Background: an optimization exercise with open tools, aiming at small area and a short achievable clock period. Do not read the settings as production practice. Function was checked by simulation only, so behaviour that the tests miss may differ from the original. The series may have gaps, and a smaller design here may also do less where the tests do not look. Power is estimated from default activity; no workload was simulated.

### Sequential cells grouped by signal name, run 1

Drawn at 1 px/um. Other sequential cells in the stronger grey, the rest of the logic in the fainter grey.
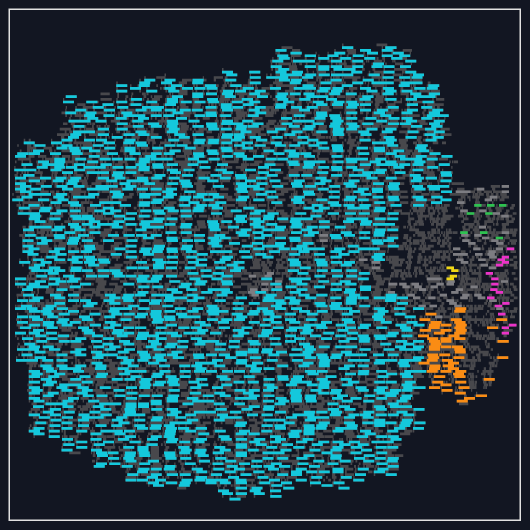
### Sequential cells coloured by instance or generate block, run 1

Drawn at 1 px/um. Other sequential cells in the stronger grey, the rest of the logic in the fainter grey.
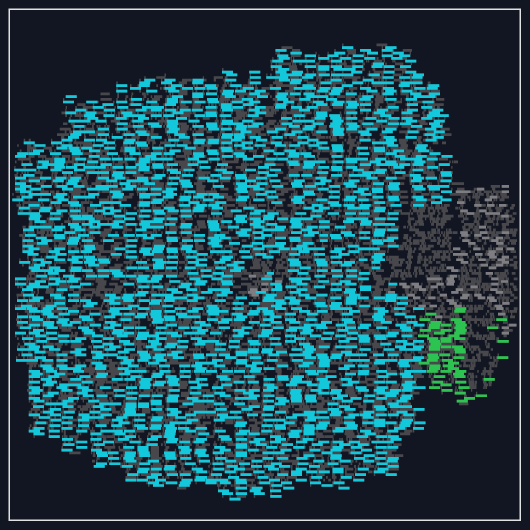
### Metal layers overlaid, run 1

Drawn at 1 px/um.
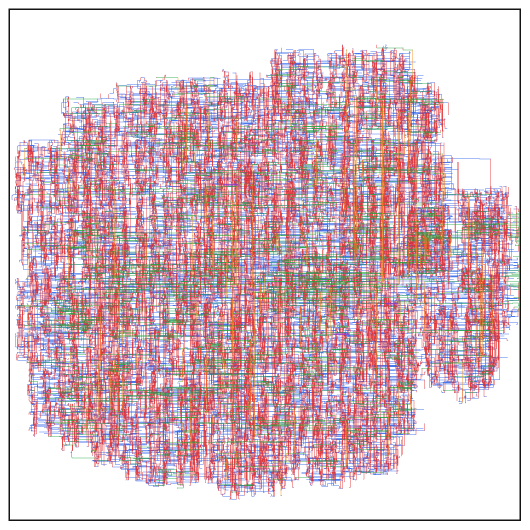
### flow/run.sh
#!/bin/bash
# synth_recipe.tcl (not shown) runs the flow's synth.tcl, then flattens the netlist and writes it again
# the make line also repeats each setting of config.mk as NAME=value (left out here)
make -C /OpenROAD-flow-scripts/flow DESIGN_CONFIG=/design/flow/config.mk WORK_HOME=/design/flow/orfs CLKGATE_MAP_FILE= SYNTH_SCRIPT=/design/flow/synth_recipe.tcl finish
### flow/config.mk
export PLATFORM = sky130hd
export DESIGN_NAME = mcu_main
export DESIGN_NICKNAME = mcu_main
export VERILOG_FILES = /design/flow/design.v
export SDC_FILE = /design/flow/constraint.sdc
export NUM_CORES = 4
export LEC_CHECK = 0
export CAP_MARGIN = 20
export CORE_MARGIN = 2
export CORE_UTILIZATION = 40
export PLACE_DENSITY = 0.6
export SLEW_MARGIN = 20
### flow/constraint.sdc
create_clock -name core_clock -period 10.0 [get_ports {clk}]
set_input_delay 2.0000 -clock core_clock [delete_from_list [all_inputs] [get_ports {clk}]]
set_output_delay 2.0000 -clock core_clock [all_outputs]
set_load 0.01 [all_outputs]
### flow/design.v
`timescale 1ns / 1ps
module constant(input [5:0] immidiate_value,input cs,output [7:0] constant_unit_out);
reg [7:0] constantunit;
always@(cs , immidiate_value)
begin
if (cs)
    if (immidiate_value[5] == 1'b0)
        constantunit =  8'b0000_0000+  immidiate_value ;
    else
        constantunit = 8'b1100_0000 + immidiate_value;
else
    constantunit = 8'b0000_0000+  immidiate_value;
end
assign constant_unit_out = constantunit;
endmodule
module mux_a(
input MA,  
input [7:0]PC_minus1,   
input [7:0]register_a,  
output [7:0] mux_a_out   
);
reg [7:0] mux_a;   
always@(MA,PC_minus1,register_a)begin
if (MA)
    mux_a = PC_minus1;
else
    mux_a = register_a;
end
assign mux_a_out = mux_a ;
endmodule
module mux_b(
input MB,  
input [7:0]constantunit_out,   
input [7:0]register_b,  
output [7:0]mux_b_out   
);
reg [7:0]mux_b;   
always@(MB,constantunit_out,register_b)begin
if (MB)
    mux_b = constantunit_out;
else
    mux_b = register_b;
end
assign mux_b_out = mux_b ;
endmodule
module mux_d(
input [1:0] MD,  
input [7:0]alu_out,   
input [7:0] mem_data,  
input [7:0] in_out,
output [7:0] mux_d_out   
);
reg [7:0]mux_d;   
always@(MD,alu_out,mem_data,in_out)begin
if (MD == 2'b01)
    begin
    mux_d = mem_data;
    end
else if (MD == 2'b10)
    begin
    mux_d = in_out;
    end
else
    begin
    mux_d = alu_out;
    end
end
assign mux_d_out = mux_d ;
endmodule
module mux_c(
input [1:0] BS,  
input [7:0] pc_value,   
input [7:0] RAA,  
input [7:0] Braa,
output [7:0] pc_out);
parameter pc = 2'b00;
parameter jump = 2'b10;
reg [7:0]mux_c; 
always@( BS , pc_value, RAA, Braa)begin
case (BS)  
    pc:
    mux_c = pc_value + 8'h1;
    jump:
    mux_c = RAA;
    default:
    mux_c = Braa; 
endcase
end
assign pc_out = mux_c ;
endmodule
module adder(input [7:0]pc,input [7:0]bus_b,output [7:0]BrA);
assign BrA = pc + bus_b;
endmodule
module brancher(input [1:0] BS_in,input ps,input z,output [1:0] BS_out);
assign BS_out = {BS_in[1],(BS_in[0]&(BS_in[1]|(ps ^ z)))};
endmodule
`timescale 1ns / 1ps
module inst_decoder(
    input [16:0] instruction,
    output  RW,
    output  [2:0] DA, 
    output [1:0] MD , 
    output [1:0] BS,  
    output PS, 
    output MW, 
    output [3:0] FS, 
    output MA, 
    output MB, 
    output [2:0]AA,  
    output [2:0]BA,  
    output CS,  
    output [2:0] SH,  
    output output_write_enable );
parameter NOP = 5'b00000;  
parameter SUB = 5'b00001;  
parameter JML = 5'b00010;  
parameter JMP =	5'b00011;  
parameter AIU =	5'b00100;  
parameter ST  = 5'b00101;  
parameter AND = 5'b00110;  
parameter JMR =	5'b00111;  
parameter LSL =	5'b01000;  
parameter ADI = 5'b01001;  
parameter OR  = 5'b01010;  
parameter BZ  = 5'b01011;  
parameter MOV = 5'b01100;  
parameter LD  = 5'b01101;  
parameter SLT = 5'b01110;  
parameter ADD = 5'b01111;  
parameter OUT = 5'b10000;  
parameter NOT = 5'b10001;  
parameter IN  = 5'b10010;  
parameter BNZ = 5'b10011;  
parameter XRI = 5'b10100;  
parameter LSR = 5'b10101;  
reg RW_WIRE;
reg [2:0] DA_WIRE;   
reg[1:0] MD_WIRE ; 
reg[1:0] BS_WIRE;   
reg  PS_WIRE ;  
reg  MW_WIRE ;  
reg [3:0] FS_WIRE;  
reg MA_WIRE ;  
reg MB_WIRE ;  
reg [2:0]AA_WIRE ;  
reg [2:0]BA_WIRE ;  
reg CS_WIRE ;  
reg [2:0] SH_WIRE;
reg [4:0] opcode;
reg output_write_enable_wire;
always@(*) begin
opcode = instruction[16:12]; 
case(opcode)
    NOP:begin     
    RW_WIRE = 1'b0; DA_WIRE = 3'b000; MD_WIRE = 2'b00;BS_WIRE = 2'b00;PS_WIRE = 1'b0;MW_WIRE = 1'b0;FS_WIRE = 4'b0000; MA_WIRE = 1'b0; MB_WIRE = 1'b0; AA_WIRE = 3'b000; BA_WIRE = 3'b000; CS_WIRE = 1'b0;SH_WIRE=3'h0; output_write_enable_wire = 1'b0;
    end 
    SUB:begin  
    RW_WIRE = 1'b1; DA_WIRE = instruction[11:9]; MD_WIRE = 2'b00;BS_WIRE = 2'b00;PS_WIRE = 1'b0;MW_WIRE = 1'b0;FS_WIRE = 4'b0010; MA_WIRE = 1'b0; MB_WIRE = 1'b0; AA_WIRE = instruction[8:6]; BA_WIRE = instruction[5:3]; CS_WIRE = 1'b0;SH_WIRE = 3'h0; output_write_enable_wire = 1'b0; 
    end 
    JML:begin    
    RW_WIRE = 1'b1; DA_WIRE = instruction[11:9]; MD_WIRE = 2'b00;BS_WIRE = 2'b11;PS_WIRE = 1'b0;MW_WIRE = 1'b0 ;FS_WIRE = 4'b1000; MA_WIRE = 1'b1; MB_WIRE = 1'b1; AA_WIRE = 3'b000; BA_WIRE = 3'b000; CS_WIRE = 1'b1;SH_WIRE = 3'h0;SH_WIRE=3'h0; output_write_enable_wire = 1'b0; 
    end 
    JMP:begin  
    RW_WIRE = 1'b0; DA_WIRE = 3'b000; MD_WIRE = 2'b00;BS_WIRE = 2'b11;PS_WIRE = 1'b0;MW_WIRE = 1'b0;FS_WIRE = 4'b0000; MA_WIRE = 1'b0; MB_WIRE = 1'b1; AA_WIRE = 3'b000; BA_WIRE = 3'b000; CS_WIRE = 1'b1;SH_WIRE = 3'h0;  output_write_enable_wire = 1'b0; 
    end 
    AIU:begin  
    RW_WIRE = 1'b1; DA_WIRE = instruction[11:9]; MD_WIRE = 2'b00;BS_WIRE = 2'b00;PS_WIRE = 1'b0;MW_WIRE = 1'b0;FS_WIRE = 4'b0001; MA_WIRE = 1'b0; MB_WIRE = 1'b1; AA_WIRE = instruction[8:6]; BA_WIRE = 3'b000; CS_WIRE = 1'b1;SH_WIRE = 3'h0; output_write_enable_wire = 1'b0; 
    end
    ST:begin   
    RW_WIRE = 1'b0; DA_WIRE = instruction[11:9]; MD_WIRE = 2'b00;BS_WIRE = 2'b00;PS_WIRE = 1'b0;MW_WIRE = 1'b1;FS_WIRE = 4'b0000; MA_WIRE = 1'b0; MB_WIRE = 1'b0; AA_WIRE = instruction[8:6]; BA_WIRE = instruction[5:3]; CS_WIRE = 1'b0; SH_WIRE = 3'h0;output_write_enable_wire = 1'b0; 
    end 
    AND:begin   
    RW_WIRE = 1'b1; DA_WIRE = instruction[11:9]; MD_WIRE = 2'b00;BS_WIRE = 2'b00;PS_WIRE = 1'b0;MW_WIRE = 1'b0;FS_WIRE = 4'b1001; MA_WIRE = 1'b0; MB_WIRE = 1'b0; AA_WIRE = instruction[8:6]; BA_WIRE = instruction[5:3]; CS_WIRE = 1'b0; SH_WIRE = 3'h0; output_write_enable_wire = 1'b0;
    end
    JMR:begin   
    RW_WIRE = 1'b0; DA_WIRE = 3'b000; MD_WIRE = 2'b00;BS_WIRE = 2'b10;PS_WIRE = 1'b0;MW_WIRE = 1'b0;FS_WIRE = 4'b0000; MA_WIRE = 1'b0; MB_WIRE = 1'b0; AA_WIRE = instruction[8:6]; BA_WIRE = 3'b000; CS_WIRE = 1'b0; SH_WIRE = 3'h0;output_write_enable_wire = 1'b0; 
    end 
    LSL:begin   
    RW_WIRE = 1'b1; DA_WIRE = instruction[11:9]; MD_WIRE = 2'b00;BS_WIRE = 2'b00;PS_WIRE = 1'b0;MW_WIRE = 1'b0;FS_WIRE = 4'b0110; MA_WIRE = 1'b0; MB_WIRE = 1'b0; AA_WIRE = instruction[8:6]; BA_WIRE = 3'b000; CS_WIRE = 1'b0;SH_WIRE = instruction[2:0];output_write_enable_wire = 1'b0;  
    end 
    ADI:begin   
    RW_WIRE = 1'b1; DA_WIRE = instruction[11:9]; MD_WIRE = 2'b00;BS_WIRE = 2'b00;PS_WIRE = 1'b0;MW_WIRE = 1'b0;FS_WIRE = 4'b0001; MA_WIRE = 1'b0; MB_WIRE = 1'b1; AA_WIRE = instruction[8:6]; BA_WIRE = 3'b000; CS_WIRE = 1'b1;SH_WIRE=3'h0;output_write_enable_wire = 1'b0;  
    end 
    OR:begin  
    RW_WIRE = 1'b1; DA_WIRE = instruction[11:9]; MD_WIRE = 2'b00;BS_WIRE = 2'b00;PS_WIRE = 1'b0;MW_WIRE = 1'b0;FS_WIRE = 4'b0011; MA_WIRE = 1'b0; MB_WIRE = 1'b0; AA_WIRE = instruction[8:6]; BA_WIRE = instruction[5:3]; CS_WIRE = 1'b0;SH_WIRE=3'h0; output_write_enable_wire = 1'b0; 
    end
    BZ:begin   
    RW_WIRE = 1'b0; DA_WIRE = 3'b000; MD_WIRE = 2'b00;BS_WIRE = 2'b01;PS_WIRE = 1'b0;MW_WIRE = 1'b0;FS_WIRE = 4'b1000; MA_WIRE = 1'b0; MB_WIRE = 1'b1; AA_WIRE = instruction[8:6]; BA_WIRE = 3'b000; CS_WIRE = 1'b1;SH_WIRE =3'h0;output_write_enable_wire = 1'b0;  
    end 
    MOV:begin  
    RW_WIRE = 1'b1; DA_WIRE = instruction[11:9]; MD_WIRE = 2'b00;BS_WIRE = 2'b00;PS_WIRE = 1'b0;MW_WIRE = 1'b0;FS_WIRE = 4'b1000; MA_WIRE = 1'b0; MB_WIRE = 1'b0; AA_WIRE = instruction[8:6]; BA_WIRE = 3'b000; CS_WIRE = 1'b0;SH_WIRE = 3'h0; output_write_enable_wire = 1'b0; 
    end 
    LD:begin   
    RW_WIRE = 1'b1; DA_WIRE = instruction[11:9]; MD_WIRE = 2'b01;BS_WIRE = 2'b00;PS_WIRE = 1'b0;MW_WIRE = 1'b0;FS_WIRE = 4'b0000; MA_WIRE = 1'b0; MB_WIRE = 1'b0; AA_WIRE = instruction[8:6]; BA_WIRE = 3'b000; CS_WIRE = 1'b0;SH_WIRE = 3'h0; output_write_enable_wire = 1'b0; 
    end 
    SLT:begin  
    RW_WIRE = 1'b1; DA_WIRE = instruction[11:9]; MD_WIRE = 2'b00;BS_WIRE = 2'b00;PS_WIRE = 1'b0;MW_WIRE = 1'b0;FS_WIRE = 4'b1010; MA_WIRE = 1'b0; MB_WIRE = 1'b0; AA_WIRE = instruction[8:6]; BA_WIRE = instruction[5:3]; CS_WIRE = 1'b0;SH_WIRE = 3'h0;  output_write_enable_wire = 1'b0;
    end 
    ADD:begin  
    RW_WIRE = 1'b1; DA_WIRE = instruction[11:9]; MD_WIRE = 2'b00;BS_WIRE = 2'b00;PS_WIRE = 1'b0;MW_WIRE = 1'b0;FS_WIRE = 4'b0001; MA_WIRE = 1'b0; MB_WIRE = 1'b0; AA_WIRE = instruction[8:6]; BA_WIRE = instruction[5:3]; CS_WIRE = 1'b0;SH_WIRE = 3'h0; output_write_enable_wire = 1'b0; 
    end
    OUT:begin   
    RW_WIRE = 1'b0; DA_WIRE = 3'b000; MD_WIRE = 2'b00;BS_WIRE = 2'b00;PS_WIRE = 1'b0;MW_WIRE = 1'b1;FS_WIRE = 4'b0000; MA_WIRE = 1'b0; MB_WIRE = 1'b0; AA_WIRE = instruction[8:6]; BA_WIRE = instruction[5:3]; CS_WIRE = 1'b0;SH_WIRE=3'h0; output_write_enable_wire = 1'b1; 
    end 
    NOT:begin  
    RW_WIRE = 1'b1; DA_WIRE = instruction[11:9]; MD_WIRE = 2'b00;BS_WIRE = 2'b00;PS_WIRE = 1'b0;MW_WIRE = 1'b0;FS_WIRE = 4'b1100; MA_WIRE = 1'b0; MB_WIRE = 1'b0; AA_WIRE = instruction[8:6]; BA_WIRE = 3'b000; CS_WIRE = 1'b0;SH_WIRE=3'h0; output_write_enable_wire = 1'b0; 
    end 
    IN:begin  
    RW_WIRE = 1'b1; DA_WIRE = instruction[11:9]; MD_WIRE = 2'b10;BS_WIRE = 2'b00;PS_WIRE = 1'b0;MW_WIRE = 1'b0;FS_WIRE = 4'b0000; MA_WIRE = 1'b0; MB_WIRE = 1'b0; AA_WIRE = instruction[8:6]; BA_WIRE = 3'b000; CS_WIRE = 1'b0;SH_WIRE=3'h0; output_write_enable_wire = 1'b0; 
    end 
    BNZ:begin  
    RW_WIRE = 1'b0; DA_WIRE = 3'b000; MD_WIRE = 2'b00;BS_WIRE = 2'b11;PS_WIRE = 1'b1;MW_WIRE = 1'b0;FS_WIRE = 4'b1000; MA_WIRE = 1'b0; MB_WIRE = 1'b1; AA_WIRE = instruction[8:6]; BA_WIRE = 3'b000; CS_WIRE = 1'b1;SH_WIRE= 3'h0; output_write_enable_wire = 1'b0; 
    end 
    XRI:begin   
    RW_WIRE = 1'b1; DA_WIRE = instruction[11:9]; MD_WIRE = 2'b00;BS_WIRE = 2'b00;PS_WIRE = 1'b0;MW_WIRE = 1'b0;FS_WIRE = 4'b0100; MA_WIRE = 1'b0; MB_WIRE = 1'b1; AA_WIRE = instruction[8:6]; BA_WIRE = 3'b000; CS_WIRE = 1'b0;SH_WIRE=3'h0; output_write_enable_wire = 1'b0;  
    end 
    LSR:begin   
    RW_WIRE = 1'b1; DA_WIRE = instruction[11:9]; MD_WIRE = 2'b00;BS_WIRE = 2'b00;PS_WIRE = 1'b0;MW_WIRE = 1'b0;FS_WIRE = 4'b0101; MA_WIRE = 1'b0; MB_WIRE = 1'b0; AA_WIRE = instruction[8:6]; BA_WIRE = 3'b000; CS_WIRE = 1'b0;SH_WIRE = instruction[2:0];output_write_enable_wire = 1'b0;  
    end 
    default: begin
    RW_WIRE = 1'b0; DA_WIRE = 3'b000; MD_WIRE = 2'b00;BS_WIRE = 2'b00;PS_WIRE = 1'b0;MW_WIRE = 1'b0;FS_WIRE = 4'b0000; MA_WIRE = 1'b0; MB_WIRE = 1'b0; AA_WIRE = 3'b000; BA_WIRE = 3'b000; CS_WIRE = 1'b0;SH_WIRE=3'h0;output_write_enable_wire = 1'b0;
    end 
    endcase
end
assign RW = RW_WIRE;
assign DA = DA_WIRE;
assign MD = MD_WIRE;
assign BS = BS_WIRE;
assign PS = PS_WIRE;
assign MW = MW_WIRE;
assign FS = FS_WIRE;
assign MA = MA_WIRE;
assign MB = MB_WIRE;
assign AA = AA_WIRE;
assign BA = BA_WIRE;
assign CS = CS_WIRE;
assign SH = SH_WIRE;
assign output_write_enable = output_write_enable_wire;
endmodule
`timescale 1ns / 1ps
module Data_hazard(input [2:0] AA,input [2:0] BA,input [2:0] DA,input RW,input MA,input MB,output DHS);
reg or_1,comp_1,comp_2,HA,HB;
always@(AA,BA,DA,RW,MA,MB)
begin    
or_1 = DA[0]|DA[1]|DA[2];
if (AA ^ DA)   
    comp_1 = 1'b0;
else
    comp_1 = 1'b1;
if (BA ^ DA)   
    comp_2 = 1'b0;
else
    comp_2 = 1'b1; 
HA = RW & or_1 & ~MA & comp_1;
HB = RW & or_1 & ~MB & comp_2;    
end  
assign DHS = ~(HA | HB);
endmodule
module branchpredictor(
input [1:0] BS,
output B_D);
assign B_D = ~(BS[0] | BS [1]);
endmodule
`timescale 1ns / 1ps
module alu(
           input [7:0] A,B,  
           input [3:0] FS, 
           input [2:0] sh,  
           output [7:0] F,  
           output C,  
           output N , 
           output V , 
           output Z  
           );
reg [8:0] outputreg ; 
reg zeroflag;
reg overflowflag;
reg carryflag;
reg negativeflag;
reg [7:0]overflowregister;
reg [2:0] shift;
parameter d = 0;
parameter nop = 4'b0000; 
parameter add = 4'b0001; 
parameter sub = 4'b0010; 
parameter xor2 = 4'b0011; 
parameter or2 = 4'b0100; 
parameter logicshift_right = 4'b0101; 
parameter logicshift_left = 4'b0110; 
parameter compliment = 4'b0111; 
parameter bypass =	4'b1000; 
parameter and2 = 4'b1001; 
parameter greater_comparison = 4'b1010; 
parameter equality_comparison = 4'b1011; 
parameter not2 = 4'b1100; 
always @(A,B,FS,sh)
begin
overflowflag = 1'b0;
overflowregister = 8'h0;
case(FS)
    add:outputreg = A + B; 
    sub:outputreg = A + ~B + 1; 
    and2:outputreg = A & B; 
    or2:outputreg = A | B; 
    xor2:outputreg = A ^ B; 
    bypass:outputreg = A; 
    not2:outputreg = ~A; 
    greater_comparison:outputreg = A>B ? 1'b0 : 1'b1 ;
    equality_comparison:outputreg = A==B ? 8'h0 : 8'h1; 
    logicshift_right:outputreg = A >> sh; 
    logicshift_left:outputreg = A << sh; 
    compliment:outputreg = ~A;
    default:outputreg = 9'h0;
endcase
zeroflag = (outputreg == 0)? 1'b1: 1'b0;  
negativeflag = outputreg[7];  
carryflag = outputreg[8];  
if (FS == 1 )begin
  overflowflag = ( (A[7] == B[7]) && (A[7] !=  outputreg[7])) ? 1'b1 : 1'b0;
   end
  else if (FS == 2 )begin
   overflowregister = ~B+8'b1;
  overflowflag = ((A[7] == overflowregister[7]) && (A[7] !=  outputreg[7])) ? 1'b1 : 1'b0;
   end
end
assign F = outputreg[7:0];
assign N = negativeflag;
assign C = carryflag;
assign V = overflowflag;
assign Z = zeroflag;
endmodule
`timescale 1ns / 1ps
module Register_file(clk,reset,a_address,b_address,d_address,datain,write_en,a_data,b_data);
input clk;
input reset;  
input [2:0]a_address;
input [2:0]b_address;
input [2:0]d_address;
input [7:0]datain;
input write_en;
output [7:0]a_data;
output [7:0]b_data;
reg [7:0]regs[7:0];
integer k;
always@(negedge clk )begin
    if (~reset) begin
        for (k=0; k<8; k=k+1)
            regs[k] <= 8'h0;
    end else if(d_address == 3'h0 && write_en)begin
        regs[d_address] <= 8'h0;
    end else if( write_en )  begin
        regs[d_address] <= datain;
    end
    end
assign a_data = regs [a_address];
assign b_data = regs [b_address ];                              
endmodule
`timescale 1ns / 1ps
module Data_memory(
    input clk,  
    input reset,  
    input write,  
    input [7:0] address,  
    input [7:0] datain,  
    output[7:0] dataout  
      );
     reg [0:7]ram[0:255] ;  
     reg [7:0] addressregister;  
     integer i;
     always @(negedge clk)  
     begin
        if (~reset) begin
        for (i=0; i<256; i=i+1)
            ram[i] <= 8'h0;
        addressregister <= 8'h0;
        end
        else if (write)   
        ram[address]<=datain;   
        else  
        addressregister <= address;  
     end 
     assign dataout = ram[addressregister];     
endmodule
`timescale 10ns / 1ps
module mcu_main(input clk,input reset,
                input [16:0] instr,      
                input [7:0] io_in,       
                output [7:0] pc,         
                output io_we,            
                output [7:0] io_addr,    
                output [7:0] io_data);   
reg[7:0] pc_1_reg;
reg[16:0] instruction_reg;
reg [7:0] pc_2_reg ;
reg RW_decode_reg ; 
reg [2:0] DA_decode_reg;  
reg  [1:0] MD_decode_reg;  
reg [1:0] BS_reg;  
reg  PS_reg ; 
reg MW_reg;  
reg [3:0] FS_reg ; 
reg [2:0] SH_reg ;  
reg [7:0] MUX_A_out_reg ;  
reg [7:0] MUX_B_out_reg ;
reg output_write_enable_reg;
reg RW_execute_reg ; 
reg [2:0] DA_execute_reg;  
reg [2:0] MD_execute_reg;  
reg [7:0] F_out_reg ;  
reg [7:0] data_out_reg ;
reg [7:0] inout_reg;
reg[7:0] pc_reg;   
wire resetwire;
wire [7:0] pc_1_wire;  
wire [16:0] instruction_wire;   
wire [7:0] pc_2_wire ; 
wire RW_decode_wire ; 
wire [2:0] DA_decode_wire;  
wire  [1:0] MD_decode_wire;  
wire [1:0] BS_decode_wire;  
wire  PS_wire ; 
wire MW_wire;  
wire [3:0] FS_wire ; 
wire [2:0] SH_wire ;  
wire [7:0] MUX_A_out_wire ;  
wire [7:0] MUX_B_out_wire ;  
wire output_write_enable_wire;
wire cs_wire ;
wire MA_wire;
wire MB_wire;
wire [2:0]AA_wire;
wire [2:0]BA_wire;
wire [7:0] constant_unit_wire;
wire [7:0] a_data_wire;
wire [7:0] b_data_wire;
wire [2:0] DA_hazard_wire;
wire RW_hazard_wire;
wire RW_execute_wire ; 
wire [2:0] DA_execute_wire;  
wire [2:0] MD_execute_wire;  
wire [7:0] F_out_wire ;  
wire [7:0] data_out_wire ;
wire [7:0] inout_wire;
wire zero_flag_wire;
wire carry_wire;
wire negative_flag_wire;
wire [7:0]BrA_wire;
wire [7:0] pc_wire;   
wire [7:0] mux_d_out_wire; 
wire [1:0] BS_wire;
wire B_D_wire;
wire DHS;
wire [1:0]BS_brancher_wire;
assign resetwire = ~reset;
assign pc = pc_reg;
assign instruction_wire = instr;
assign pc_1_wire = pc_reg + 8'h1;
assign pc_2_wire = pc_1_reg;
assign RW_execute_wire = RW_decode_reg;
constant interface2 (.immidiate_value(instruction_reg[5:0]),.cs(cs_wire),.constant_unit_out(constant_unit_wire));
mux_a interface3 (.MA(MA_wire),.PC_minus1(pc_1_reg),.register_a(a_data_wire),.mux_a_out(MUX_A_out_wire));
mux_b interface4 (.MB(MB_wire),.constantunit_out(constant_unit_wire),.register_b(b_data_wire),.mux_b_out(MUX_B_out_wire));
Register_file interface5 (.clk(clk),.reset(reset),.a_address(AA_wire),.b_address(BA_wire),.d_address(DA_execute_reg),.datain(mux_d_out_wire),
                         .write_en(RW_execute_reg),.a_data(a_data_wire),.b_data(b_data_wire));
inst_decoder interface6(.instruction(instruction_reg),.MA(MA_wire),.MB(MB_wire),.AA(AA_wire),.BA(BA_wire),.CS(cs_wire),
                              .RW(RW_decode_wire),.DA(DA_decode_wire),.MD(MD_decode_wire),.BS(BS_decode_wire),.PS(PS_wire),
                              .MW(MW_wire),.FS(FS_wire),.SH(SH_wire),.output_write_enable(output_write_enable_wire));
Data_hazard interface7(.AA(AA_wire),.BA(BA_wire),.DA(DA_decode_reg),.RW(RW_decode_reg),.MA(MA_wire),.MB(MB_wire),.DHS(DHS));
assign MD_execute_wire = MD_decode_reg;
assign DA_execute_wire = DA_decode_reg;
Data_memory interface8(.clk(clk),.reset(reset),.write(MW_reg),.address(MUX_A_out_reg),.datain(MUX_B_out_reg),.dataout(data_out_wire));
adder interface9(.pc(pc_2_reg),.bus_b(MUX_B_out_reg),.BrA(BrA_wire));
alu interface10(.A(MUX_A_out_reg),.B(MUX_B_out_reg),.FS(FS_reg),.sh(SH_reg),.F(F_out_wire),.C(carry_wire),
                .N(negative_flag_wire),.Z(zero_flag_wire));
assign io_we = output_write_enable_reg;
assign io_addr = MUX_A_out_reg;
assign io_data = MUX_B_out_reg;
assign inout_wire = io_in;
mux_d interface11(.MD(MD_execute_reg),.alu_out(F_out_reg),.in_out(inout_reg),.mem_data(data_out_reg),.mux_d_out(mux_d_out_wire));
brancher interface12(.BS_in(BS_reg),.ps(PS_wire),.z(zero_flag_wire),.BS_out(BS_brancher_wire));
mux_c interface13(.BS(BS_brancher_wire),.pc_value(pc_reg),.RAA(MUX_A_out_reg),.Braa(BrA_wire),.pc_out(pc_wire));
branchpredictor interface14(.BS(BS_brancher_wire),.B_D(B_D_wire));   
always @(posedge clk ) begin
if (~reset) begin
pc_1_reg <= 8'h0;
instruction_reg <= 17'h0;
pc_2_reg <= 8'h0;
RW_decode_reg <= 1'h0;
DA_decode_reg <= 3'h0;
MD_decode_reg <= 2'h0;
BS_reg <= 2'h0;
PS_reg <= 2'h0;
MW_reg <= 1'h0;
FS_reg <= 4'h0;
SH_reg <= 3'h0;
MUX_A_out_reg <= 8'h0;
MUX_B_out_reg <= 8'h0;
output_write_enable_reg <= 1'h0;
RW_execute_reg <= 1'h0;
DA_execute_reg <= 3'h0;
MD_execute_reg <= 2'h0;
F_out_reg <= 8'h0;
data_out_reg <= 8'h0;
inout_reg <= 8'h0;
pc_reg <= 8'h0;
end
else 
begin
if (DHS )
    pc_1_reg <= pc_1_wire;
if (DHS)
    instruction_reg <= instruction_wire;
if (DHS)
    pc_2_reg <= pc_2_wire;
RW_decode_reg <= (RW_decode_wire  & B_D_wire &DHS);
DA_decode_reg <= { DA_decode_wire[2] & DHS & B_D_wire ,DA_decode_wire[1] & DHS & B_D_wire ,DA_decode_wire[0] & DHS & B_D_wire };
MD_decode_reg <= MD_decode_wire;
BS_reg <= {BS_decode_wire[1] & DHS & B_D_wire ,BS_decode_wire[0] & DHS & B_D_wire };        
PS_reg <= PS_wire;
MW_reg <= (MW_wire & DHS & B_D_wire);
FS_reg <= FS_wire;
SH_reg <= SH_wire;
MUX_A_out_reg <= MUX_A_out_wire;
MUX_B_out_reg <= MUX_B_out_wire;
output_write_enable_reg <= output_write_enable_wire;
RW_execute_reg <= RW_execute_wire;
DA_execute_reg <= DA_execute_wire ;
MD_execute_reg <= MD_execute_wire;
F_out_reg <= F_out_wire;
data_out_reg <= data_out_wire;
inout_reg <= inout_wire;
if (DHS)
    pc_reg <= pc_wire;
end
end
endmodule
==> out/metrics.csv, run 1 <==
stage,metric,value,unit
die,I/O Pins,52,
yosys,most instantiated flip-flop cell in the synthesis netlist,sky130_fd_sc_hd__edfxtp_1,
setup_path,startpoint-to-endpoint class of the critical path,in -> reg,
yosys,netlist area before placement,102000,um2
yosys,number of distinct library cells after synthesis,75,
sta,final hold violations,0,
yosys,sequential-to-total area share from yosys stat,0.642,
yosys,number of enable flip-flop cells after synthesis,2112,
pwr,cell leakage power,47.2,nW
die,Chip Width,510,um
pwr,worst vdd rail ir drop,0.199,mV
detailed_routing,remaining design rule violation count,0,
yosys,"FF+latch count, synth",2224,
clock_tree,number of sinks on the clock net,2224,
cells_and_area,area overhead of the layout relative to synthesis,20.8,%
die,core outline area,254000,um2
clock_tree,clock tree from TritonCTS,built,
die,chip height,510,um
die,Starting Density,0.402,
yosys,Synth Area per Inst,14.3,um2
run_status,outcome,finished clean,
cells_and_area,"commonest non-fill, non-tap cells in the layout","2,201 x sky130_fd_sc_hd__inv_1, 2,112 x sky130_fd_sc_hd__edfxtp_1, 1,914 x sky130_fd_sc_hd__nor3_1, 690 x sky130_fd_sc_hd__mux4_2, 381 x sky130_fd_sc_hd__buf_4",
yosys,async set-reset flop share out of synthesis,0,
grt,vias in the first global route,75700,
sta,worst slew pin tran,1.08,ns
cells_and_area,Largest register FFs,2048,
sta,unrepaired setup endpoints after global routing,no,
grt,largest net degree at the start of global routing,145,
sta,Clock Skews,0.110,ns
sta,number of endpoints failing setup at the final stage,0,
clock_tree,Clock Root Buffer,sky130_fd_sc_hd__clkbuf_16,
sta,worst-case headroom to the max-slew limit,0.273,
die,Cell Rows,185,
hold_path,min-delay src,instruction_reg[10],
grt,antenna violations before repair,12,
sta,number of max-slew violations in the final report,0,
clock_tree,number of H-tree levels,4,
clock_tree,Clock Latency Late Sink,0.90,ns
setup_path,biggest fanout along the worst timing path,16,
setup_path,type of element capturing the critical path,register,
yosys,number of warnings printed during yosys synthesis,12,
hold_path,type of the worst min-delay path,reg -> reg,
setup_path,worst reg2reg path startpoint,interface8.addressregister[0],
clock_tree,Post-CTS Setup Inserts,0,
setup_path,startpoint type of the worst setup path,input port,
job,max-capacitance violation count,0,
detailed_routing,ANT nets after route,0,
grt,first-pass GRT wire length,458,mm
cells_and_area,final net count,9148,
pwr,power density over cell area,210,nW/um2
cells_and_area,"leading cell type in the layout, fill and taps excluded",sky130_fd_sc_hd__inv_1,
pwr,total power,25.9,mW
cells_and_area,layout cell share with drive strength beyond 1,0.168,
detailed_routing,drt pass-1 iters,6,
yosys,Post-Synthesis Cells,7168,
place,post-DP HPWL,185,mm
setup_path,critical path startpoint,reset,
clock_tree,maximum root-to-sink buffer count,3,
detailed_routing,initial detailed-routing violation count,9764,
clock_tree,CTS-repair resized insts,0,
About 'Sequential cells grouped by signal name':
[orange] interface5.regs | sequential cells: 64
[magenta] instruction_reg | sequential cells: 17 | where: east
[cyan] interface8.ram | sequential cells: 2,048 | where: all over the die
[green] pc_1_reg | sequential cells: 8 | where: east
[yellow] FS_reg | sequential cells: 4 | where: east
not coloured: 83
post-layout utilization of the core: 0.486
area occupied by registers: 65,700 um2
proportion of cell area occupied by registers: 0.532

About 'Sequential cells coloured by instance or generate block':
[green] interface5 | sequential cells: 64
[cyan] interface8 | sequential cells: 2,056 | where: all over the die
not coloured: 104
final cell count without fillers: 12,600
area of the die: 260,000 um2

About 'Metal layers overlaid':
[blue] met1 | wire length: 123 mm
[red] met2 | wire length: 146 mm
[purple] met5 | wire length: 46.0 um
[green] met3 | wire length: 31.9 mm
[orange] met4 | wire length: 8,480 um
number of vias after detailed routing: 73,500
total track usage: 0.234
detailed-route wire length: 309 mm
per-cell routed wire length: 24.4 um

-- run 1: kinds of logic after synthesis --
family / after synthesis / share of synthesized area
flops: 2224 / 0.642
simple gates: 2693 / 0.129
fa+ha+maj: 37 / 0.00472
other cells: 1 / 0.0000367
buf+inv: 966 / 0.0365
compound gates: 492 / 0.0287
mux: 737 / 0.157
xor+xnor: 18 / 0.00154
-- run 1: layout make-up --
class / instances / area [um2] / share of cell area
flip-flops and latches: 2224 / 65700 / 0.532
repair buffers: 483 / 4360 / 0.0353
multi-input cells: 3985 / 33200 / 0.269
well taps: 3366 / 4210 / 0.0341
clock inverters: 2309 / 9890 / 0.0801
clock buffers: 239 / 5950 / 0.0482
inverters: 36 / 195 / 0.00158
diodes: 3 / 7.51 / 0.0000608
-- run 1: cell usage after synthesis (all sizes together), types with 5 or more instances --
master   instances  area share
a21oi           63      0.0031
buf            105      0.0048
nor4            10     0.00061
mux2             8     0.00088
nand3b           5     0.00037
edfxtp        2112        0.62
a21boi           6     0.00044
a221oi           5     0.00055
clkbuf         824       0.030
o2111ai          5     0.00043
a31oi           23      0.0014
o22ai            5     0.00031
nand4           25      0.0016
nor4b            6     0.00051
nor3b            5     0.00037
nor2           292       0.011
o211ai          25      0.0018
xnor2           14      0.0012
o21bai           7     0.00051
dfxtp          112       0.022
nor2b           21      0.0013
nor3          1915       0.094
a22oi            9     0.00066
nand3           60      0.0029
mux2i           36      0.0035
inv             35      0.0013
nand2          213      0.0078
and3            16     0.00098
a311oi           7     0.00060
or3             18      0.0011
mux4           693        0.15
ha              33      0.0040
and2            68      0.0042
nand2b          22      0.0013
o21ai          270       0.013
a211oi          31      0.0023
-- run 1: layer usage --
layer  vias up  part of all wire  global-route usage
met5         -           0.00015                   0
met4         8             0.027               0.102
met3       491              0.10              0.0702
met2      4242              0.47               0.358
met1     36800              0.40               0.311
li1      31900                 -                   -
-- run 1: power by group --
part           switching [mW]  total [mW]  internal [mW]
Sequential              0.215        10.8           10.6
Clock                    6.21        12.5           6.29
Combinational            1.73        2.61          0.879
-- run 1: worst paths after layout --
path	to	slack [ns]	depth (start not counted)
setup / recovery	interface8.ram[194][3]	0.97	4
hold / removal	DA_decode_reg[1]	0.46	2
setup reg to reg	data_out_reg[4]	1.05	6
hold reg to reg	DA_decode_reg[1]	0.46	2
-- run 1: critical path, stage by stage --
cell and delay [ns]:
sky130_fd_sc_hd__buf_8 0.16, sky130_fd_sc_hd__and2_2 0.70, sky130_fd_sc_hd__nand3_4 0.54, sky130_fd_sc_hd__o21ai_0 1.01
-- run 1: stage by stage --
| step | hold WS [ns] | setup slack [ns] | cell area (um2) |
|---|---|---|---|
| 5_1_grt | 0.477 | 0.904 | 123000 |
| 3_3_place_gp | 0.428 | 0.290 | 108000 |
| 4_1_cts | 0.453 | 1.06 | 123000 |
| 2_1_floorplan | 0.412 | 0.956 | 102000 |
| 3_5_place_dp | 0.428 | 0.217 | 108000 |
| 6_report | 0.455 | 0.973 | 123000 |
--- run 2 (changed files replaced; the others as in run 1) ---
removed: flow/run.sh
==> flow/design.v <==
`timescale 1ns / 1ps
module mcu_main(input clk, input reset,
                input [16:0] instr,      
                input [7:0] io_in,       
                output [7:0] pc,         
                output io_we,            
                output [7:0] io_addr,    
                output [7:0] io_data);   
localparam [3:0] OP_ADD = 4'd0, OP_SUB = 4'd1, OP_XOR = 4'd2, OP_OR  = 4'd3,
                 OP_AND = 4'd4, OP_PA  = 4'd5, OP_NOT = 4'd6, OP_SLE = 4'd7,
                 OP_SHL = 4'd8, OP_SHR = 4'd9, OP_MEM = 4'd10, OP_IN = 4'd11;
reg [7:0]  pc_reg;
reg [7:0]  pc1;       
reg [16:0] ir;        
reg [7:0]  pc2;       
reg        rw_e;      
reg [2:0]  da_e;
reg [1:0]  bs_e;
reg        mw_e;
reg        owe_e;
reg [3:0]  op_e;
reg [7:0]  a_e, b_e;
reg [7:0]  a_out, b_out;  
reg [7:0]  md;            
reg [15:0] alo_n, ahi_n;  
reg        rw_w;
reg [2:0]  da_w;
reg [7:0]  res_w;
reg        rst_q;     
reg [7:0] r1, r2, r3, r4, r5, r6, r7;
reg [7:0] mem [0:255];
assign pc      = pc_reg;
assign io_we   = owe_e;
assign io_addr = a_out;
assign io_data = b_out;
wire [4:0] opc = ir[16:12];
wire [31:0] d = 32'd1 << opc;    
wire rw  = d[1] | d[2] | d[4] | d[6] | d[8] | d[9] | d[10] | d[12] | d[13] | d[14] |
           d[15] | d[17] | d[18] | d[20] | d[21];
wire ps  = d[19];
wire mw  = d[5] | d[16];
wire ma  = d[2];
wire mb  = d[2] | d[3] | d[4] | d[8] | d[9] | d[11] | d[19] | d[20] | d[21];
wire cs  = d[2] | d[3] | d[4] | d[9] | d[11] | d[19];
wire ua  = |d[21:4] | d[1];      
wire ub  = d[1] | d[5] | d[6] | d[10] | d[14] | d[15] | d[16];
wire owe = d[16];
wire [1:0] bs = {d[2] | d[3] | d[7] | d[19], d[2] | d[3] | d[11] | d[19]};
wire [3:0] op = ({4{d[4] | d[9] | d[15]}} & OP_ADD) | ({4{d[1]}}  & OP_SUB) |
                ({4{d[10]}} & OP_XOR) | ({4{d[20]}} & OP_OR)  | ({4{d[6]}}  & OP_AND) |
                ({4{d[17]}} & OP_NOT) | ({4{d[14]}} & OP_SLE) | ({4{d[8]}}  & OP_SHL) |
                ({4{d[21]}} & OP_SHR) | ({4{d[13]}} & OP_MEM) | ({4{d[18]}} & OP_IN)  |
                ({4{~(d[4] | d[9] | d[15] | d[1] | d[10] | d[20] | d[6] | d[17] | d[14] |
                     d[8] | d[21] | d[13] | d[18])}} & OP_PA);
wire memop = d[5] | d[13] | d[16];    
function [7:0] rdreg(input [2:0] a);
  if (rw_w && da_w == a)
    rdreg = res_w;
  else
    case (a)
      3'd1: rdreg = r1; 3'd2: rdreg = r2; 3'd3: rdreg = r3; 3'd4: rdreg = r4;
      3'd5: rdreg = r5; 3'd6: rdreg = r6; 3'd7: rdreg = r7; default: rdreg = 8'h00;
    endcase
endfunction
wire [7:0] kon    = {ir[5] & cs, ir[5] & cs, ir[5:0]};
wire [7:0] a_next = ma ? pc1 : rdreg(ir[8:6]);
wire [7:0] b_next = mb ? kon : rdreg(ir[5:3]);
wire haz = rw_e & ((ua & (ir[8:6] == da_e)) | (ub & (ir[5:3] == da_e)));
wire dhs = ~haz;
wire z      = (a_e == 8'h00);
wire t0     = bs_e[0] & (bs_e[1] | (ps ^ z));
wire taken  = t0 | bs_e[1];
wire [7:0] bra    = pc2 + b_e;
wire [7:0] pc_inc = pc_reg + 8'h01;
wire [7:0] pc_next = ~taken ? pc_inc : (bs_e == 2'b10) ? a_e : bra;
wire g = dhs & ~taken;
wire [255:0] msel;    
wire [255:0] mwen;    
wire [7:0]   res;     
wire [7:0]   in_n;    
reg [7:0] f;
always @(*) begin
  case (op_e)
    OP_ADD: f = a_e + b_e;
    OP_SUB: f = a_e - b_e;
    OP_XOR: f = a_e ^ b_e;
    OP_OR:  f = a_e | b_e;
    OP_AND: f = a_e & b_e;
    OP_NOT: f = ~a_e;
    OP_SLE: f = {7'b0, a_e <= b_e};
    OP_SHL: f = a_e << b_e[2:0];
    OP_SHR: f = a_e >> b_e[2:0];
    OP_MEM: f = 8'h00;
    OP_IN:  f = 8'h00;
    default: f = a_e;
  endcase
end
integer n;
always @(posedge clk) begin
  rst_q <= reset;
  if (~reset) begin
    pc_reg <= 8'h00;
    ir[16:12] <= 5'h00;
    rw_e <= 1'b0; bs_e <= 2'b00; mw_e <= 1'b0; owe_e <= 1'b0;
  end else begin
    if (dhs) begin
      pc_reg <= pc_next;
      ir[16:12] <= instr[16:12];
    end
    rw_e  <= rw & (ir[11:9] != 3'd0) & g;
    bs_e  <= bs & {2{g}};
    mw_e  <= mw & g;
    owe_e <= owe;
  end
  if (dhs) begin
    ir[11:0] <= instr[11:0];
    pc1 <= pc_inc;
    pc2 <= pc1;
  end
  da_e  <= ir[11:9];
  op_e  <= op;
  a_e   <= a_next;
  b_e   <= b_next;
  md    <= b_next & {8{reset}};
  a_out <= a_next & {8{owe}};
  b_out <= b_next & {8{owe}};
  for (n = 0; n < 16; n = n + 1) begin
    alo_n[n] <= ~((a_next[3:0] == n) & memop);
    ahi_n[n] <= (a_next[7:4] != n);
  end
  rw_w  <= rw_e;
  da_w  <= da_e;
  res_w <= res;
end
wire [7:0] wd = res_w & {8{rst_q}};
always @(posedge clk) begin
  if (~rst_q | (rw_w & da_w == 3'd1)) r1 <= wd;
  if (~rst_q | (rw_w & da_w == 3'd2)) r2 <= wd;
  if (~rst_q | (rw_w & da_w == 3'd3)) r3 <= wd;
  if (~rst_q | (rw_w & da_w == 3'd4)) r4 <= wd;
  if (~rst_q | (rw_w & da_w == 3'd5)) r5 <= wd;
  if (~rst_q | (rw_w & da_w == 3'd6)) r6 <= wd;
  if (~rst_q | (rw_w & da_w == 3'd7)) r7 <= wd;
end
wire [15:0] wlo_n = (alo_n | {16{~mw_e}}) & {16{rst_q}};
wire [15:0] whi_n = ahi_n & {16{rst_q}};
wire [255:0] mcol [0:7];
genvar i, j;
generate
  for (i = 0; i < 256; i = i + 1) begin : row
    assign msel[i] = ~(ahi_n[i / 16] | alo_n[i % 16]);
    assign mwen[i] = ~(whi_n[i / 16] | wlo_n[i % 16]);
    always @(posedge clk)
      if (mwen[i]) mem[i] <= md;
    for (j = 0; j < 8; j = j + 1) begin : col
      assign mcol[j][i] = mem[i][j];
    end
  end
  for (j = 0; j < 8; j = j + 1) begin : rd
    g_nand2 u_in (.a({io_in[j], op_e == OP_IN}), .y(in_n[j]));
    mem_rdbit u (.sel(msel), .d(mcol[j]), .oth_n(~f[j]), .in_n(in_n[j]), .y(res[j]));
  end
endgenerate
endmodule
module mem_rdbit(input [255:0] sel, input [255:0] d, input oth_n, input in_n, output y);
wire [85:0] yn;    
wire [21:0] h1;
wire [10:0] l2;
wire [2:0]  h3;
wire        l4;
genvar i;
generate
  for (i = 0; i < 85; i = i + 1) begin : g
    g_ao222n u (.s(sel[3*i+2:3*i]), .d(d[3*i+2:3*i]), .yn(yn[i]));
  end
  for (i = 0; i < 21; i = i + 1) begin : t1
    g_nand4 u (.a(yn[4*i+3:4*i]), .y(h1[i]));
  end
  for (i = 0; i < 11; i = i + 1) begin : t2
    g_nor2 u (.a(h1[2*i+1:2*i]), .y(l2[i]));
  end
endgenerate
g_nand2 u_last (.a({sel[255], d[255]}), .y(yn[85]));
g_nand2 u_t1   (.a(yn[85:84]), .y(h1[21]));
g_nand4 u_t3a  (.a(l2[3:0]), .y(h3[0]));
g_nand4 u_t3b  (.a(l2[7:4]), .y(h3[1]));
g_nand3 u_t3c  (.a(l2[10:8]), .y(h3[2]));
g_nor3  u_t4   (.a(h3), .y(l4));
g_nand3 u_out  (.a({l4, oth_n, in_n}), .y(y));
endmodule
module g_ao222n(input [2:0] s, input [2:0] d, output yn);
assign yn = ~|(s & d);
endmodule
module g_nand4(input [3:0] a, output y);
assign y = ~&a;
endmodule
module g_nand3(input [2:0] a, output y);
assign y = ~&a;
endmodule
module g_nand2(input [1:0] a, output y);
assign y = ~&a;
endmodule
module g_nor3(input [2:0] a, output y);
assign y = ~|a;
endmodule
module g_nor2(input [1:0] a, output y);
assign y = ~|a;
endmodule
==> flow/flow/run.sh <==
#!/bin/bash
# Layout: the standard flow (standard.sh: the standard synthesis and the
# ORFS steps, unchanged), except that
set -euo pipefail
bash standard.sh SETUP_SLACK_MARGIN=7.0 "BUFFER_PORTS_ARGS=-buffer_cell sky130_fd_sc_hd__buf_4" finish > run_standard.log 2>&1
==> flow/standard.sh <==
#!/bin/bash
# synth_recipe.tcl (not shown) runs the flow's synth.tcl, then flattens the netlist and writes it again
# the make line also repeats each setting of config.mk as NAME=value (left out here)
make -C /OpenROAD-flow-scripts/flow DESIGN_CONFIG=/design/flow/config.mk WORK_HOME=/design/flow/orfs CLKGATE_MAP_FILE= SYNTH_SCRIPT=/design/flow/synth_recipe.tcl "${@:-finish}"
==> flow/config.mk <==
export PLATFORM = sky130hd
export DESIGN_NAME = mcu_main
export DESIGN_NICKNAME = mcu_main
export VERILOG_FILES = /design/flow/design.v
export SDC_FILE = /design/flow/constraint.sdc
export NUM_CORES = 4
export LEC_CHECK = 0
export CAP_MARGIN = 30
export CORE_MARGIN = 2
export CORE_UTILIZATION = 40
export CTS_CLUSTER_DIAMETER = 150
export CTS_CLUSTER_SIZE = 25
export PLACE_DENSITY = 0.6
export SLEW_MARGIN = 20
export SYNTH_HIERARCHICAL = 1
### Sequential cells grouped by signal name, run 2

Drawn at 1 px/um. Other sequential cells in the stronger grey, the rest of the logic in the fainter grey.
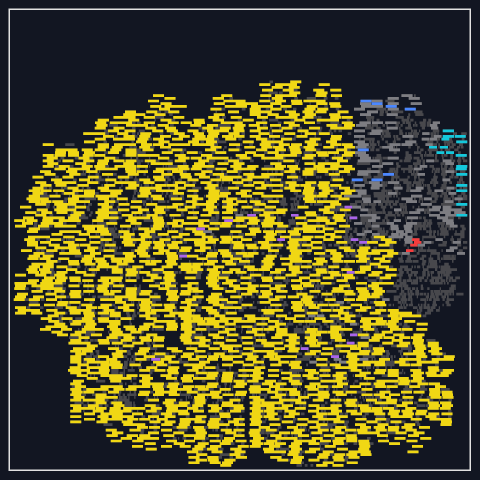
post-layout utilization of the core: 0.439
area occupied by registers: 66,400 um2
power dissipated in sequential cells: 12.0 mW

==> out/metrics.csv, run 2 <==
stage,metric,value,unit
cells_and_area,final cell count without fillers,7590,
sta,number of endpoints failing setup at the final stage,0,
detailed_routing,met3 WL post-DR,24.8,mm
setup_path,dominant delay contributor by cell family on the critical path,flip-flops,
pwr,relative contribution of sequential cells to total power,0.652,
clock_tree,number of sinks on the clock net,2242,
clock_tree,clock tree from TritonCTS,built,
setup_path,number of buffers and inverters on the critical path,1,
detailed_routing,met2 WL,111,mm
cells_and_area,"commonest non-fill, non-tap cells in the layout","2,132 x sky130_fd_sc_hd__edfxtp_1, 681 x sky130_fd_sc_hd__a222oi_1, 643 x sky130_fd_sc_hd__nor2_1, 200 x sky130_fd_sc_hd__nand4_1, 108 x sky130_fd_sc_hd__buf_4",
grt,antenna violations before repair,9,
sta,number of max-slew violations in the final report,0,
hold_path,type of the worst min-delay path,reg -> reg,
yosys,top cell type's share of synthesized area,0.771,
die,Chip Width,460,um
setup_path,slack of the worst reg-to-reg path,6.92,ns
yosys,main area contributors after synthesis,"sky130_fd_sc_hd__edfxtp_1 77%, sky130_fd_sc_hd__a222oi_1 8.2%, sky130_fd_sc_hd__nor2_1 3.1%, sky130_fd_sc_hd__dfxtp_1 2.7%, sky130_fd_sc_hd__nand4_1 1.5%",
setup_path,worst reg2reg path startpoint,alo_n[10],
clock_tree,maximum root-to-sink buffer count,3,
yosys,number of distinct library cells after synthesis,95,
cells_and_area,Largest register FFs,2048,
pwr,internal power,13.9,mW
place,post-DP HPWL,147,mm
setup_path,biggest fanout along the worst timing path,1,
setup_path,startpoint-to-endpoint class of the critical path,reg -> out,
pwr,power density over cell area,204,nW/um2
run_status,outcome,finished clean,
cells_and_area,area overhead of the layout relative to synthesis,9.23,%
pwr,cell leakage power,29.0,nW
detailed_routing,initial detailed-routing violation count,9133,
die,Starting Density,0.402,
detailed_routing,drt pass-1 iters,10,
### Congestion heat map, run 2

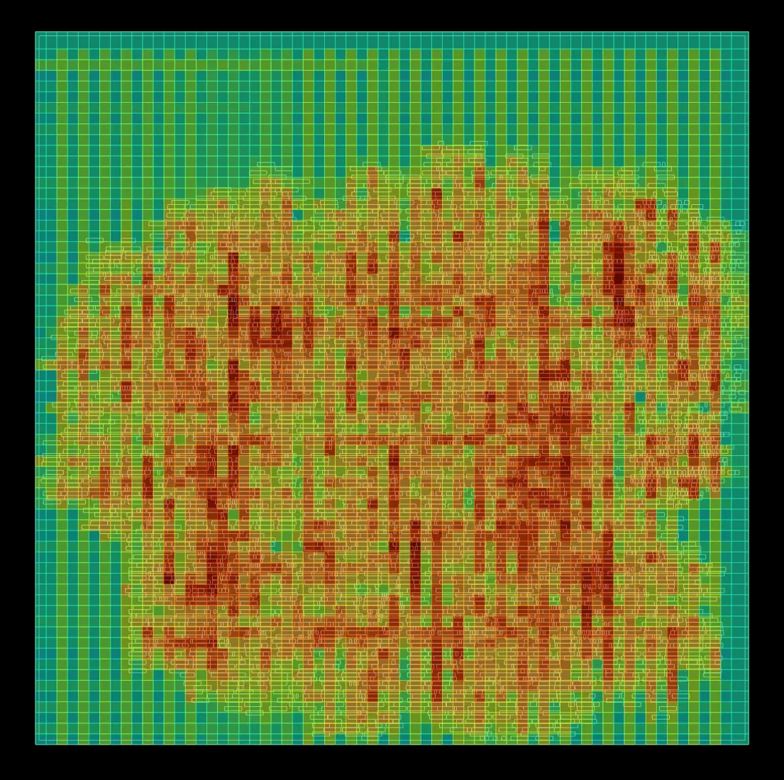
per-cell routed wire length: 31.5 um
GR met3 Demand/Resource: 0.0402
met2 usage in global routing: 0.346
total track usage: 0.219

run 2: changes by cell type after synthesis, sizes merged, moves of 27 or more:
cell,previous run,this run
buf,105,33
and2,68,32
nand4,25,200
o21ai,270,31
a222oi,0,681
nand2,213,74
inv,35,62
mux4,693,19
clkbuf,824,154
nor3,1915,34
nor2,292,678
run 2: repair_timing:
item                       in CTS  in global routing
hold endpoints to repair        0                  0
pin swaps                      28                 21
gates resized for setup       135                 42
setup endpoints to repair     235                113
buffers inserted               20                 11
run 2: cells by family (layout without fill, tap and decap cells):
family          Yosys count  in the layout
compound gates          936            936
xor+xnor                 20             20
fa+ha+maj                38             38
buf+inv                 249            396
flops                  2242           2242
mux                      47             47
other cells               0              7
simple gates           1200           1200
run 2: cell type report:
cell class | count | area (um2)
Clock inverter | 5 | 80.1
Fill cell | 17700 | 116000
Antenna cell | 7 | 17.5
Clock buffer | 162 | 2740
Inverter | 62 | 233
Timing Repair Buffer | 167 | 1700
Tap cell | 2704 | 3380
Sequential cell | 2242 | 66400
Multi-Input combinational cell | 2241 | 16200
run 2: stage by stage:
stage                     power (mW)  area (um2)  setup slack [ns]  utilization
after floorplan                 13.0       83000              7.27            -
after global placement          13.9       86800              6.21        0.420
after detailed placement        13.9       86900              6.30        0.420
after CTS                       18.5       90300              6.69        0.437
after global routing            19.0       90700              6.68        0.439
final                           18.5       90700              6.73        0.439
run 2: power by group through the flow:
stage | logic (mW) | clock network (mW) | registers [mW]
finish | 1.73 | 4.69 | 12.0
global route | 1.85 | 5.05 | 12.1
CTS | 1.68 | 4.75 | 12.0
detailed placement | 1.66 | 0 | 12.3
global placement | 1.62 | 0 | 12.2
floorplan | 0.891 | 0 | 12.1
run 2: worst max path at each step:
| stage | slack [ns] | end | depth (start not counted) |
|---|---|---|---|
| 2_1_floorplan | 7.27 | res_w[7] | 10 |
| 3_3_place_gp | 6.21 | res_w[2] | 7 |
| 3_5_place_dp | 6.30 | res_w[6] | 7 |
| 4_1_cts | 6.69 | pc[7] | 1 |
| 5_1_grt | 6.68 | io_data[5] | 1 |
| 6_report | 6.73 | io_data[5] | 1 |
run 2: per-module statistics from Yosys, one instance, submodules excluded, a selection:
| module | copies in the design | cells inside | cell area, um2 | flip-flops and latches |
|---|---|---|---|---|
| mcu_main | 1 | 3732 | 74500 | 2242 |
| g_ao222n | 680 | 1 | 10.0 | 0 |
| g_nor3 | 8 | 1 | 10.0 | 0 |
| g_nand4 | 184 | 1 | 6.26 | 0 |
| g_nand3 | 16 | 1 | 5.00 | 0 |
| g_nand2 | 24 | 1 | 3.75 | 0 |
| g_nor2 | 88 | 1 | 3.75 | 0 |
run 2: routing by layer:
| metal | vias up | track usage |
|---|---|---|
| li1 | 20400 | - |
| met1 | 25500 | 0.306 |
| met2 | 2974 | 0.346 |
| met3 | 394 | 0.0402 |
| met4 | 4 | 0.0724 |
| met5 | - | 0 |
--- run 3 (diff from run 2) ---
--- a/flow/design.v
+++ b/flow/design.v
@@ -79,14 +79,16 @@
 wire [7:0]   res;     
 wire [7:0]   in_n;    
+wire       sub = (op_e == OP_SUB) | (op_e == OP_SLE);
+wire [8:0] sum = {1'b0, a_e} + {1'b0, b_e ^ {8{sub}}} + {8'h00, sub};
 reg [7:0] f;
 always @(*) begin
   case (op_e)
-    OP_ADD: f = a_e + b_e;
-    OP_SUB: f = a_e - b_e;
+    OP_ADD: f = sum[7:0];
+    OP_SUB: f = sum[7:0];
     OP_XOR: f = a_e ^ b_e;
     OP_OR:  f = a_e | b_e;
     OP_AND: f = a_e & b_e;
     OP_NOT: f = ~a_e;
-    OP_SLE: f = {7'b0, a_e <= b_e};
+    OP_SLE: f = {7'b0, ~sum[8] | (sum[7:0] == 8'h00)};
     OP_SHL: f = a_e << b_e[2:0];
     OP_SHR: f = a_e >> b_e[2:0];
### Metal layers overlaid, run 3

Drawn at 1 px/um.
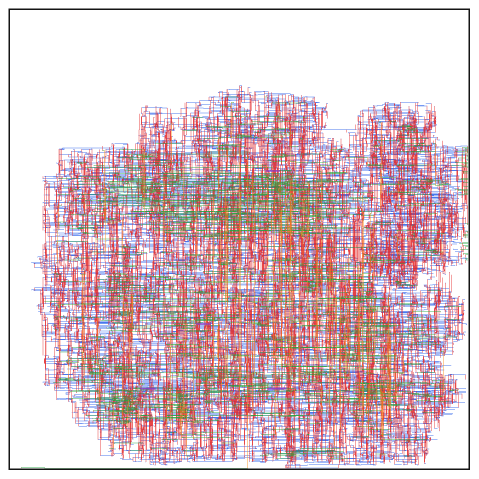
total track usage: 0.223
detailed-route wire length: 243 mm
number of vias after detailed routing: 49,200

==> out/metrics.csv, run 3 <==
stage,metric,value,unit
setup_path,cell with the largest stage delay on the worst path,sky130_fd_sc_hd__dfxtp_4,
setup_path,terminus of the critical flop-to-flop path,res_w[5],
yosys,most instantiated flip-flop cell in the synthesis netlist,sky130_fd_sc_hd__edfxtp_1,
clock_tree,Clock Root Buffer,sky130_fd_sc_hd__clkbuf_16,
sta,worst hold margin,0.398,ns
yosys,sequential-to-total area share from yosys stat,0.801,
setup_path,biggest fanout along the worst timing path,2,
cells_and_area,"leading cell type in the layout, fill and taps excluded",sky130_fd_sc_hd__edfxtp_1,
yosys,Post-Synthesis Cells,4704,
detailed_routing,drt pass-1 iters,11,
clock_tree,number of H-tree levels,3,
cells_and_area,area occupied by registers,66400,um2
die,I/O Pins,52,
cells_and_area,layout cell share with drive strength beyond 1,0.111,
pwr,combinational group share of total power,0.094,
yosys,cell taking the most area after synthesis,sky130_fd_sc_hd__edfxtp_1,
die,chip height,459,um
detailed_routing,initial detailed-routing violation count,9328,
pwr,Sw Share,0.247,
clock_tree,Clock Latency Late Sink,0.79,ns
grt,antenna violations before repair,6,
setup_path,number of buffers and inverters on the critical path,1,
cells_and_area,"commonest non-fill, non-tap cells in the layout","2,132 x sky130_fd_sc_hd__edfxtp_1, 681 x sky130_fd_sc_hd__a222oi_1, 617 x sky130_fd_sc_hd__nor2_1, 210 x sky130_fd_sc_hd__nand4_1, 137 x sky130_fd_sc_hd__buf_4",
cells_and_area,Post-Layout Inst Area,91100,um2
grt,largest net degree at the start of global routing,202,
setup_path,startpoint-to-endpoint class of the critical path,reg -> out,
place,post-placement setup slack,5.97,ns
pwr,internal power,13.9,mW
run_status,outcome,finished clean,
setup_path,dominant delay contributor by cell family on the critical path,flip-flops,
setup_path,largest incremental delay on the critical path,0.37,ns
pwr,power density over cell area,202,nW/um2
yosys,top-count cell post-synth,sky130_fd_sc_hd__edfxtp_1,
setup_path,startpoint type of the worst setup path,register,
### Congestion heat map, run 3

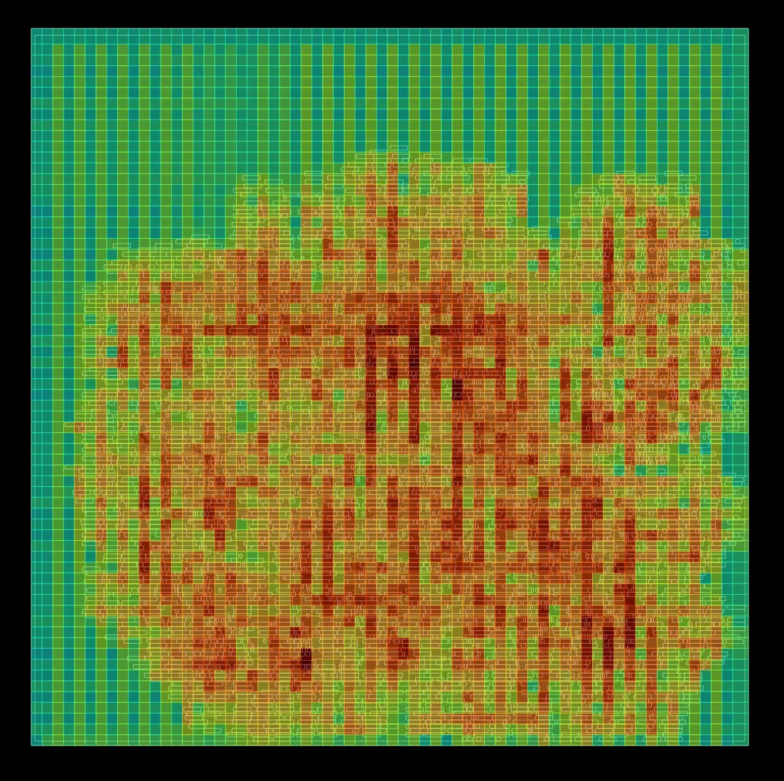
post-layout utilization of the core: 0.444
GR met3 Demand/Resource: 0.0453
routing layer with the top usage in global route: met2
per-cell routed wire length: 32.1 um

[run 3: what timing repair did]
item / CTS / global route
buffers inserted: 43 / 28
endpoints found under the hold margin: 0 / 0
setup endpoints to repair: 65 / 66
pin swaps: 47 / 42
gates cloned: 0 / 3
resized for setup: 185 / 73
[run 3: cell type report]
type | count | area share
Timing Repair Buffer | 208 | 0.0241
Tap cell | 2688 | 0.0369
Clock buffer | 150 | 0.0298
Sequential cell | 2242 | 0.729
Multi-Input combinational cell | 2215 | 0.176
Antenna cell | 1 | 0.0000275
Clock inverter | 5 | 0.00131
Inverter | 63 | 0.00276
[run 3: worst max-delay path by stage]
| stage | to |
|---|---|
| after floorplan | res_w[5] |
| after global placement | res_w[0] |
| after detailed placement | res_w[3] |
| after CTS | pc[7] |
| after global routing | pc[7] |
| final | pc[0] |
[run 3: worst reg2reg max path: cells and delay by family (launching register included)]
family | cells | cell delay [ns]
AO/OA/AOI/OAI | 1 | 0.43
buffers and inverters | 2 | 0.35
AND/OR/NAND/NOR | 6 | 1.81
flip-flops | 1 | 0.43
[run 3: cells by family (layout without fill, tap and decap cells)]
logic type / after synthesis / count (layout) / share of synthesized area
DFF: 2242 / 2242 / 0.801
and+or+nand+nor: 1146 / 1146 / 0.0638
AOI/OAI and AO/OA: 942 / 942 / 0.104
buffers and inverters: 247 / 426 / 0.0119
muxes: 59 / 59 / 0.00987
adders and majority gates: 35 / 35 / 0.00545
xor gates and xnor gates: 33 / 33 / 0.00350
other: 0 / 1 / 0
[run 3: layer usage]
layer  global-route usage  routed length, um  up-vias
met4               0.0739               9680        8
li1                     -                  -    20300
met1                0.319              95600    25300
met3               0.0453              28000      386
met2                0.341             110000     3197
met5                    0                 57        -
[run 3: power by group through the flow]
| stage | clock, mW | sequential [mW] | combinational (mW) |
|---|---|---|---|
| global placement | 0 | 12.1 | 1.53 |
| global route | 5.08 | 12.0 | 1.84 |
| detailed placement | 0 | 12.1 | 1.55 |
| CTS | 4.78 | 11.9 | 1.61 |
| finish | 4.74 | 11.9 | 1.73 |
| floorplan | 0 | 12.0 | 0.827 |
[run 3: Yosys stat by module, one instance, submodules excluded, a selection]
| module | cells | area, um2 | flops+latches |
|---|---|---|---|
| g_nand3 | 1 | 5.00 | 0 |
| g_nand4 | 1 | 6.26 | 0 |
| g_ao222n | 1 | 10.0 | 0 |
| mcu_main | 3704 | 74100 | 2242 |
| g_nand2 | 1 | 3.75 | 0 |
| g_nor3 | 1 | 10.0 | 0 |
| g_nor2 | 1 | 3.75 | 0 |
--- run 4 (diff from run 3) ---
--- a/flow/config.mk
+++ b/flow/config.mk
@@ -8,8 +8,8 @@
 export CAP_MARGIN = 30
 export CORE_MARGIN = 2
-export CORE_UTILIZATION = 40
+export CORE_UTILIZATION = 55
 export CTS_CLUSTER_DIAMETER = 150
 export CTS_CLUSTER_SIZE = 25
-export PLACE_DENSITY = 0.6
+export PLACE_DENSITY = 0.7
 export SLEW_MARGIN = 20
 export SYNTH_HIERARCHICAL = 1
### Gate-type map, run 4

Drawn at 1.5 px/um.
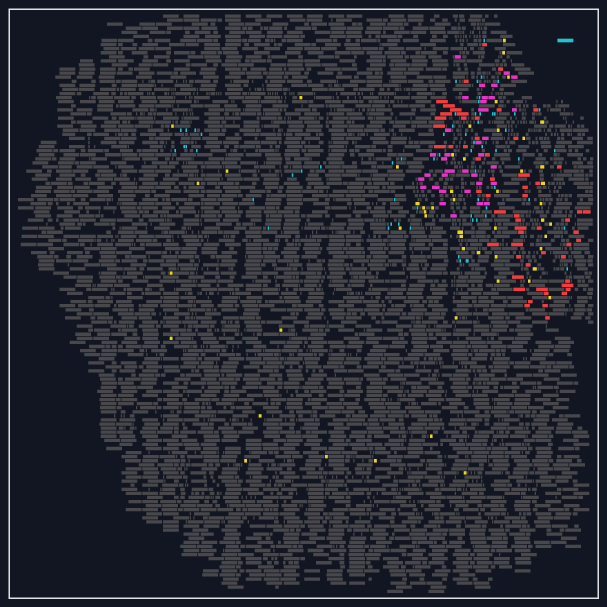
[red] multiplexers | cells: 59 | most used: mux2i_1
[cyan] inverters | cells: 63 | most used: inv_1
[yellow] AND and OR gates | cells: 52 | most used: and2_1
[magenta] adder and majority cells | cells: 35 | most used: ha_1 | where: north-east
share of the final layout cell area in multi-input gates: 0.176
leading cell type in the layout, fill and taps excluded: sky130_fd_sc_hd__edfxtp_1
final cell count without fillers: 6,867

==> out/metrics.csv, run 4 <==
stage,metric,value,unit
yosys,netlist area before placement,82600,um2
sta,Clock Skews,0.0388,ns
grt,vias in the first global route,45500,
yosys,most instantiated flip-flop cell in the synthesis netlist,sky130_fd_sc_hd__edfxtp_1,
hold_path,min-delay src,rw_e,
grt,first-pass GRT wire length,316,mm
die,core outline area,149000,um2
yosys,number of distinct library cells after synthesis,83,
setup_path,biggest fanout along the worst timing path,4,
cells_and_area,Largest register FFs,2048,
clock_tree,number of H-tree levels,3,
setup_path,startpoint type of the worst setup path,register,
die,chip height,392,um
setup_path,worst reg2reg path startpoint,alo_n[11],
sta,final hold violations,0,
yosys,top cell type's share of synthesized area,0.775,
setup_path,number of buffers and inverters on the critical path,1,
cells_and_area,post-layout utilization of the core,0.599,
die,Cell Rows,142,
clock_tree,clock tree from TritonCTS,built,
detailed_routing,remaining design rule violation count,0,
setup_path,"critical path, cell by cell",buf_6,
run_status,outcome,finished clean,
cells_and_area,Post-Layout Inst Area,89400,um2
detailed_routing,detailed-route wire length,223,mm
sta,number of max-slew violations in the final report,0,
yosys,cell taking the most area after synthesis,sky130_fd_sc_hd__edfxtp_1,
pwr,relative contribution of the clock network to total power,0.256,
sta,number of endpoints failing setup at the final stage,0,
pwr,Sw Share,0.241,
setup_path,type of element capturing the critical path,primary output,
sta,worst slew pin tran,1.11,ns
die,area of the die,153000,um2
### Congestion heat map, run 4

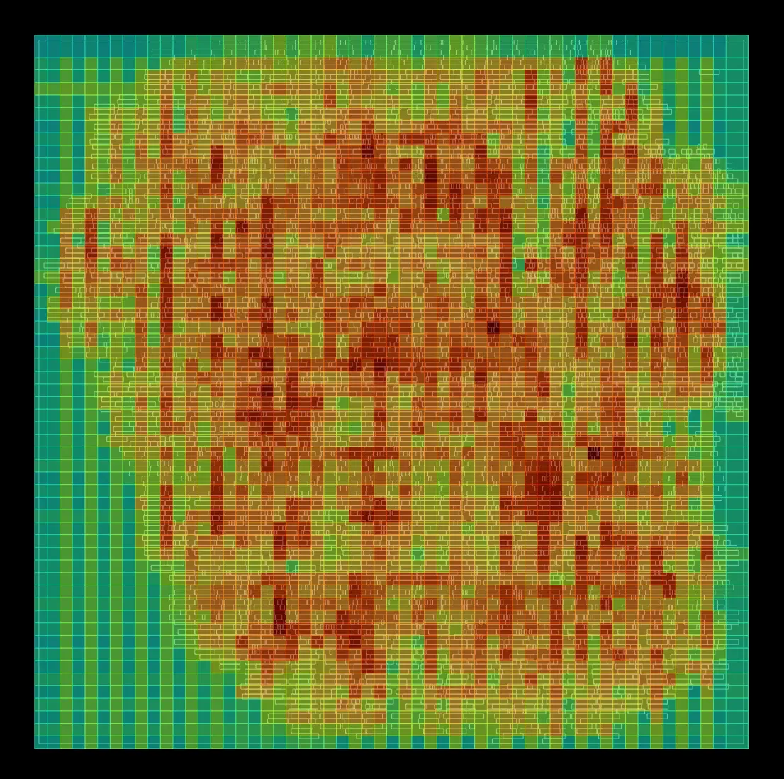
met2 usage in global routing: 0.439
fraction of met1 tracks used by global routing: 0.411

## run 4: cell types whose count changed in the layout (fill, tap and decap cells not counted), moves of 8 or more
cell,change
sky130_fd_sc_hd__buf_12,-12
sky130_fd_sc_hd__buf_4,-34
sky130_fd_sc_hd__dfxtp_2,+8
sky130_fd_sc_hd__nor2_1,+32
sky130_fd_sc_hd__nor2_2,-24
sky130_fd_sc_hd__nor2_4,-8
## run 4: logic make-up after synthesis
logic type                 Yosys count  synth area share
buffers and inverters              247            0.0119
adders and majority gates           35           0.00545
DFF                               2242             0.801
muxes                               59           0.00987
xor gates and xnor gates            33           0.00350
and+or+nand+nor                   1146            0.0638
AOI/OAI and AO/OA                  942             0.104
## run 4: what timing repair did
action | in CTS | in global routing
setup buffers | 20 | 23
hold buffers | 0 | 0
setup endpoints to repair | 188 | 213
gates resized for setup | 118 | 58
pin swaps | 13 | 29
## run 4: area by class of cell
| cell class | instances | area [um2] | area share |
|---|---|---|---|
| diodes | 1 | 2.50 | 0.0000280 |
| clock buffers | 156 | 2710 | 0.0303 |
| clock inverters | 7 | 126 | 0.00141 |
| inverters | 63 | 265 | 0.00297 |
| multi-input cells | 2215 | 15800 | 0.176 |
| flip-flops and latches | 2242 | 66400 | 0.742 |
| well taps | 2016 | 2520 | 0.0282 |
| repair buffers | 167 | 1660 | 0.0186 |
## run 4: how the worst max path moves through the flow
stage	start	endpoint	depth (start not counted)
6_report	pc_reg[6]	pc[6]	1
5_1_grt	pc_reg[6]	pc[6]	1
4_1_cts	pc_reg[6]	pc[6]	1
3_5_place_dp	op_e[1]	res_w[5]	11
3_3_place_gp	ir[12]	mw_e	7
2_1_floorplan	op_e[0]	res_w[5]	13
## run 4: metrics by stage
| stage | cells | total power, mW |
|---|---|---|
| global placement | 6648 | 13.5 |
| detailed placement | 6655 | 13.6 |
| finish | 6867 | 18.1 |
| global route | 6866 | 18.7 |
| floorplan | 4704 | 12.8 |
| CTS | 6838 | 18.1 |
## run 4: power groups by stage
stage / clock [mW] / combinational, mW / sequential [mW]
CTS: 4.67 / 1.49 / 11.9
global placement: 0 / 1.42 / 12.1
floorplan: 0 / 0.827 / 12.0
detailed placement: 0 / 1.46 / 12.1
finish: 4.65 / 1.57 / 11.9
global route: 4.99 / 1.68 / 12.0
## run 4: modules after synthesis, one instance, submodules excluded, excerpt
module	times used	area (um2)	flip-flops and latches
g_nor3	8	10.0	0
g_nand4	184	6.26	0
g_ao222n	680	10.0	0
g_nand2	24	3.75	0
mcu_main	1	74100	2242
g_nor2	88	3.75	0
g_nand3	16	5.00	0
## run 4: routing by layer
layer / GRT usage / routed length, um / vias to the layer above
li1: - / - / 20200
met1: 0.411 / 82000 / 24800
met2: 0.439 / 102000 / 3539
met3: 0.0541 / 29800 / 474
met4: 0.0985 / 8770 / 12
met5: 0 / 77 / -
--- run 5 (diff from run 4) ---
--- a/flow/config.mk
+++ b/flow/config.mk
@@ -14,2 +14,3 @@
 export SLEW_MARGIN = 20
 export SYNTH_HIERARCHICAL = 1
+export TNS_END_PERCENT = 10
### Sequential cells grouped by signal name, run 5

Drawn at 1 px/um. Other sequential cells in the stronger grey, the rest of the logic in the fainter grey.
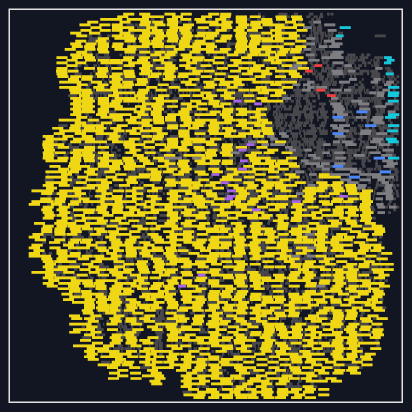
[blue] r6 | sequential cells: 8
[purple] ahi_n | sequential cells: 16 | where: centre
[red] op_e | sequential cells: 4 | where: north-east
[yellow] mem | sequential cells: 2,048 | where: all over the die
[cyan] ir | sequential cells: 17 | where: north-east
area occupied by registers: 66,400 um2
proportion of cell area occupied by registers: 0.736

==> out/metrics.csv, run 5 <==
stage,metric,value,unit
detailed_routing,top layer reached by signal wires,met4,
job,max-capacitance violation count,0,
run_status,outcome,finished clean,
setup_path,type of element capturing the critical path,primary output,
die,Starting Density,0.553,
pwr,cell leakage power,29.3,nW
pwr,combinational group share of total power,0.092,
yosys,number of enable flip-flop cells after synthesis,2132,
sta,Clock Skews,0.0335,ns
yosys,"FF+latch count, synth",2242,
clock_tree,maximum root-to-sink buffer count,3,
setup_path,largest incremental delay on the critical path,0.38,ns
yosys,number of distinct library cells after synthesis,83,
setup_path,startpoint-to-endpoint class of the critical path,reg -> out,
setup_path,startpoint type of the worst setup path,register,
setup_path,dominant delay contributor by cell family on the critical path,flip-flops,
detailed_routing,met2 WL,106,mm
place,post-DP HPWL,139,mm
yosys,adder-cell area share of the yosys netlist,0.00545,
yosys,main area contributors after synthesis,"sky130_fd_sc_hd__edfxtp_1 77%, sky130_fd_sc_hd__a222oi_1 8.2%, sky130_fd_sc_hd__nor2_1 3.0%, sky130_fd_sc_hd__dfxtp_1 2.7%, sky130_fd_sc_hd__nand4_1 1.6%",
clock_tree,number of hold-repair buffers added at the cts stage,0,
detailed_routing,ANT nets after route,0,
sta,number of endpoints failing setup at the final stage,0,
yosys,xor-xnor portion of the synthesized cell area,0.00350,
clock_tree,number of H-tree levels,3,
cells_and_area,final net count,4895,
cells_and_area,area overhead of the layout relative to synthesis,9.14,%
hold_path,type of the worst min-delay path,reg -> reg,
yosys,combinational family with the most area after synthesis,compound AO/OA/AOI/OAI gates,
die,chip height,392,um
yosys,Synth Area in Simple Gates,0.0638,
cells_and_area,number of fill cells in the layout,10600,
grt,antenna violations before repair,2,
### Metal layers overlaid, run 5

Drawn at 1 px/um.
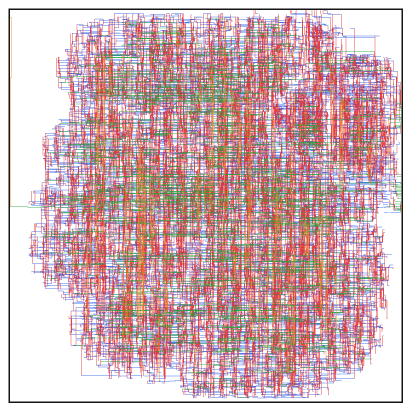
total track usage: 0.287
per-cell routed wire length: 32.7 um
number of vias after detailed routing: 49,400
detailed-route wire length: 226 mm

[run 5: cell types whose count changed in the layout (fill, tap and decap cells not counted), moves of 11 or more]
cell | before | now
sky130_fd_sc_hd__nor2_1 | 649 | 620
sky130_fd_sc_hd__buf_4 | 103 | 147
sky130_fd_sc_hd__dfxtp_2 | 45 | 26
sky130_fd_sc_hd__dfxtp_1 | 35 | 51
sky130_fd_sc_hd__buf_12 | 16 | 35
sky130_fd_sc_hd__nor2_2 | 14 | 43
sky130_fd_sc_hd__buf_16 | 2 | 13
sky130_fd_sc_hd__buf_6 | 36 | 14
[run 5: what timing repair did]
item / CTS / global route
gates resized for setup: 133 / 53
setup buffers: 32 / 45
hold endpoints to repair: 0 / 0
setup endpoints to repair: 182 / 338
gates cloned: 0 / 1
pin swaps: 30 / 35
[run 5: power groups by stage]
stage | Clock, mW | Sequential, mW | Combinational [mW]
after floorplan | 0 | 12.0 | 0.825
after global placement | 0 | 12.1 | 1.42
after detailed placement | 0 | 12.1 | 1.48
after CTS | 4.66 | 11.9 | 1.52
after global routing | 4.98 | 11.9 | 1.78
final | 4.63 | 11.9 | 1.68
[run 5: final timing paths]
kind	from	end	slack (ns)	cells after the start
max	pc_reg[6]	pc[6]	6.75	1
min	rw_e	rw_w	0.40	0
max reg2reg	ahi_n[7]	res_w[1]	6.79	7
min reg2reg	rw_e	rw_w	0.40	0
[run 5: layout make-up]
cell class | instances | share of cell area
timing repair buffer | 213 | 0.0264
multi-input combinational | 2215 | 0.176
clock buffer | 151 | 0.0303
inverter | 63 | 0.00298
sequential | 2242 | 0.736
tap | 2016 | 0.0280
clock inverter | 5 | 0.000694
[run 5: routing by layer]
| metal | track usage | vias up |
|---|---|---|
| li1 | - | 20300 |
| met4 | 0.120 | 0 |
| met1 | 0.402 | 25000 |
| met2 | 0.447 | 3712 |
| met3 | 0.0517 | 450 |
| met5 | 0 | - |
[run 5: logic make-up after synthesis]
| group | count (synthesis) |
|---|---|
| flip-flops | 2242 |
| AND/OR/NAND/NOR | 1146 |
| AO/OA/AOI/OAI | 942 |
| buffers and inverters | 247 |
| multiplexers | 59 |
| adder cells (fa/ha/maj) | 35 |
| XOR/XNOR | 33 |
[run 5: per-module statistics from Yosys (local to each module, per instance), a selection]
module    copies in the design  area [um2]  cells inside
g_ao222n                   680        10.0             1
g_nand2                     24        3.75             1
g_nand3                     16        5.00             1
g_nand4                    184        6.26             1
g_nor2                      88        3.75             1
g_nor3                       8        10.0             1
mcu_main                     1       74100          3704
--- run 6 (diff from run 5) ---
--- a/flow/config.mk
+++ b/flow/config.mk
@@ -10,5 +10,5 @@
 export CORE_UTILIZATION = 55
 export CTS_CLUSTER_DIAMETER = 150
-export CTS_CLUSTER_SIZE = 25
+export CTS_CLUSTER_SIZE = 28
 export PLACE_DENSITY = 0.7
 export SLEW_MARGIN = 20
### Sequential cells grouped by signal name, run 6

Drawn at 1 px/um. Other sequential cells in the stronger grey, the rest of the logic in the fainter grey.
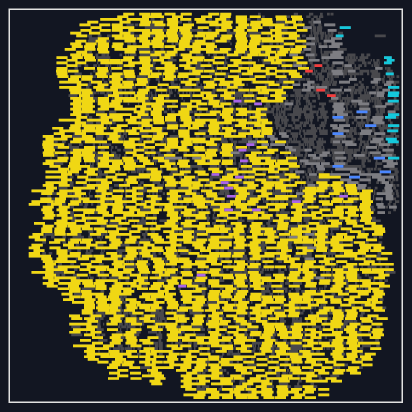
[cyan] ir | sequential cells: 17 | where: north-east
[blue] r6 | sequential cells: 8
[red] op_e | sequential cells: 4 | where: north-east
[yellow] mem | sequential cells: 2,048 | where: all over the die
[purple] ahi_n | sequential cells: 16 | where: centre
not coloured: 149
area occupied by registers: 66,400 um2
post-layout utilization of the core: 0.603
power dissipated in sequential cells: 11.9 mW
proportion of cell area occupied by registers: 0.737

==> out/metrics.csv, run 6 <==
stage,metric,value,unit
grt,vias in the first global route,45600,
yosys,top cell type's share of synthesized area,0.775,
setup_path,largest incremental delay on the critical path,0.80,ns
setup_path,most numerous cell on the critical path,sky130_fd_sc_hd__buf_4,
place,post-placement setup slack,6.15,ns
cells_and_area,area overhead of the layout relative to synthesis,9.08,%
sta,number of max-slew violations in the final report,0,
sta,worst slew pin tran,0.977,ns
yosys,"FF+latch count, synth",2242,
clock_tree,Clock Latency Late Sink,0.76,ns
yosys,Post-Synthesis Cells,4704,
run_status,outcome,finished clean,
detailed_routing,Post-Route M1 WL,82.6,mm
die,I/O Pins,52,
yosys,sequential-to-total area share from yosys stat,0.801,
setup_path,startpoint-to-endpoint class of the critical path,reg -> reg,
yosys,most instantiated flip-flop cell in the synthesis netlist,sky130_fd_sc_hd__edfxtp_1,
clock_tree,Clock Root Buffer,sky130_fd_sc_hd__clkbuf_16,
detailed_routing,initial detailed-routing violation count,10300,
pwr,cell leakage power,29.3,nW
detailed_routing,met2 WL,106,mm
grt,antenna violations before repair,5,
cells_and_area,Post-Layout Inst Area,90100,um2
sta,number of endpoints failing setup at the final stage,0,
detailed_routing,ANT nets after route,0,
detailed_routing,per-cell routed wire length,32.7,um
sta,final hold violations,0,
clock_tree,number of sinks on the clock net,2242,
setup_path,worst-case reg-to-reg path depth,4,
hold_path,type of the worst min-delay path,reg -> reg,
pwr,power density over cell area,200,nW/um2
yosys,Synth Area per Inst,17.6,um2
yosys,most instantiated cells after synthesis,"2,132 x sky130_fd_sc_hd__edfxtp_1, 681 x sky130_fd_sc_hd__a222oi_1, 665 x sky130_fd_sc_hd__nor2_1, 210 x sky130_fd_sc_hd__nand4_1, 148 x sky130_fd_sc_hd__clkbuf_1",
cells_and_area,layout cell share with drive strength beyond 1,0.110,
sta,final worst setup slack,6.71,ns
job,max-capacitance violation count,0,
grt,first-pass GRT wire length,318,mm
die,Chip Width,392,um
yosys,netlist area before placement,82600,um2
setup_path,startpoint type of the worst setup path,register,
die,area of the die,153000,um2
die,Starting Density,0.553,
detailed_routing,drt pass-1 iters,8,
yosys,async set-reset flop share out of synthesis,0,
yosys,number of distinct library cells after synthesis,83,
cells_and_area,final net count,4906,
clock_tree,number of H-tree levels,3,
place,post-DP HPWL,139,mm
die,core outline area,149000,um2
### Metal layers overlaid, run 6

Drawn at 1 px/um.
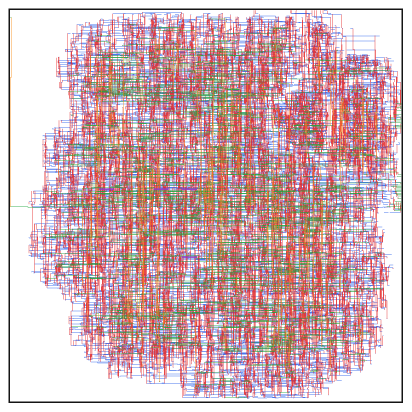
total track usage: 0.286
number of vias after detailed routing: 49,600

==> run 6: changes by cell type in the layout (fill, tap and decap cells not counted), sizes merged <==
| cell | before | now |
|---|---|---|
| diode | 0 | 1 |
| buf | 210 | 231 |
| inv | 63 | 59 |
| clkbuf | 154 | 140 |
| clkinv | 3 | 4 |
==> run 6: repair_timing <==
action / 4_1_cts / 5_1_grt
cloned: 0 / 2
gates resized for setup: 96 / 124
setup buffers: 14 / 82
pin swaps: 19 / 64
endpoints found under the setup margin: 174 / 216
hold buffers: 0 / 0
endpoints found under the hold margin: 0 / 0
==> run 6: layout make-up <==
type | instances | area, um2
Sequential cell | 2242 | 66400
Fill cell | 10600 | 59300
Multi-Input combinational cell | 2215 | 15900
Tap cell | 2016 | 2520
Clock buffer | 138 | 2520
Timing Repair Buffer | 233 | 2490
Inverter | 63 | 269
Clock inverter | 2 | 46.3
Antenna cell | 1 | 2.50
==> run 6: power breakdown <==
| group | internal, mW | switching [mW] |
|---|---|---|
| sequential | 11.4 | 0.423 |
| combinational | 0.472 | 1.23 |
| clock | 1.76 | 2.69 |
==> run 6: final timing paths <==
kind | slack, ns | start | to
max | 6.71 | rst_q | mem[34][0]
min | 0.40 | rw_e | rw_w
max reg2reg | 6.71 | rst_q | mem[34][0]
min reg2reg | 0.40 | rw_e | rw_w
==> run 6: Yosys stat by module (local to each module, per instance), a selection <==
module	times used	cell area, um2	flops+latches
mcu_main	1	74100	2242
g_nor2	88	3.75	0
g_nand2	24	3.75	0
g_nor3	8	10.0	0
g_ao222n	680	10.0	0
g_nand4	184	6.26	0
g_nand3	16	5.00	0
==> run 6: cells by family (layout without fill, tap and decap cells) <==
group / after synthesis / count (layout) / synth area share
flops: 2242 / 2242 / 0.801
simple gates: 1146 / 1146 / 0.0638
compound gates: 942 / 942 / 0.104
buf+inv: 247 / 436 / 0.0119
mux: 59 / 59 / 0.00987
fa+ha+maj: 35 / 35 / 0.00545
xor+xnor: 33 / 33 / 0.00350
other cells: 0 / 1 / 0
==> run 6: stage by stage <==
step | hold WS, ns | power, mW | instances
after floorplan | 0.348 | 12.8 | 4704
after global routing | 0.399 | 18.5 | 6909
after global placement | 0.367 | 13.5 | 6655
after CTS | 0.396 | 17.9 | 6816
after detailed placement | 0.369 | 13.6 | 6662
final | 0.399 | 18.0 | 6910
==> run 6: routing by layer <==
metal	vias up	GRT usage
li1	20300	-
met1	25200	0.404
met2	3657	0.446
met3	483	0.0503
met4	8	0.115
met5	-	0
==> run 6: worst max-delay path: cells and delay by family, from the launching register on <==
kind / cells / cell delay [ns]
buffers and inverters: 2 / 1.10
AO/OA/AOI/OAI: 1 / 0.80
flip-flops: 1 / 0.76
AND/OR/NAND/NOR: 1 / 0.26
--- run 7 (diff from run 6) ---
==> flow/flow/run.sh (replaced) <==
#!/bin/bash
# Layout: the standard flow (standard.sh: the standard synthesis and the
# ORFS steps, unchanged), except that
set -euo pipefail
bash standard.sh SETUP_SLACK_MARGIN=6.8 "BUFFER_PORTS_ARGS=-buffer_cell sky130_fd_sc_hd__buf_4" finish > run_standard.log 2>&1
--- a/flow/config.mk
+++ b/flow/config.mk
@@ -10,7 +10,6 @@
 export CORE_UTILIZATION = 55
 export CTS_CLUSTER_DIAMETER = 150
-export CTS_CLUSTER_SIZE = 28
+export CTS_CLUSTER_SIZE = 25
 export PLACE_DENSITY = 0.7
 export SLEW_MARGIN = 20
 export SYNTH_HIERARCHICAL = 1
-export TNS_END_PERCENT = 10
### Congestion heat map, run 7

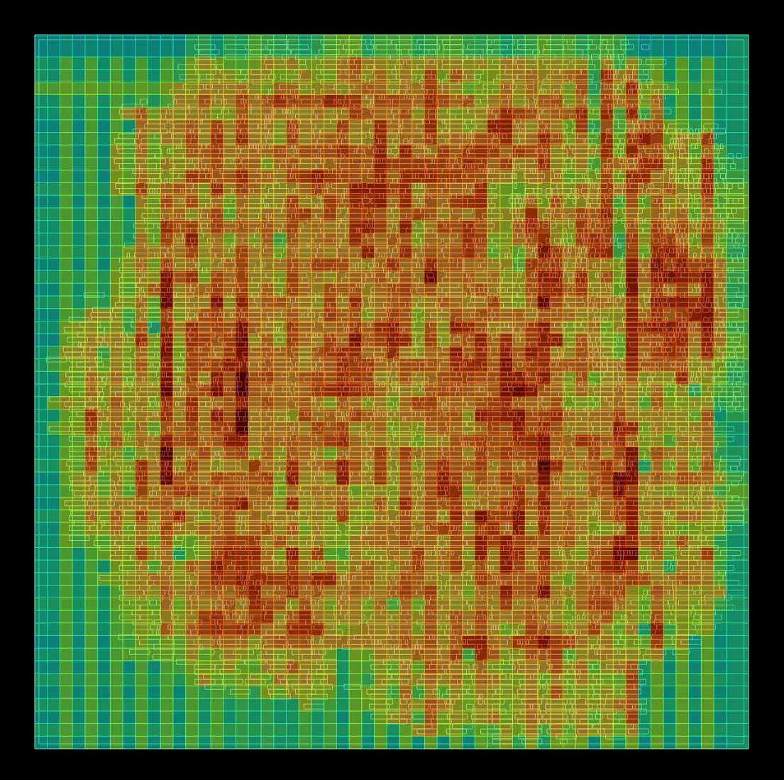
post-layout utilization of the core: 0.598
fraction of met1 tracks used by global routing: 0.401
total track usage: 0.284
met2 usage in global routing: 0.448

==> out/metrics.csv, run 7 <==
stage,metric,value,unit
run_status,outcome,finished clean,
sta,number of endpoints failing setup at the final stage,0,
clock_tree,number of H-tree levels,3,
die,area of the die,153000,um2
die,core outline area,149000,um2
setup_path,terminus of the critical flop-to-flop path,res_w[1],
pwr,power density over cell area,202,nW/um2
die,chip height,392,um
die,Cell Rows,142,
yosys,"FF+latch count, synth",2242,
yosys,async set-reset flop share out of synthesis,0,
grt,GR met3 Demand/Resource,0.0558,
yosys,cell taking the most area after synthesis,sky130_fd_sc_hd__edfxtp_1,
yosys,main area contributors after synthesis,"sky130_fd_sc_hd__edfxtp_1 77%, sky130_fd_sc_hd__a222oi_1 8.2%, sky130_fd_sc_hd__nor2_1 3.0%, sky130_fd_sc_hd__dfxtp_1 2.7%, sky130_fd_sc_hd__nand4_1 1.6%",
yosys,top-count cell post-synth,sky130_fd_sc_hd__edfxtp_1,
yosys,number of enable flip-flop cells after synthesis,2132,
cells_and_area,area occupied by registers,66400,um2
yosys,most instantiated flip-flop cell in the synthesis netlist,sky130_fd_sc_hd__edfxtp_1,
cells_and_area,"commonest non-fill, non-tap cells in the layout","2,132 x sky130_fd_sc_hd__edfxtp_1, 681 x sky130_fd_sc_hd__a222oi_1, 655 x sky130_fd_sc_hd__nor2_1, 210 x sky130_fd_sc_hd__nand4_1, 99 x sky130_fd_sc_hd__clkbuf_16",
yosys,number of warnings printed during yosys synthesis,9,
sta,worst-case headroom to the max-slew limit,0.338,
clock_tree,clock tree from TritonCTS,built,
detailed_routing,number of vias after detailed routing,48500,
sta,number of max-slew violations in the final report,0,
cells_and_area,area overhead of the layout relative to synthesis,8.09,%
pwr,relative contribution of the clock network to total power,0.256,
hold_path,min-delay src,da_e[0],
clock_tree,Clock Root Buffer,sky130_fd_sc_hd__clkbuf_16,
### Gate-type map, run 7

Drawn at 1.5 px/um.
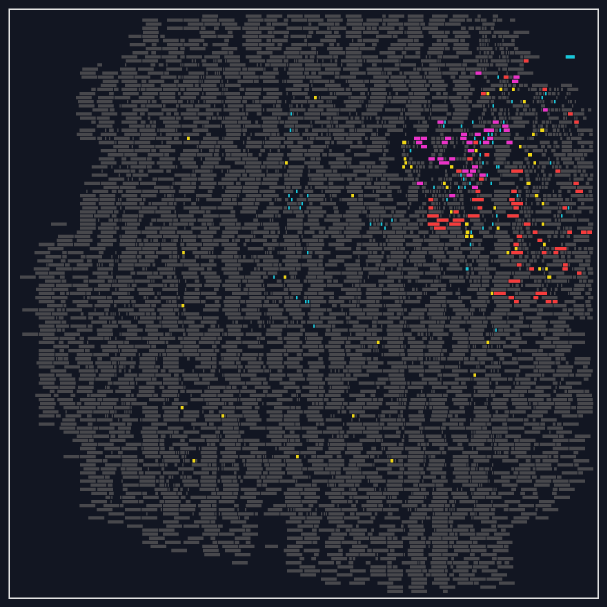
share of the final layout cell area in multi-input gates: 0.176
final cell count without fillers: 6,851

## run 7: cell types whose count changed in the layout (fill, tap and decap cells not counted), moves of 7 or more
cell,before,now
sky130_fd_sc_hd__clkbuf_1,44,51
sky130_fd_sc_hd__dfxtp_2,24,41
sky130_fd_sc_hd__nor2_2,51,10
sky130_fd_sc_hd__buf_6,17,25
sky130_fd_sc_hd__nor2_4,10,0
sky130_fd_sc_hd__nor2_1,604,655
sky130_fd_sc_hd__dfxtp_1,50,42
sky130_fd_sc_hd__buf_4,170,95
sky130_fd_sc_hd__buf_16,14,7
sky130_fd_sc_hd__buf_12,29,20
sky130_fd_sc_hd__dfxtp_4,36,27
## run 7: timing repair
action | 4_1_cts | 5_1_grt
setup endpoints to repair | 46 | 49
gates resized for setup | 103 | 45
setup buffers | 20 | 5
pin swaps | 10 | 19
## run 7: power by group through the flow
stage	Clock, mW	Sequential [mW]	Combinational, mW
after global routing	4.96	12.0	1.66
final	4.63	11.9	1.55
after floorplan	0	12.0	0.825
after global placement	0	12.1	1.40
after CTS	4.66	11.9	1.49
after detailed placement	0	12.1	1.46
## run 7: modules after synthesis, one instance, submodules excluded, a selection
| module | cells | times used | flops+latches | cell area, um2 |
|---|---|---|---|---|
| mcu_main | 3704 | 1 | 2242 | 74100 |
| g_ao222n | 1 | 680 | 0 | 10.0 |
| g_nor3 | 1 | 8 | 0 | 10.0 |
| g_nand4 | 1 | 184 | 0 | 6.26 |
| g_nand3 | 1 | 16 | 0 | 5.00 |
| g_nand2 | 1 | 24 | 0 | 3.75 |
| g_nor2 | 1 | 88 | 0 | 3.75 |
## run 7: layer usage
metal | wire (um) | vias up
met5 | 0 | -
met4 | 7970 | 0
met3 | 27700 | 366
met2 | 104000 | 3329
met1 | 81100 | 24600
li1 | - | 20200
## run 7: kinds of logic after synthesis
| family | synth area share |
|---|---|
| compound gates | 0.104 |
| xor+xnor | 0.00350 |
| fa+ha+maj | 0.00545 |
| buf+inv | 0.0119 |
| flops | 0.801 |
| mux | 0.00987 |
| simple gates | 0.0638 |
## run 7: critical path: cells and delay by family (launching register included)
kind / cells / cell delay [ns]
compound gates: 1 / 0.53
buf+inv: 1 / 0.32
flops: 1 / 0.50
simple gates: 6 / 1.79
## run 7: worst max-delay path by stage
stage                   start          to  slack, ns  cells past startpoint
floorplan             op_e[0]    res_w[5]       6.84                     13
global placement     alo_n[0]    res_w[6]       6.18                      7
detailed placement   alo_n[9]    res_w[6]       6.23                      7
CTS                  b_out[7]  io_data[7]       6.69                      1
global route        pc_reg[7]       pc[7]       6.72                      1
finish               alo_n[8]    res_w[1]       6.71                      8
## run 7: cell type report
class                           count  share of cell area
Sequential cell                  2242               0.743
Timing Repair Buffer              154              0.0189
Clock buffer                      150              0.0299
Multi-Input combinational cell   2215               0.176
Antenna cell                        2           0.0000560
Inverter                           63             0.00283
Clock inverter                      9             0.00140
Tap cell                         2016              0.0282
## run 7: through the flow
| stage | cell area [um2] | std cells | hold WS [ns] |
|---|---|---|---|
| after global placement | 85500 | 6650 | 0.374 |
| after global routing | 89300 | 6849 | 0.417 |
| after floorplan | 82600 | 4704 | 0.348 |
| after detailed placement | 85700 | 6657 | 0.369 |
| final | 89300 | 6851 | 0.401 |
| after CTS | 89000 | 6836 | 0.404 |
--- run 8 (diff from run 7) ---
--- a/flow/config.mk
+++ b/flow/config.mk
@@ -8,8 +8,8 @@
 export CAP_MARGIN = 30
 export CORE_MARGIN = 2
-export CORE_UTILIZATION = 55
+export CORE_UTILIZATION = 40
 export CTS_CLUSTER_DIAMETER = 150
 export CTS_CLUSTER_SIZE = 25
-export PLACE_DENSITY = 0.7
+export PLACE_DENSITY = 0.6
 export SLEW_MARGIN = 20
 export SYNTH_HIERARCHICAL = 1
### Sequential cells grouped by signal name, run 8

Drawn at 1 px/um. Other sequential cells in the stronger grey, the rest of the logic in the fainter grey.
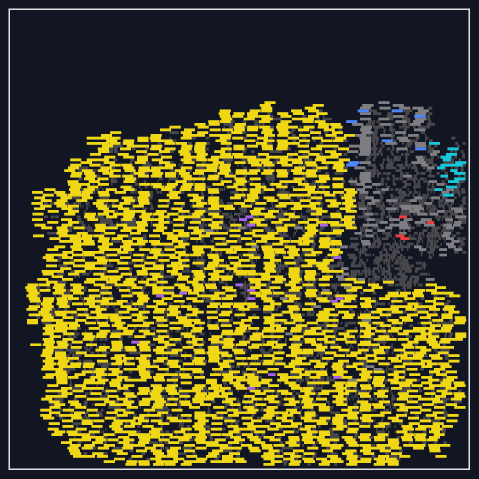
proportion of cell area occupied by registers: 0.737
area occupied by registers: 66,400 um2

==> out/metrics.csv, run 8 <==
stage,metric,value,unit
clock_tree,number of hold-repair buffers added at the cts stage,0,
yosys,number of distinct library cells after synthesis,83,
cells_and_area,Largest register FFs,2048,
pwr,relative contribution of sequential cells to total power,0.653,
yosys,top-count cell post-synth,sky130_fd_sc_hd__edfxtp_1,
sta,unrepaired setup endpoints after global routing,yes,
detailed_routing,number of vias after detailed routing,48500,
cells_and_area,number of fill cells in the layout,17500,
grt,largest net degree at the start of global routing,212,
pwr,Sw Share,0.244,
cells_and_area,total area of multi-input combinational cells,15700,um2
yosys,main area contributors after synthesis,"sky130_fd_sc_hd__edfxtp_1 77%, sky130_fd_sc_hd__a222oi_1 8.2%, sky130_fd_sc_hd__nor2_1 3.0%, sky130_fd_sc_hd__dfxtp_1 2.7%, sky130_fd_sc_hd__nand4_1 1.6%",
die,area of the die,210000,um2
grt,antenna violations before repair,1,
yosys,top cell type's share of synthesized area,0.775,
place,# placed instances,7326,
clock_tree,clock tree from TritonCTS,built,
cells_and_area,"commonest non-fill, non-tap cells in the layout","2,132 x sky130_fd_sc_hd__edfxtp_1, 681 x sky130_fd_sc_hd__a222oi_1, 651 x sky130_fd_sc_hd__nor2_1, 210 x sky130_fd_sc_hd__nand4_1, 101 x sky130_fd_sc_hd__clkbuf_16",
pwr,relative contribution of the clock network to total power,0.258,
die,chip height,459,um
cells_and_area,area overhead of the layout relative to synthesis,9.01,%
detailed_routing,remaining design rule violation count,0,
detailed_routing,ANT nets after route,0,
detailed_routing,initial detailed-routing violation count,9555,
pwr,worst vdd rail ir drop,0.128,mV
yosys,most instantiated cells after synthesis,"2,132 x sky130_fd_sc_hd__edfxtp_1, 681 x sky130_fd_sc_hd__a222oi_1, 665 x sky130_fd_sc_hd__nor2_1, 210 x sky130_fd_sc_hd__nand4_1, 148 x sky130_fd_sc_hd__clkbuf_1",
sta,number of max-slew violations in the final report,0,
clock_tree,Clock Latency Late Sink,0.79,ns
detailed_routing,per-cell routed wire length,31.0,um
hold_path,type of the worst min-delay path,reg -> reg,
pwr,total power,18.2,mW
die,Chip Width,459,um
yosys,cell taking the most area after synthesis,sky130_fd_sc_hd__edfxtp_1,
run_status,outcome,finished clean,
die,Starting Density,0.403,
sta,number of endpoints failing setup at the final stage,0,
grt,vias in the first global route,45300,
clock_tree,maximum root-to-sink buffer count,3,
setup_path,type of element capturing the critical path,register,
clock_tree,Clock Root Buffer,sky130_fd_sc_hd__clkbuf_16,
yosys,most instantiated flip-flop cell in the synthesis netlist,sky130_fd_sc_hd__edfxtp_1,
yosys,netlist area before placement,82600,um2
place,post-DP HPWL,143,mm
pwr,cell leakage power,28.9,nW
pwr,net switching component of the power,4.44,mW
### Congestion heat map, run 8

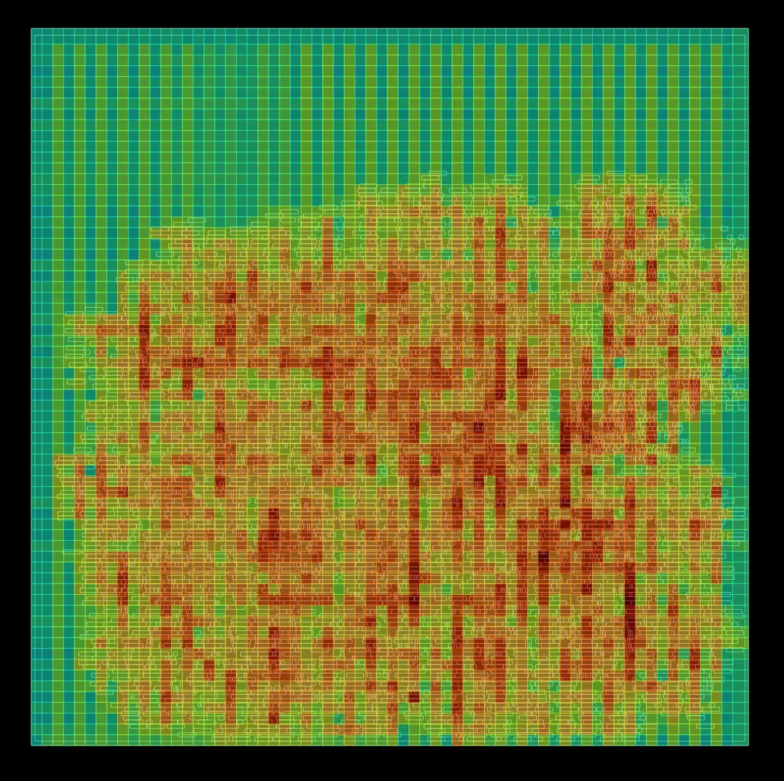
post-layout utilization of the core: 0.439
met2 usage in global routing: 0.332

==> run 8: cell counts after synthesis <==
Identical to the previous run, type by type.
==> run 8: path summary, 6_finish.rpt <==
kind             from  endpoint  slack (ns)  cells after the start
max          ahi_n[5]  res_w[7]        6.68                      7
min              rw_e      rw_w        0.39                      0
max reg2reg  ahi_n[5]  res_w[7]        6.68                      7
min reg2reg      rw_e      rw_w        0.39                      0
==> run 8: what timing repair did <==
action,CTS,global route
endpoints found under the setup margin,48,44
gates resized for setup,107,44
setup buffers,10,12
pin swaps,9,13
==> run 8: Yosys stat by module, one instance, submodules excluded, excerpt <==
| module | flops+latches | cell area, um2 | cells |
|---|---|---|---|
| g_nand2 | 0 | 3.75 | 1 |
| g_nor3 | 0 | 10.0 | 1 |
| mcu_main | 2242 | 74100 | 3704 |
| g_ao222n | 0 | 10.0 | 1 |
| g_nor2 | 0 | 3.75 | 1 |
| g_nand4 | 0 | 6.26 | 1 |
| g_nand3 | 0 | 5.00 | 1 |
==> run 8: cell type report <==
| cell class | count | area share |
|---|---|---|
| flip-flops and latches | 2242 | 0.737 |
| multi-input cells | 2215 | 0.174 |
| diodes | 1 | 0.0000278 |
| inverters | 63 | 0.00272 |
| clock inverters | 6 | 0.000750 |
| clock buffers | 161 | 0.0306 |
| repair buffers | 151 | 0.0173 |
| well taps | 2688 | 0.0373 |
==> run 8: critical path, stage by stage (launching register included) <==
cell and delay, ns:
sky130_fd_sc_hd__dfxtp_1 0.85, sky130_fd_sc_hd__nor2_1 0.33, sky130_fd_sc_hd__a222oi_1 0.63, sky130_fd_sc_hd__nand4_1 0.27, sky130_fd_sc_hd__nor2_1 0.46, sky130_fd_sc_hd__nand4_1 0.28
sky130_fd_sc_hd__nor3_2 0.26, sky130_fd_sc_hd__nand3_1 0.11
==> run 8: logic make-up (layout without fill, tap and decap cells) <==
family / Yosys count / count (layout) / synth area share
multiplexers: 59 / 59 / 0.00987
adder cells (fa/ha/maj): 35 / 35 / 0.00545
AND/OR/NAND/NOR: 1146 / 1146 / 0.0638
flip-flops: 2242 / 2242 / 0.801
XOR/XNOR: 33 / 33 / 0.00350
other: 0 / 1 / 0
AO/OA/AOI/OAI: 942 / 942 / 0.104
buffers and inverters: 247 / 381 / 0.0119
==> run 8: through the flow <==
stage / setup slack, ns / area, um2 / util
after floorplan: 6.84 / 82600 / -
after global routing: 6.67 / 90100 / 0.439
after CTS: 6.66 / 89600 / 0.437
after global placement: 6.03 / 86400 / 0.421
after detailed placement: 6.00 / 86400 / 0.422
final: 6.68 / 90100 / 0.439
==> run 8: metal layers <==
metal | GRT usage | share of wire
met5 | 0 | 0
met4 | 0.0615 | 0.032
met3 | 0.0335 | 0.10
met2 | 0.332 | 0.46
met1 | 0.315 | 0.40
==> run 8: power by group through the flow <==
stage | logic [mW] | registers [mW] | clock network [mW]
after floorplan | 0.825 | 12.0 | 0
after global placement | 1.48 | 12.1 | 0
after detailed placement | 1.50 | 12.1 | 0
after CTS | 1.52 | 11.9 | 4.76
after global routing | 1.73 | 12.0 | 5.06
final | 1.62 | 11.9 | 4.70
--- run 9 (diff from run 8) ---
--- a/flow/design.v
+++ b/flow/design.v
@@ -13,5 +13,4 @@
 reg [7:0]  pc1;       
 reg [16:0] ir;        
-reg [7:0]  pc2;       
 reg        rw_e;      
 reg [2:0]  da_e;
@@ -21,4 +20,5 @@
 reg [3:0]  op_e;
 reg [7:0]  a_e, b_e;
+reg [7:0]  bra_e;         
 reg [7:0]  a_out, b_out;  
 reg [7:0]  md;            
@@ -71,7 +71,6 @@
 wire t0     = bs_e[0] & (bs_e[1] | (ps ^ z));
 wire taken  = t0 | bs_e[1];
-wire [7:0] bra    = pc2 + b_e;
 wire [7:0] pc_inc = pc_reg + 8'h01;
-wire [7:0] pc_next = ~taken ? pc_inc : (bs_e == 2'b10) ? a_e : bra;
+wire [7:0] pc_next = ~taken ? pc_inc : (bs_e == 2'b10) ? a_e : bra_e;
 wire g = dhs & ~taken;
 wire [255:0] msel;    
@@ -118,5 +117,4 @@
     ir[11:0] <= instr[11:0];
     pc1 <= pc_inc;
-    pc2 <= pc1;
   end
   da_e  <= ir[11:9];
@@ -124,4 +122,5 @@
   a_e   <= a_next;
   b_e   <= b_next;
+  bra_e <= pc1 + kon;
   md    <= b_next & {8{reset}};
   a_out <= a_next & {8{owe}};
==> flow/flow/run.sh (replaced) <==
#!/bin/bash
# Layout: the standard flow (standard.sh: the standard synthesis and the
# ORFS steps, unchanged), except that
set -euo pipefail
bash standard.sh SETUP_SLACK_MARGIN=7.0 "BUFFER_PORTS_ARGS=-buffer_cell sky130_fd_sc_hd__buf_4" finish > run_standard.log 2>&1
### Congestion heat map, run 9

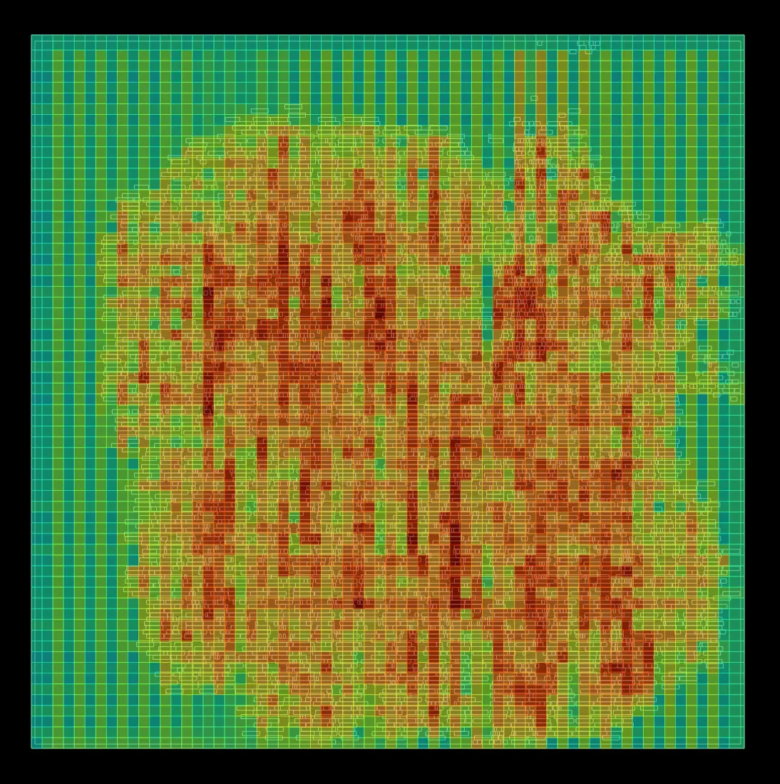
met2 usage in global routing: 0.355
post-layout utilization of the core: 0.445
per-cell routed wire length: 31.7 um
total track usage: 0.220
fraction of met1 tracks used by global routing: 0.305

==> out/metrics.csv, run 9 <==
stage,metric,value,unit
job,max-capacitance violation count,0,
setup_path,biggest fanout along the worst timing path,1,
cells_and_area,Largest register FFs,2048,
sta,number of endpoints failing setup at the final stage,0,
pwr,cell leakage power,29.4,nW
setup_path,terminus of the critical flop-to-flop path,res_w[3],
yosys,Post-Synthesis Cells,4673,
cells_and_area,Post-Layout Inst Area,91000,um2
yosys,number of warnings printed during yosys synthesis,9,
cells_and_area,final net count,4876,
detailed_routing,remaining design rule violation count,0,
cells_and_area,layout cell share with drive strength beyond 1,0.113,
yosys,most instantiated flip-flop cell in the synthesis netlist,sky130_fd_sc_hd__edfxtp_1,
grt,vias in the first global route,46000,
detailed_routing,ANT nets after route,0,
hold_path,type of the worst min-delay path,reg -> reg,
grt,largest net degree at the start of global routing,217,
sta,unrepaired setup endpoints after global routing,yes,
sta,number of max-slew violations in the final report,0,
setup_path,cell count along the critical path,1,
setup_path,type of element capturing the critical path,primary output,
clock_tree,Clock Root Buffer,sky130_fd_sc_hd__clkbuf_16,
yosys,main area contributors after synthesis,"sky130_fd_sc_hd__edfxtp_1 77%, sky130_fd_sc_hd__a222oi_1 8.2%, sky130_fd_sc_hd__nor2_1 3.0%, sky130_fd_sc_hd__dfxtp_1 2.9%, sky130_fd_sc_hd__nand4_1 1.4%",
place,post-placement setup slack,5.81,ns
die,area of the die,210000,um2
cells_and_area,"leading cell type in the layout, fill and taps excluded",sky130_fd_sc_hd__edfxtp_1,
die,chip height,458,um
setup_path,worst reg2reg path startpoint,op_e[2],
setup_path,cell with the largest stage delay on the worst path,sky130_fd_sc_hd__dfxtp_4,
yosys,cell taking the most area after synthesis,sky130_fd_sc_hd__edfxtp_1,
yosys,netlist area before placement,82500,um2
cells_and_area,area overhead of the layout relative to synthesis,10.3,%
clock_tree,number of sinks on the clock net,2242,
hold_path,Min-Delay Path Depth,0,
run_status,outcome,finished clean,
detailed_routing,initial detailed-routing violation count,8929,
yosys,Synth Area per Inst,17.7,um2
sta,Clock Skews,0.0420,ns
pwr,worst vdd rail ir drop,0.139,mV
setup_path,number of buffers and inverters on the critical path,1,
place,total cell area at the placement stage,86400,um2
setup_path,Critical Path Sink,io_addr[6],
sta,worst slew pin tran,1.00,ns
pwr,power density over cell area,203,nW/um2
yosys,top-count cell post-synth,sky130_fd_sc_hd__edfxtp_1,
sta,final worst setup slack,6.68,ns
setup_path,largest incremental delay on the critical path,0.42,ns
setup_path,startpoint-to-endpoint class of the critical path,reg -> out,
setup_path,critical path startpoint,a_out[6],
die,I/O Pins,52,
clock_tree,clock tree from TritonCTS,built,
place,post-DP HPWL,146,mm
yosys,"FF+latch count, synth",2242,
clock_tree,maximum root-to-sink buffer count,3,
yosys,most instantiated cells after synthesis,"2,124 x sky130_fd_sc_hd__edfxtp_1, 680 x sky130_fd_sc_hd__a222oi_1, 665 x sky130_fd_sc_hd__nor2_1, 189 x sky130_fd_sc_hd__nand4_1, 137 x sky130_fd_sc_hd__clkbuf_1",
setup_path,startpoint type of the worst setup path,register,
### Metal layers overlaid, run 9

Drawn at 1 px/um.
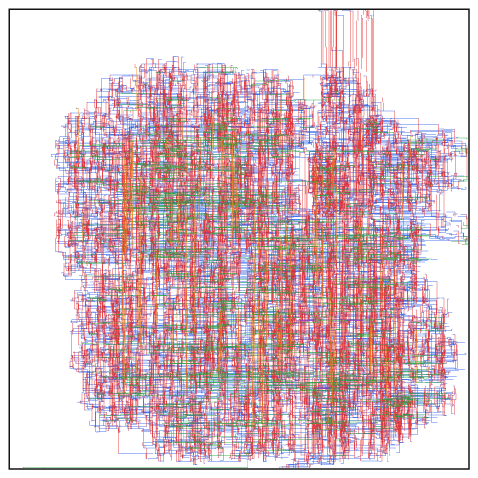
[green] met3 | wire length: 25.9 mm
[blue] met1 | wire length: 92.2 mm
[purple] met5 | wire length: 39.6 um
[red] met2 | wire length: 113 mm
[orange] met4 | wire length: 8,530 um
number of vias after detailed routing: 48,800
detailed-route wire length: 240 mm

## run 9: changes by cell type after synthesis, moves of 9 or more
cell                       previous run  this run
sky130_fd_sc_hd__nand4_1            210       189
sky130_fd_sc_hd__mux2i_1             28        45
sky130_fd_sc_hd__nand2_1             96       113
sky130_fd_sc_hd__clkbuf_1           148       137
sky130_fd_sc_hd__nor3_1              18         9
sky130_fd_sc_hd__o211ai_1            11         2
## run 9: routing by layer
| layer | vias up | wire length, um | GRT usage |
|---|---|---|---|
| li1 | 20100 | - | - |
| met4 | 6 | 8530 | 0.0669 |
| met5 | - | 39 | 0 |
| met3 | 382 | 25900 | 0.0389 |
| met1 | 25100 | 92200 | 0.305 |
| met2 | 3121 | 113000 | 0.355 |
## run 9: area by class of cell
type,instances,area [um2],share of cell area
Sequential cell,2242,66300,0.729
Tap cell,2688,3360,0.0369
Antenna cell,3,7.51,0.0000825
Clock inverter,5,66.3,0.000728
Multi-Input combinational cell,2200,16000,0.175
Timing Repair Buffer,217,2340,0.0257
Inverter,55,208,0.00228
Clock buffer,160,2770,0.0304
## run 9: logic make-up (layout without fill, tap and decap cells)
| family | count (synthesis) | count (layout) | synth area share |
|---|---|---|---|
| fa+ha+maj | 35 | 35 | 0.00546 |
| simple gates | 1139 | 1139 | 0.0639 |
| buf+inv | 231 | 437 | 0.0115 |
| other cells | 0 | 3 | 0 |
| mux | 68 | 68 | 0.0109 |
| xor+xnor | 38 | 38 | 0.00403 |
| flops | 2242 | 2242 | 0.802 |
| compound gates | 920 | 920 | 0.103 |
## run 9: metrics by stage
step                utilization  std cells  hold slack (ns)  power, mW
global route              0.444       7567            0.403       18.9
finish                    0.445       7570            0.395       18.4
floorplan                     -       4673            0.349       12.9
CTS                       0.441       7527            0.395       18.4
global placement          0.421       7303            0.378       13.7
detailed placement        0.422       7310            0.379       13.8
## run 9: report_power, final
group / switching [mW] / internal (mW) / leakage, nW
Clock: 2.80 / 1.92 / 1.36
Sequential: 0.475 / 11.5 / 21.6
Combinational: 1.29 / 0.470 / 6.39
## run 9: worst min path at each step
stage                     startpoint    to  slack, ns
after global placement          rw_e  rw_w       0.38
after detailed placement        rw_e  rw_w       0.38
after CTS                       rw_e  rw_w       0.40
final                           rw_e  rw_w       0.39
after floorplan                 rw_e  rw_w       0.35
after global routing            rw_e  rw_w       0.40
## run 9: modules after synthesis, one instance, submodules excluded, excerpt
module    cells inside  flops+latches  cell area, um2  copies in the design
g_ao222n             1              0            10.0                   680
g_nand2              1              0            3.75                    24
g_nand3              1              0            5.00                    16
g_nand4              1              0            6.26                   184
g_nor2               1              0            3.75                    88
g_nor3               1              0            10.0                     8
mcu_main          3673           2242           74000                     1
## run 9: what timing repair did
action                     4_1_cts  5_1_grt
hold buffers                     0        0
gates cloned                     0        2
pin swaps                       45       67
buffers inserted                52       30
resized for setup              172       70
setup endpoints to repair      179      111
## run 9: worst reg2reg max path, cell delays in order (launching register included)
cell	delay, ns
sky130_fd_sc_hd__dfxtp_4	0.44
sky130_fd_sc_hd__xnor2_2	0.14
sky130_fd_sc_hd__nand3b_1	0.18
sky130_fd_sc_hd__xnor2_2	0.23
sky130_fd_sc_hd__ha_1	0.28
sky130_fd_sc_hd__a31o_2	0.24
sky130_fd_sc_hd__a31o_2	0.24
sky130_fd_sc_hd__a21o_1	0.24
sky130_fd_sc_hd__xnor2_1	0.31
sky130_fd_sc_hd__nor2_1	0.14
sky130_fd_sc_hd__o32ai_4	0.48
sky130_fd_sc_hd__nand3_1	0.15
--- run 10 (diff from run 9) ---
--- a/flow/design.v
+++ b/flow/design.v
@@ -21,5 +21,4 @@
 reg [7:0]  a_e, b_e;
 reg [7:0]  bra_e;         
-reg [7:0]  a_out, b_out;  
 reg [7:0]  md;            
 reg [15:0] alo_n, ahi_n;  
@@ -32,6 +31,6 @@
 assign pc      = pc_reg;
 assign io_we   = owe_e;
-assign io_addr = a_out;
-assign io_data = b_out;
+assign io_addr = a_e;
+assign io_data = b_e;
 wire [4:0] opc = ir[16:12];
 wire [31:0] d = 32'd1 << opc;    
@@ -124,6 +123,4 @@
   bra_e <= pc1 + kon;
   md    <= b_next & {8{reset}};
-  a_out <= a_next & {8{owe}};
-  b_out <= b_next & {8{owe}};
   for (n = 0; n < 16; n = n + 1) begin
     alo_n[n] <= ~((a_next[3:0] == n) & memop);
### Sequential cells grouped by signal name, run 10

Drawn at 1 px/um. Other sequential cells in the stronger grey, the rest of the logic in the fainter grey.
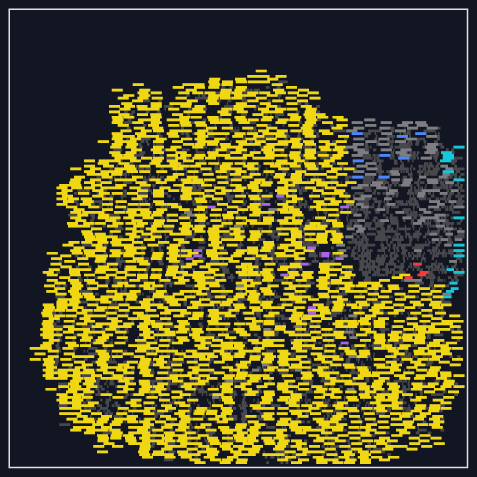
[purple] ahi_n | sequential cells: 16
[yellow] mem | sequential cells: 2,048 | where: all over the die
[cyan] ir | sequential cells: 17 | where: east
[red] op_e | sequential cells: 4 | where: east
[blue] r6 | sequential cells: 8
not coloured: 133
power dissipated in sequential cells: 12.0 mW
post-layout utilization of the core: 0.442
area occupied by registers: 66,000 um2
proportion of cell area occupied by registers: 0.732

==> out/metrics.csv, run 10 <==
stage,metric,value,unit
clock_tree,number of hold-repair buffers added at the cts stage,0,
sta,Clock Skews,0.0334,ns
clock_tree,number of sinks on the clock net,2226,
grt,antenna violations before repair,8,
detailed_routing,drt pass-1 iters,10,
run_status,outcome,finished clean,
cells_and_area,"leading cell type in the layout, fill and taps excluded",sky130_fd_sc_hd__edfxtp_1,
yosys,async set-reset flop share out of synthesis,0,
yosys,Post-Synthesis Cells,4625,
job,max-capacitance violation count,0,
sta,unrepaired setup endpoints after global routing,yes,
detailed_routing,remaining design rule violation count,0,
yosys,Synth Area per Inst,17.7,um2
setup_path,startpoint-to-endpoint class of the critical path,reg -> out,
die,Chip Width,457,um
detailed_routing,ANT nets after route,0,
setup_path,largest incremental delay on the critical path,0.33,ns
setup_path,biggest fanout along the worst timing path,2,
sta,worst-case headroom to the max-slew limit,0.291,
sta,number of endpoints failing setup at the final stage,0,
setup_path,number of buffers and inverters on the critical path,2,
sta,number of max-slew violations in the final report,0,
yosys,sequential-to-total area share from yosys stat,0.803,
yosys,number of distinct library cells after synthesis,93,
pwr,power density over cell area,206,nW/um2
yosys,top cell type's share of synthesized area,0.778,
clock_tree,Clock Root Buffer,sky130_fd_sc_hd__clkbuf_16,
place,post-placement setup slack,5.88,ns
die,core outline area,204000,um2
clock_tree,number of H-tree levels,3,
cells_and_area,final cell count without fillers,7496,
cells_and_area,number of fill cells in the layout,17500,
die,Starting Density,0.402,
place,post-DP HPWL,149,mm
hold_path,min-delay src,rw_e,
clock_tree,maximum root-to-sink buffer count,3,
sta,final worst setup slack,6.66,ns
### Metal layers overlaid, run 10

Drawn at 1 px/um.
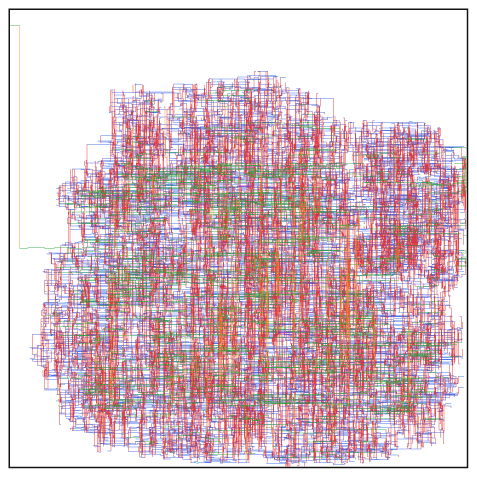
[red] met2 | wire length: 110 mm
[green] met3 | wire length: 24.7 mm
[blue] met1 | wire length: 95.7 mm
[purple] met5 | wire length: 26.7 um
[orange] met4 | wire length: 8,380 um
per-cell routed wire length: 31.8 um
detailed-route wire length: 239 mm
number of vias after detailed routing: 48,500
total track usage: 0.220

[run 10: worst max-delay path by stage]
stage,to,cells past startpoint,from
final,io_addr[7],2,a_e[7]
after global routing,io_data[1],2,b_e[1]
after CTS,io_data[1],2,b_e[1]
after detailed placement,res_w[6],11,op_e[1]
after global placement,res_w[5],11,op_e[1]
after floorplan,res_w[6],13,op_e[0]
[run 10: per-layer routing]
metal / wire length [um] / GRT usage / up-vias
met4: 8380 / 0.0693 / 4
li1: - / - / 19900
met5: 26 / 0 / -
met3: 24700 / 0.0412 / 381
met2: 110000 / 0.342 / 2955
met1: 95700 / 0.315 / 25200
[run 10: repair_timing]
item                                    in CTS  in global routing
setup buffers                               43                 13
resized for setup                          162                 51
gates cloned                                 1                  0
pin swaps                                   32                 41
endpoints found under the setup margin     112                 43
[run 10: power breakdown]
part | switching, mW | internal [mW]
Combinational | 1.33 | 0.537
Sequential | 0.521 | 11.5
Clock | 2.80 | 1.92
[run 10: per-module statistics from Yosys, one instance, submodules excluded, a selection]
module,cell area (um2),copies in the design,cells inside
mcu_main,73500,1,3625
g_ao222n,10.0,680,1
g_nor3,10.0,8,1
g_nand4,6.26,184,1
g_nand3,5.00,16,1
g_nand2,3.75,24,1
g_nor2,3.75,88,1
[run 10: layout make-up]
type / count / share of cell area
clock buffers: 162 / 0.0306
diodes: 3 / 0.0000832
inverters: 59 / 0.00246
well taps: 2688 / 0.0373
repair buffers: 187 / 0.0211
multi-input cells: 2166 / 0.176
clock inverters: 5 / 0.00104
flip-flops and latches: 2226 / 0.732
[run 10: metrics by stage]
stage / hold WS (ns) / instance area [um2]
6_report: 0.398 / 90200
5_1_grt: 0.407 / 90200
4_1_cts: 0.402 / 89700
3_5_place_dp: 0.380 / 86000
3_3_place_gp: 0.372 / 85800
2_1_floorplan: 0.349 / 82000
[run 10: cells by family (layout without fill, tap and decap cells)]
logic type | after synthesis | in the layout | synth area share
AO/OA/AOI/OAI | 898 | 898 | 0.102
adder cells (fa/ha/maj) | 35 | 35 | 0.00549
buffers and inverters | 233 | 413 | 0.0114
multiplexers | 68 | 68 | 0.0109
other | 0 | 3 | 0
flip-flops | 2226 | 2226 | 0.803
XOR/XNOR | 37 | 37 | 0.00395
AND/OR/NAND/NOR | 1128 | 1128 | 0.0639

## Gallery

Congestion heat map.
image #1
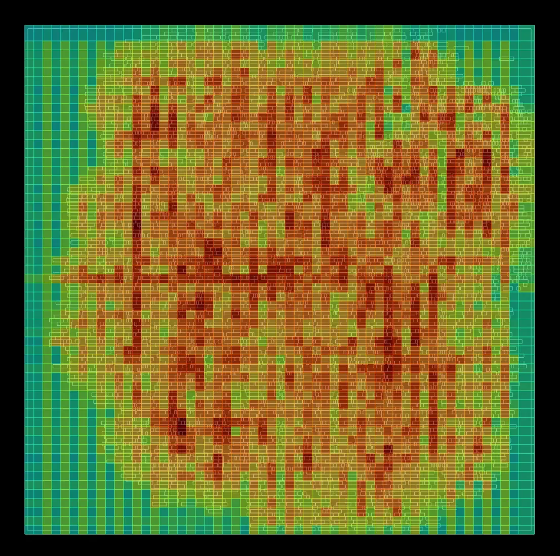
image #2
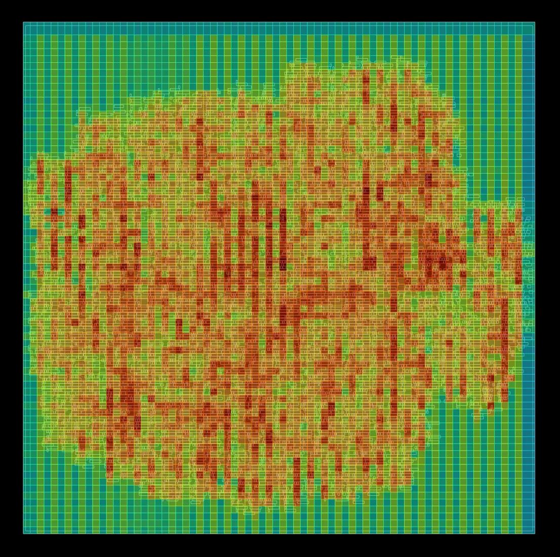
image #3
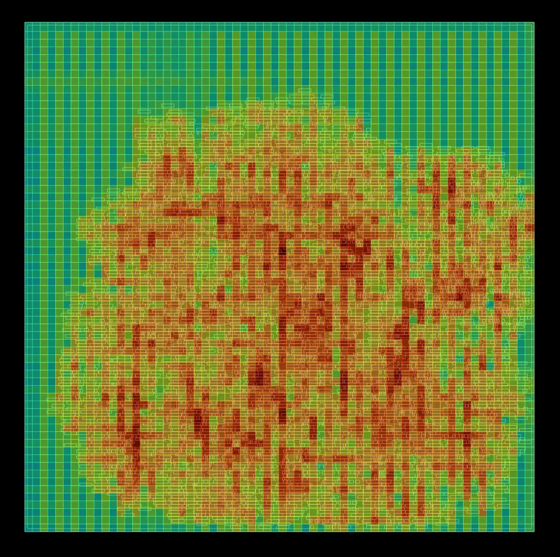
Image #1 is run 6.
Image #3 is run 10.
Image #2 is run 1.

## what the ideal ports hide
Ports are ideal in the flow. The routed layouts listed here were re-timed in OpenROAD. Step 1, drivers: a clkbuf_16 drives clk and a buf_2 each remaining input, both assumed. Step 2 adds t to the input delays and takes it off the output delays; t is the mean of the earliest and latest rising clock arrival at the registers after step 1. Input paths then give back, and output paths get back, about the clock's delay inside the block. Three values: no drivers, after step 1, after step 2; two values: the first two.
| run | shift t [ns] | setup slack, ns | worst setup path after step 2 |
|---|---|---|---|
| run 2 | 0.844 | 6.731 / 6.645 / 6.894 | input to register |
| run 3 | 0.844 | 6.764 / 6.682 / 6.718 | input to register |
| run 4 | 0.833 | 6.741 / 6.658 / 6.647 | input to register |
| run 5 | 0.830 | 6.754 / 6.677 / 6.790 | register to register |
| run 6 | 0.821 | 6.712 / 6.687 / 6.712 | register to register |
| run 7 | 0.849 | 6.713 / 6.647 / 6.700 | input to register |
| run 8 | 0.851 | 6.676 / 6.642 / 6.414 | input to register |
| run 9 | 0.847 | 6.678 / 6.595 / 6.804 | register to register |
| run 10 | 0.845 | 6.657 / 6.563 / 6.898 | input to register |
After both steps every run listed still meets setup and hold. The setup slack of run 8, which loses most, moves by -0.034 ns with the drivers and by -0.262 ns with both steps.
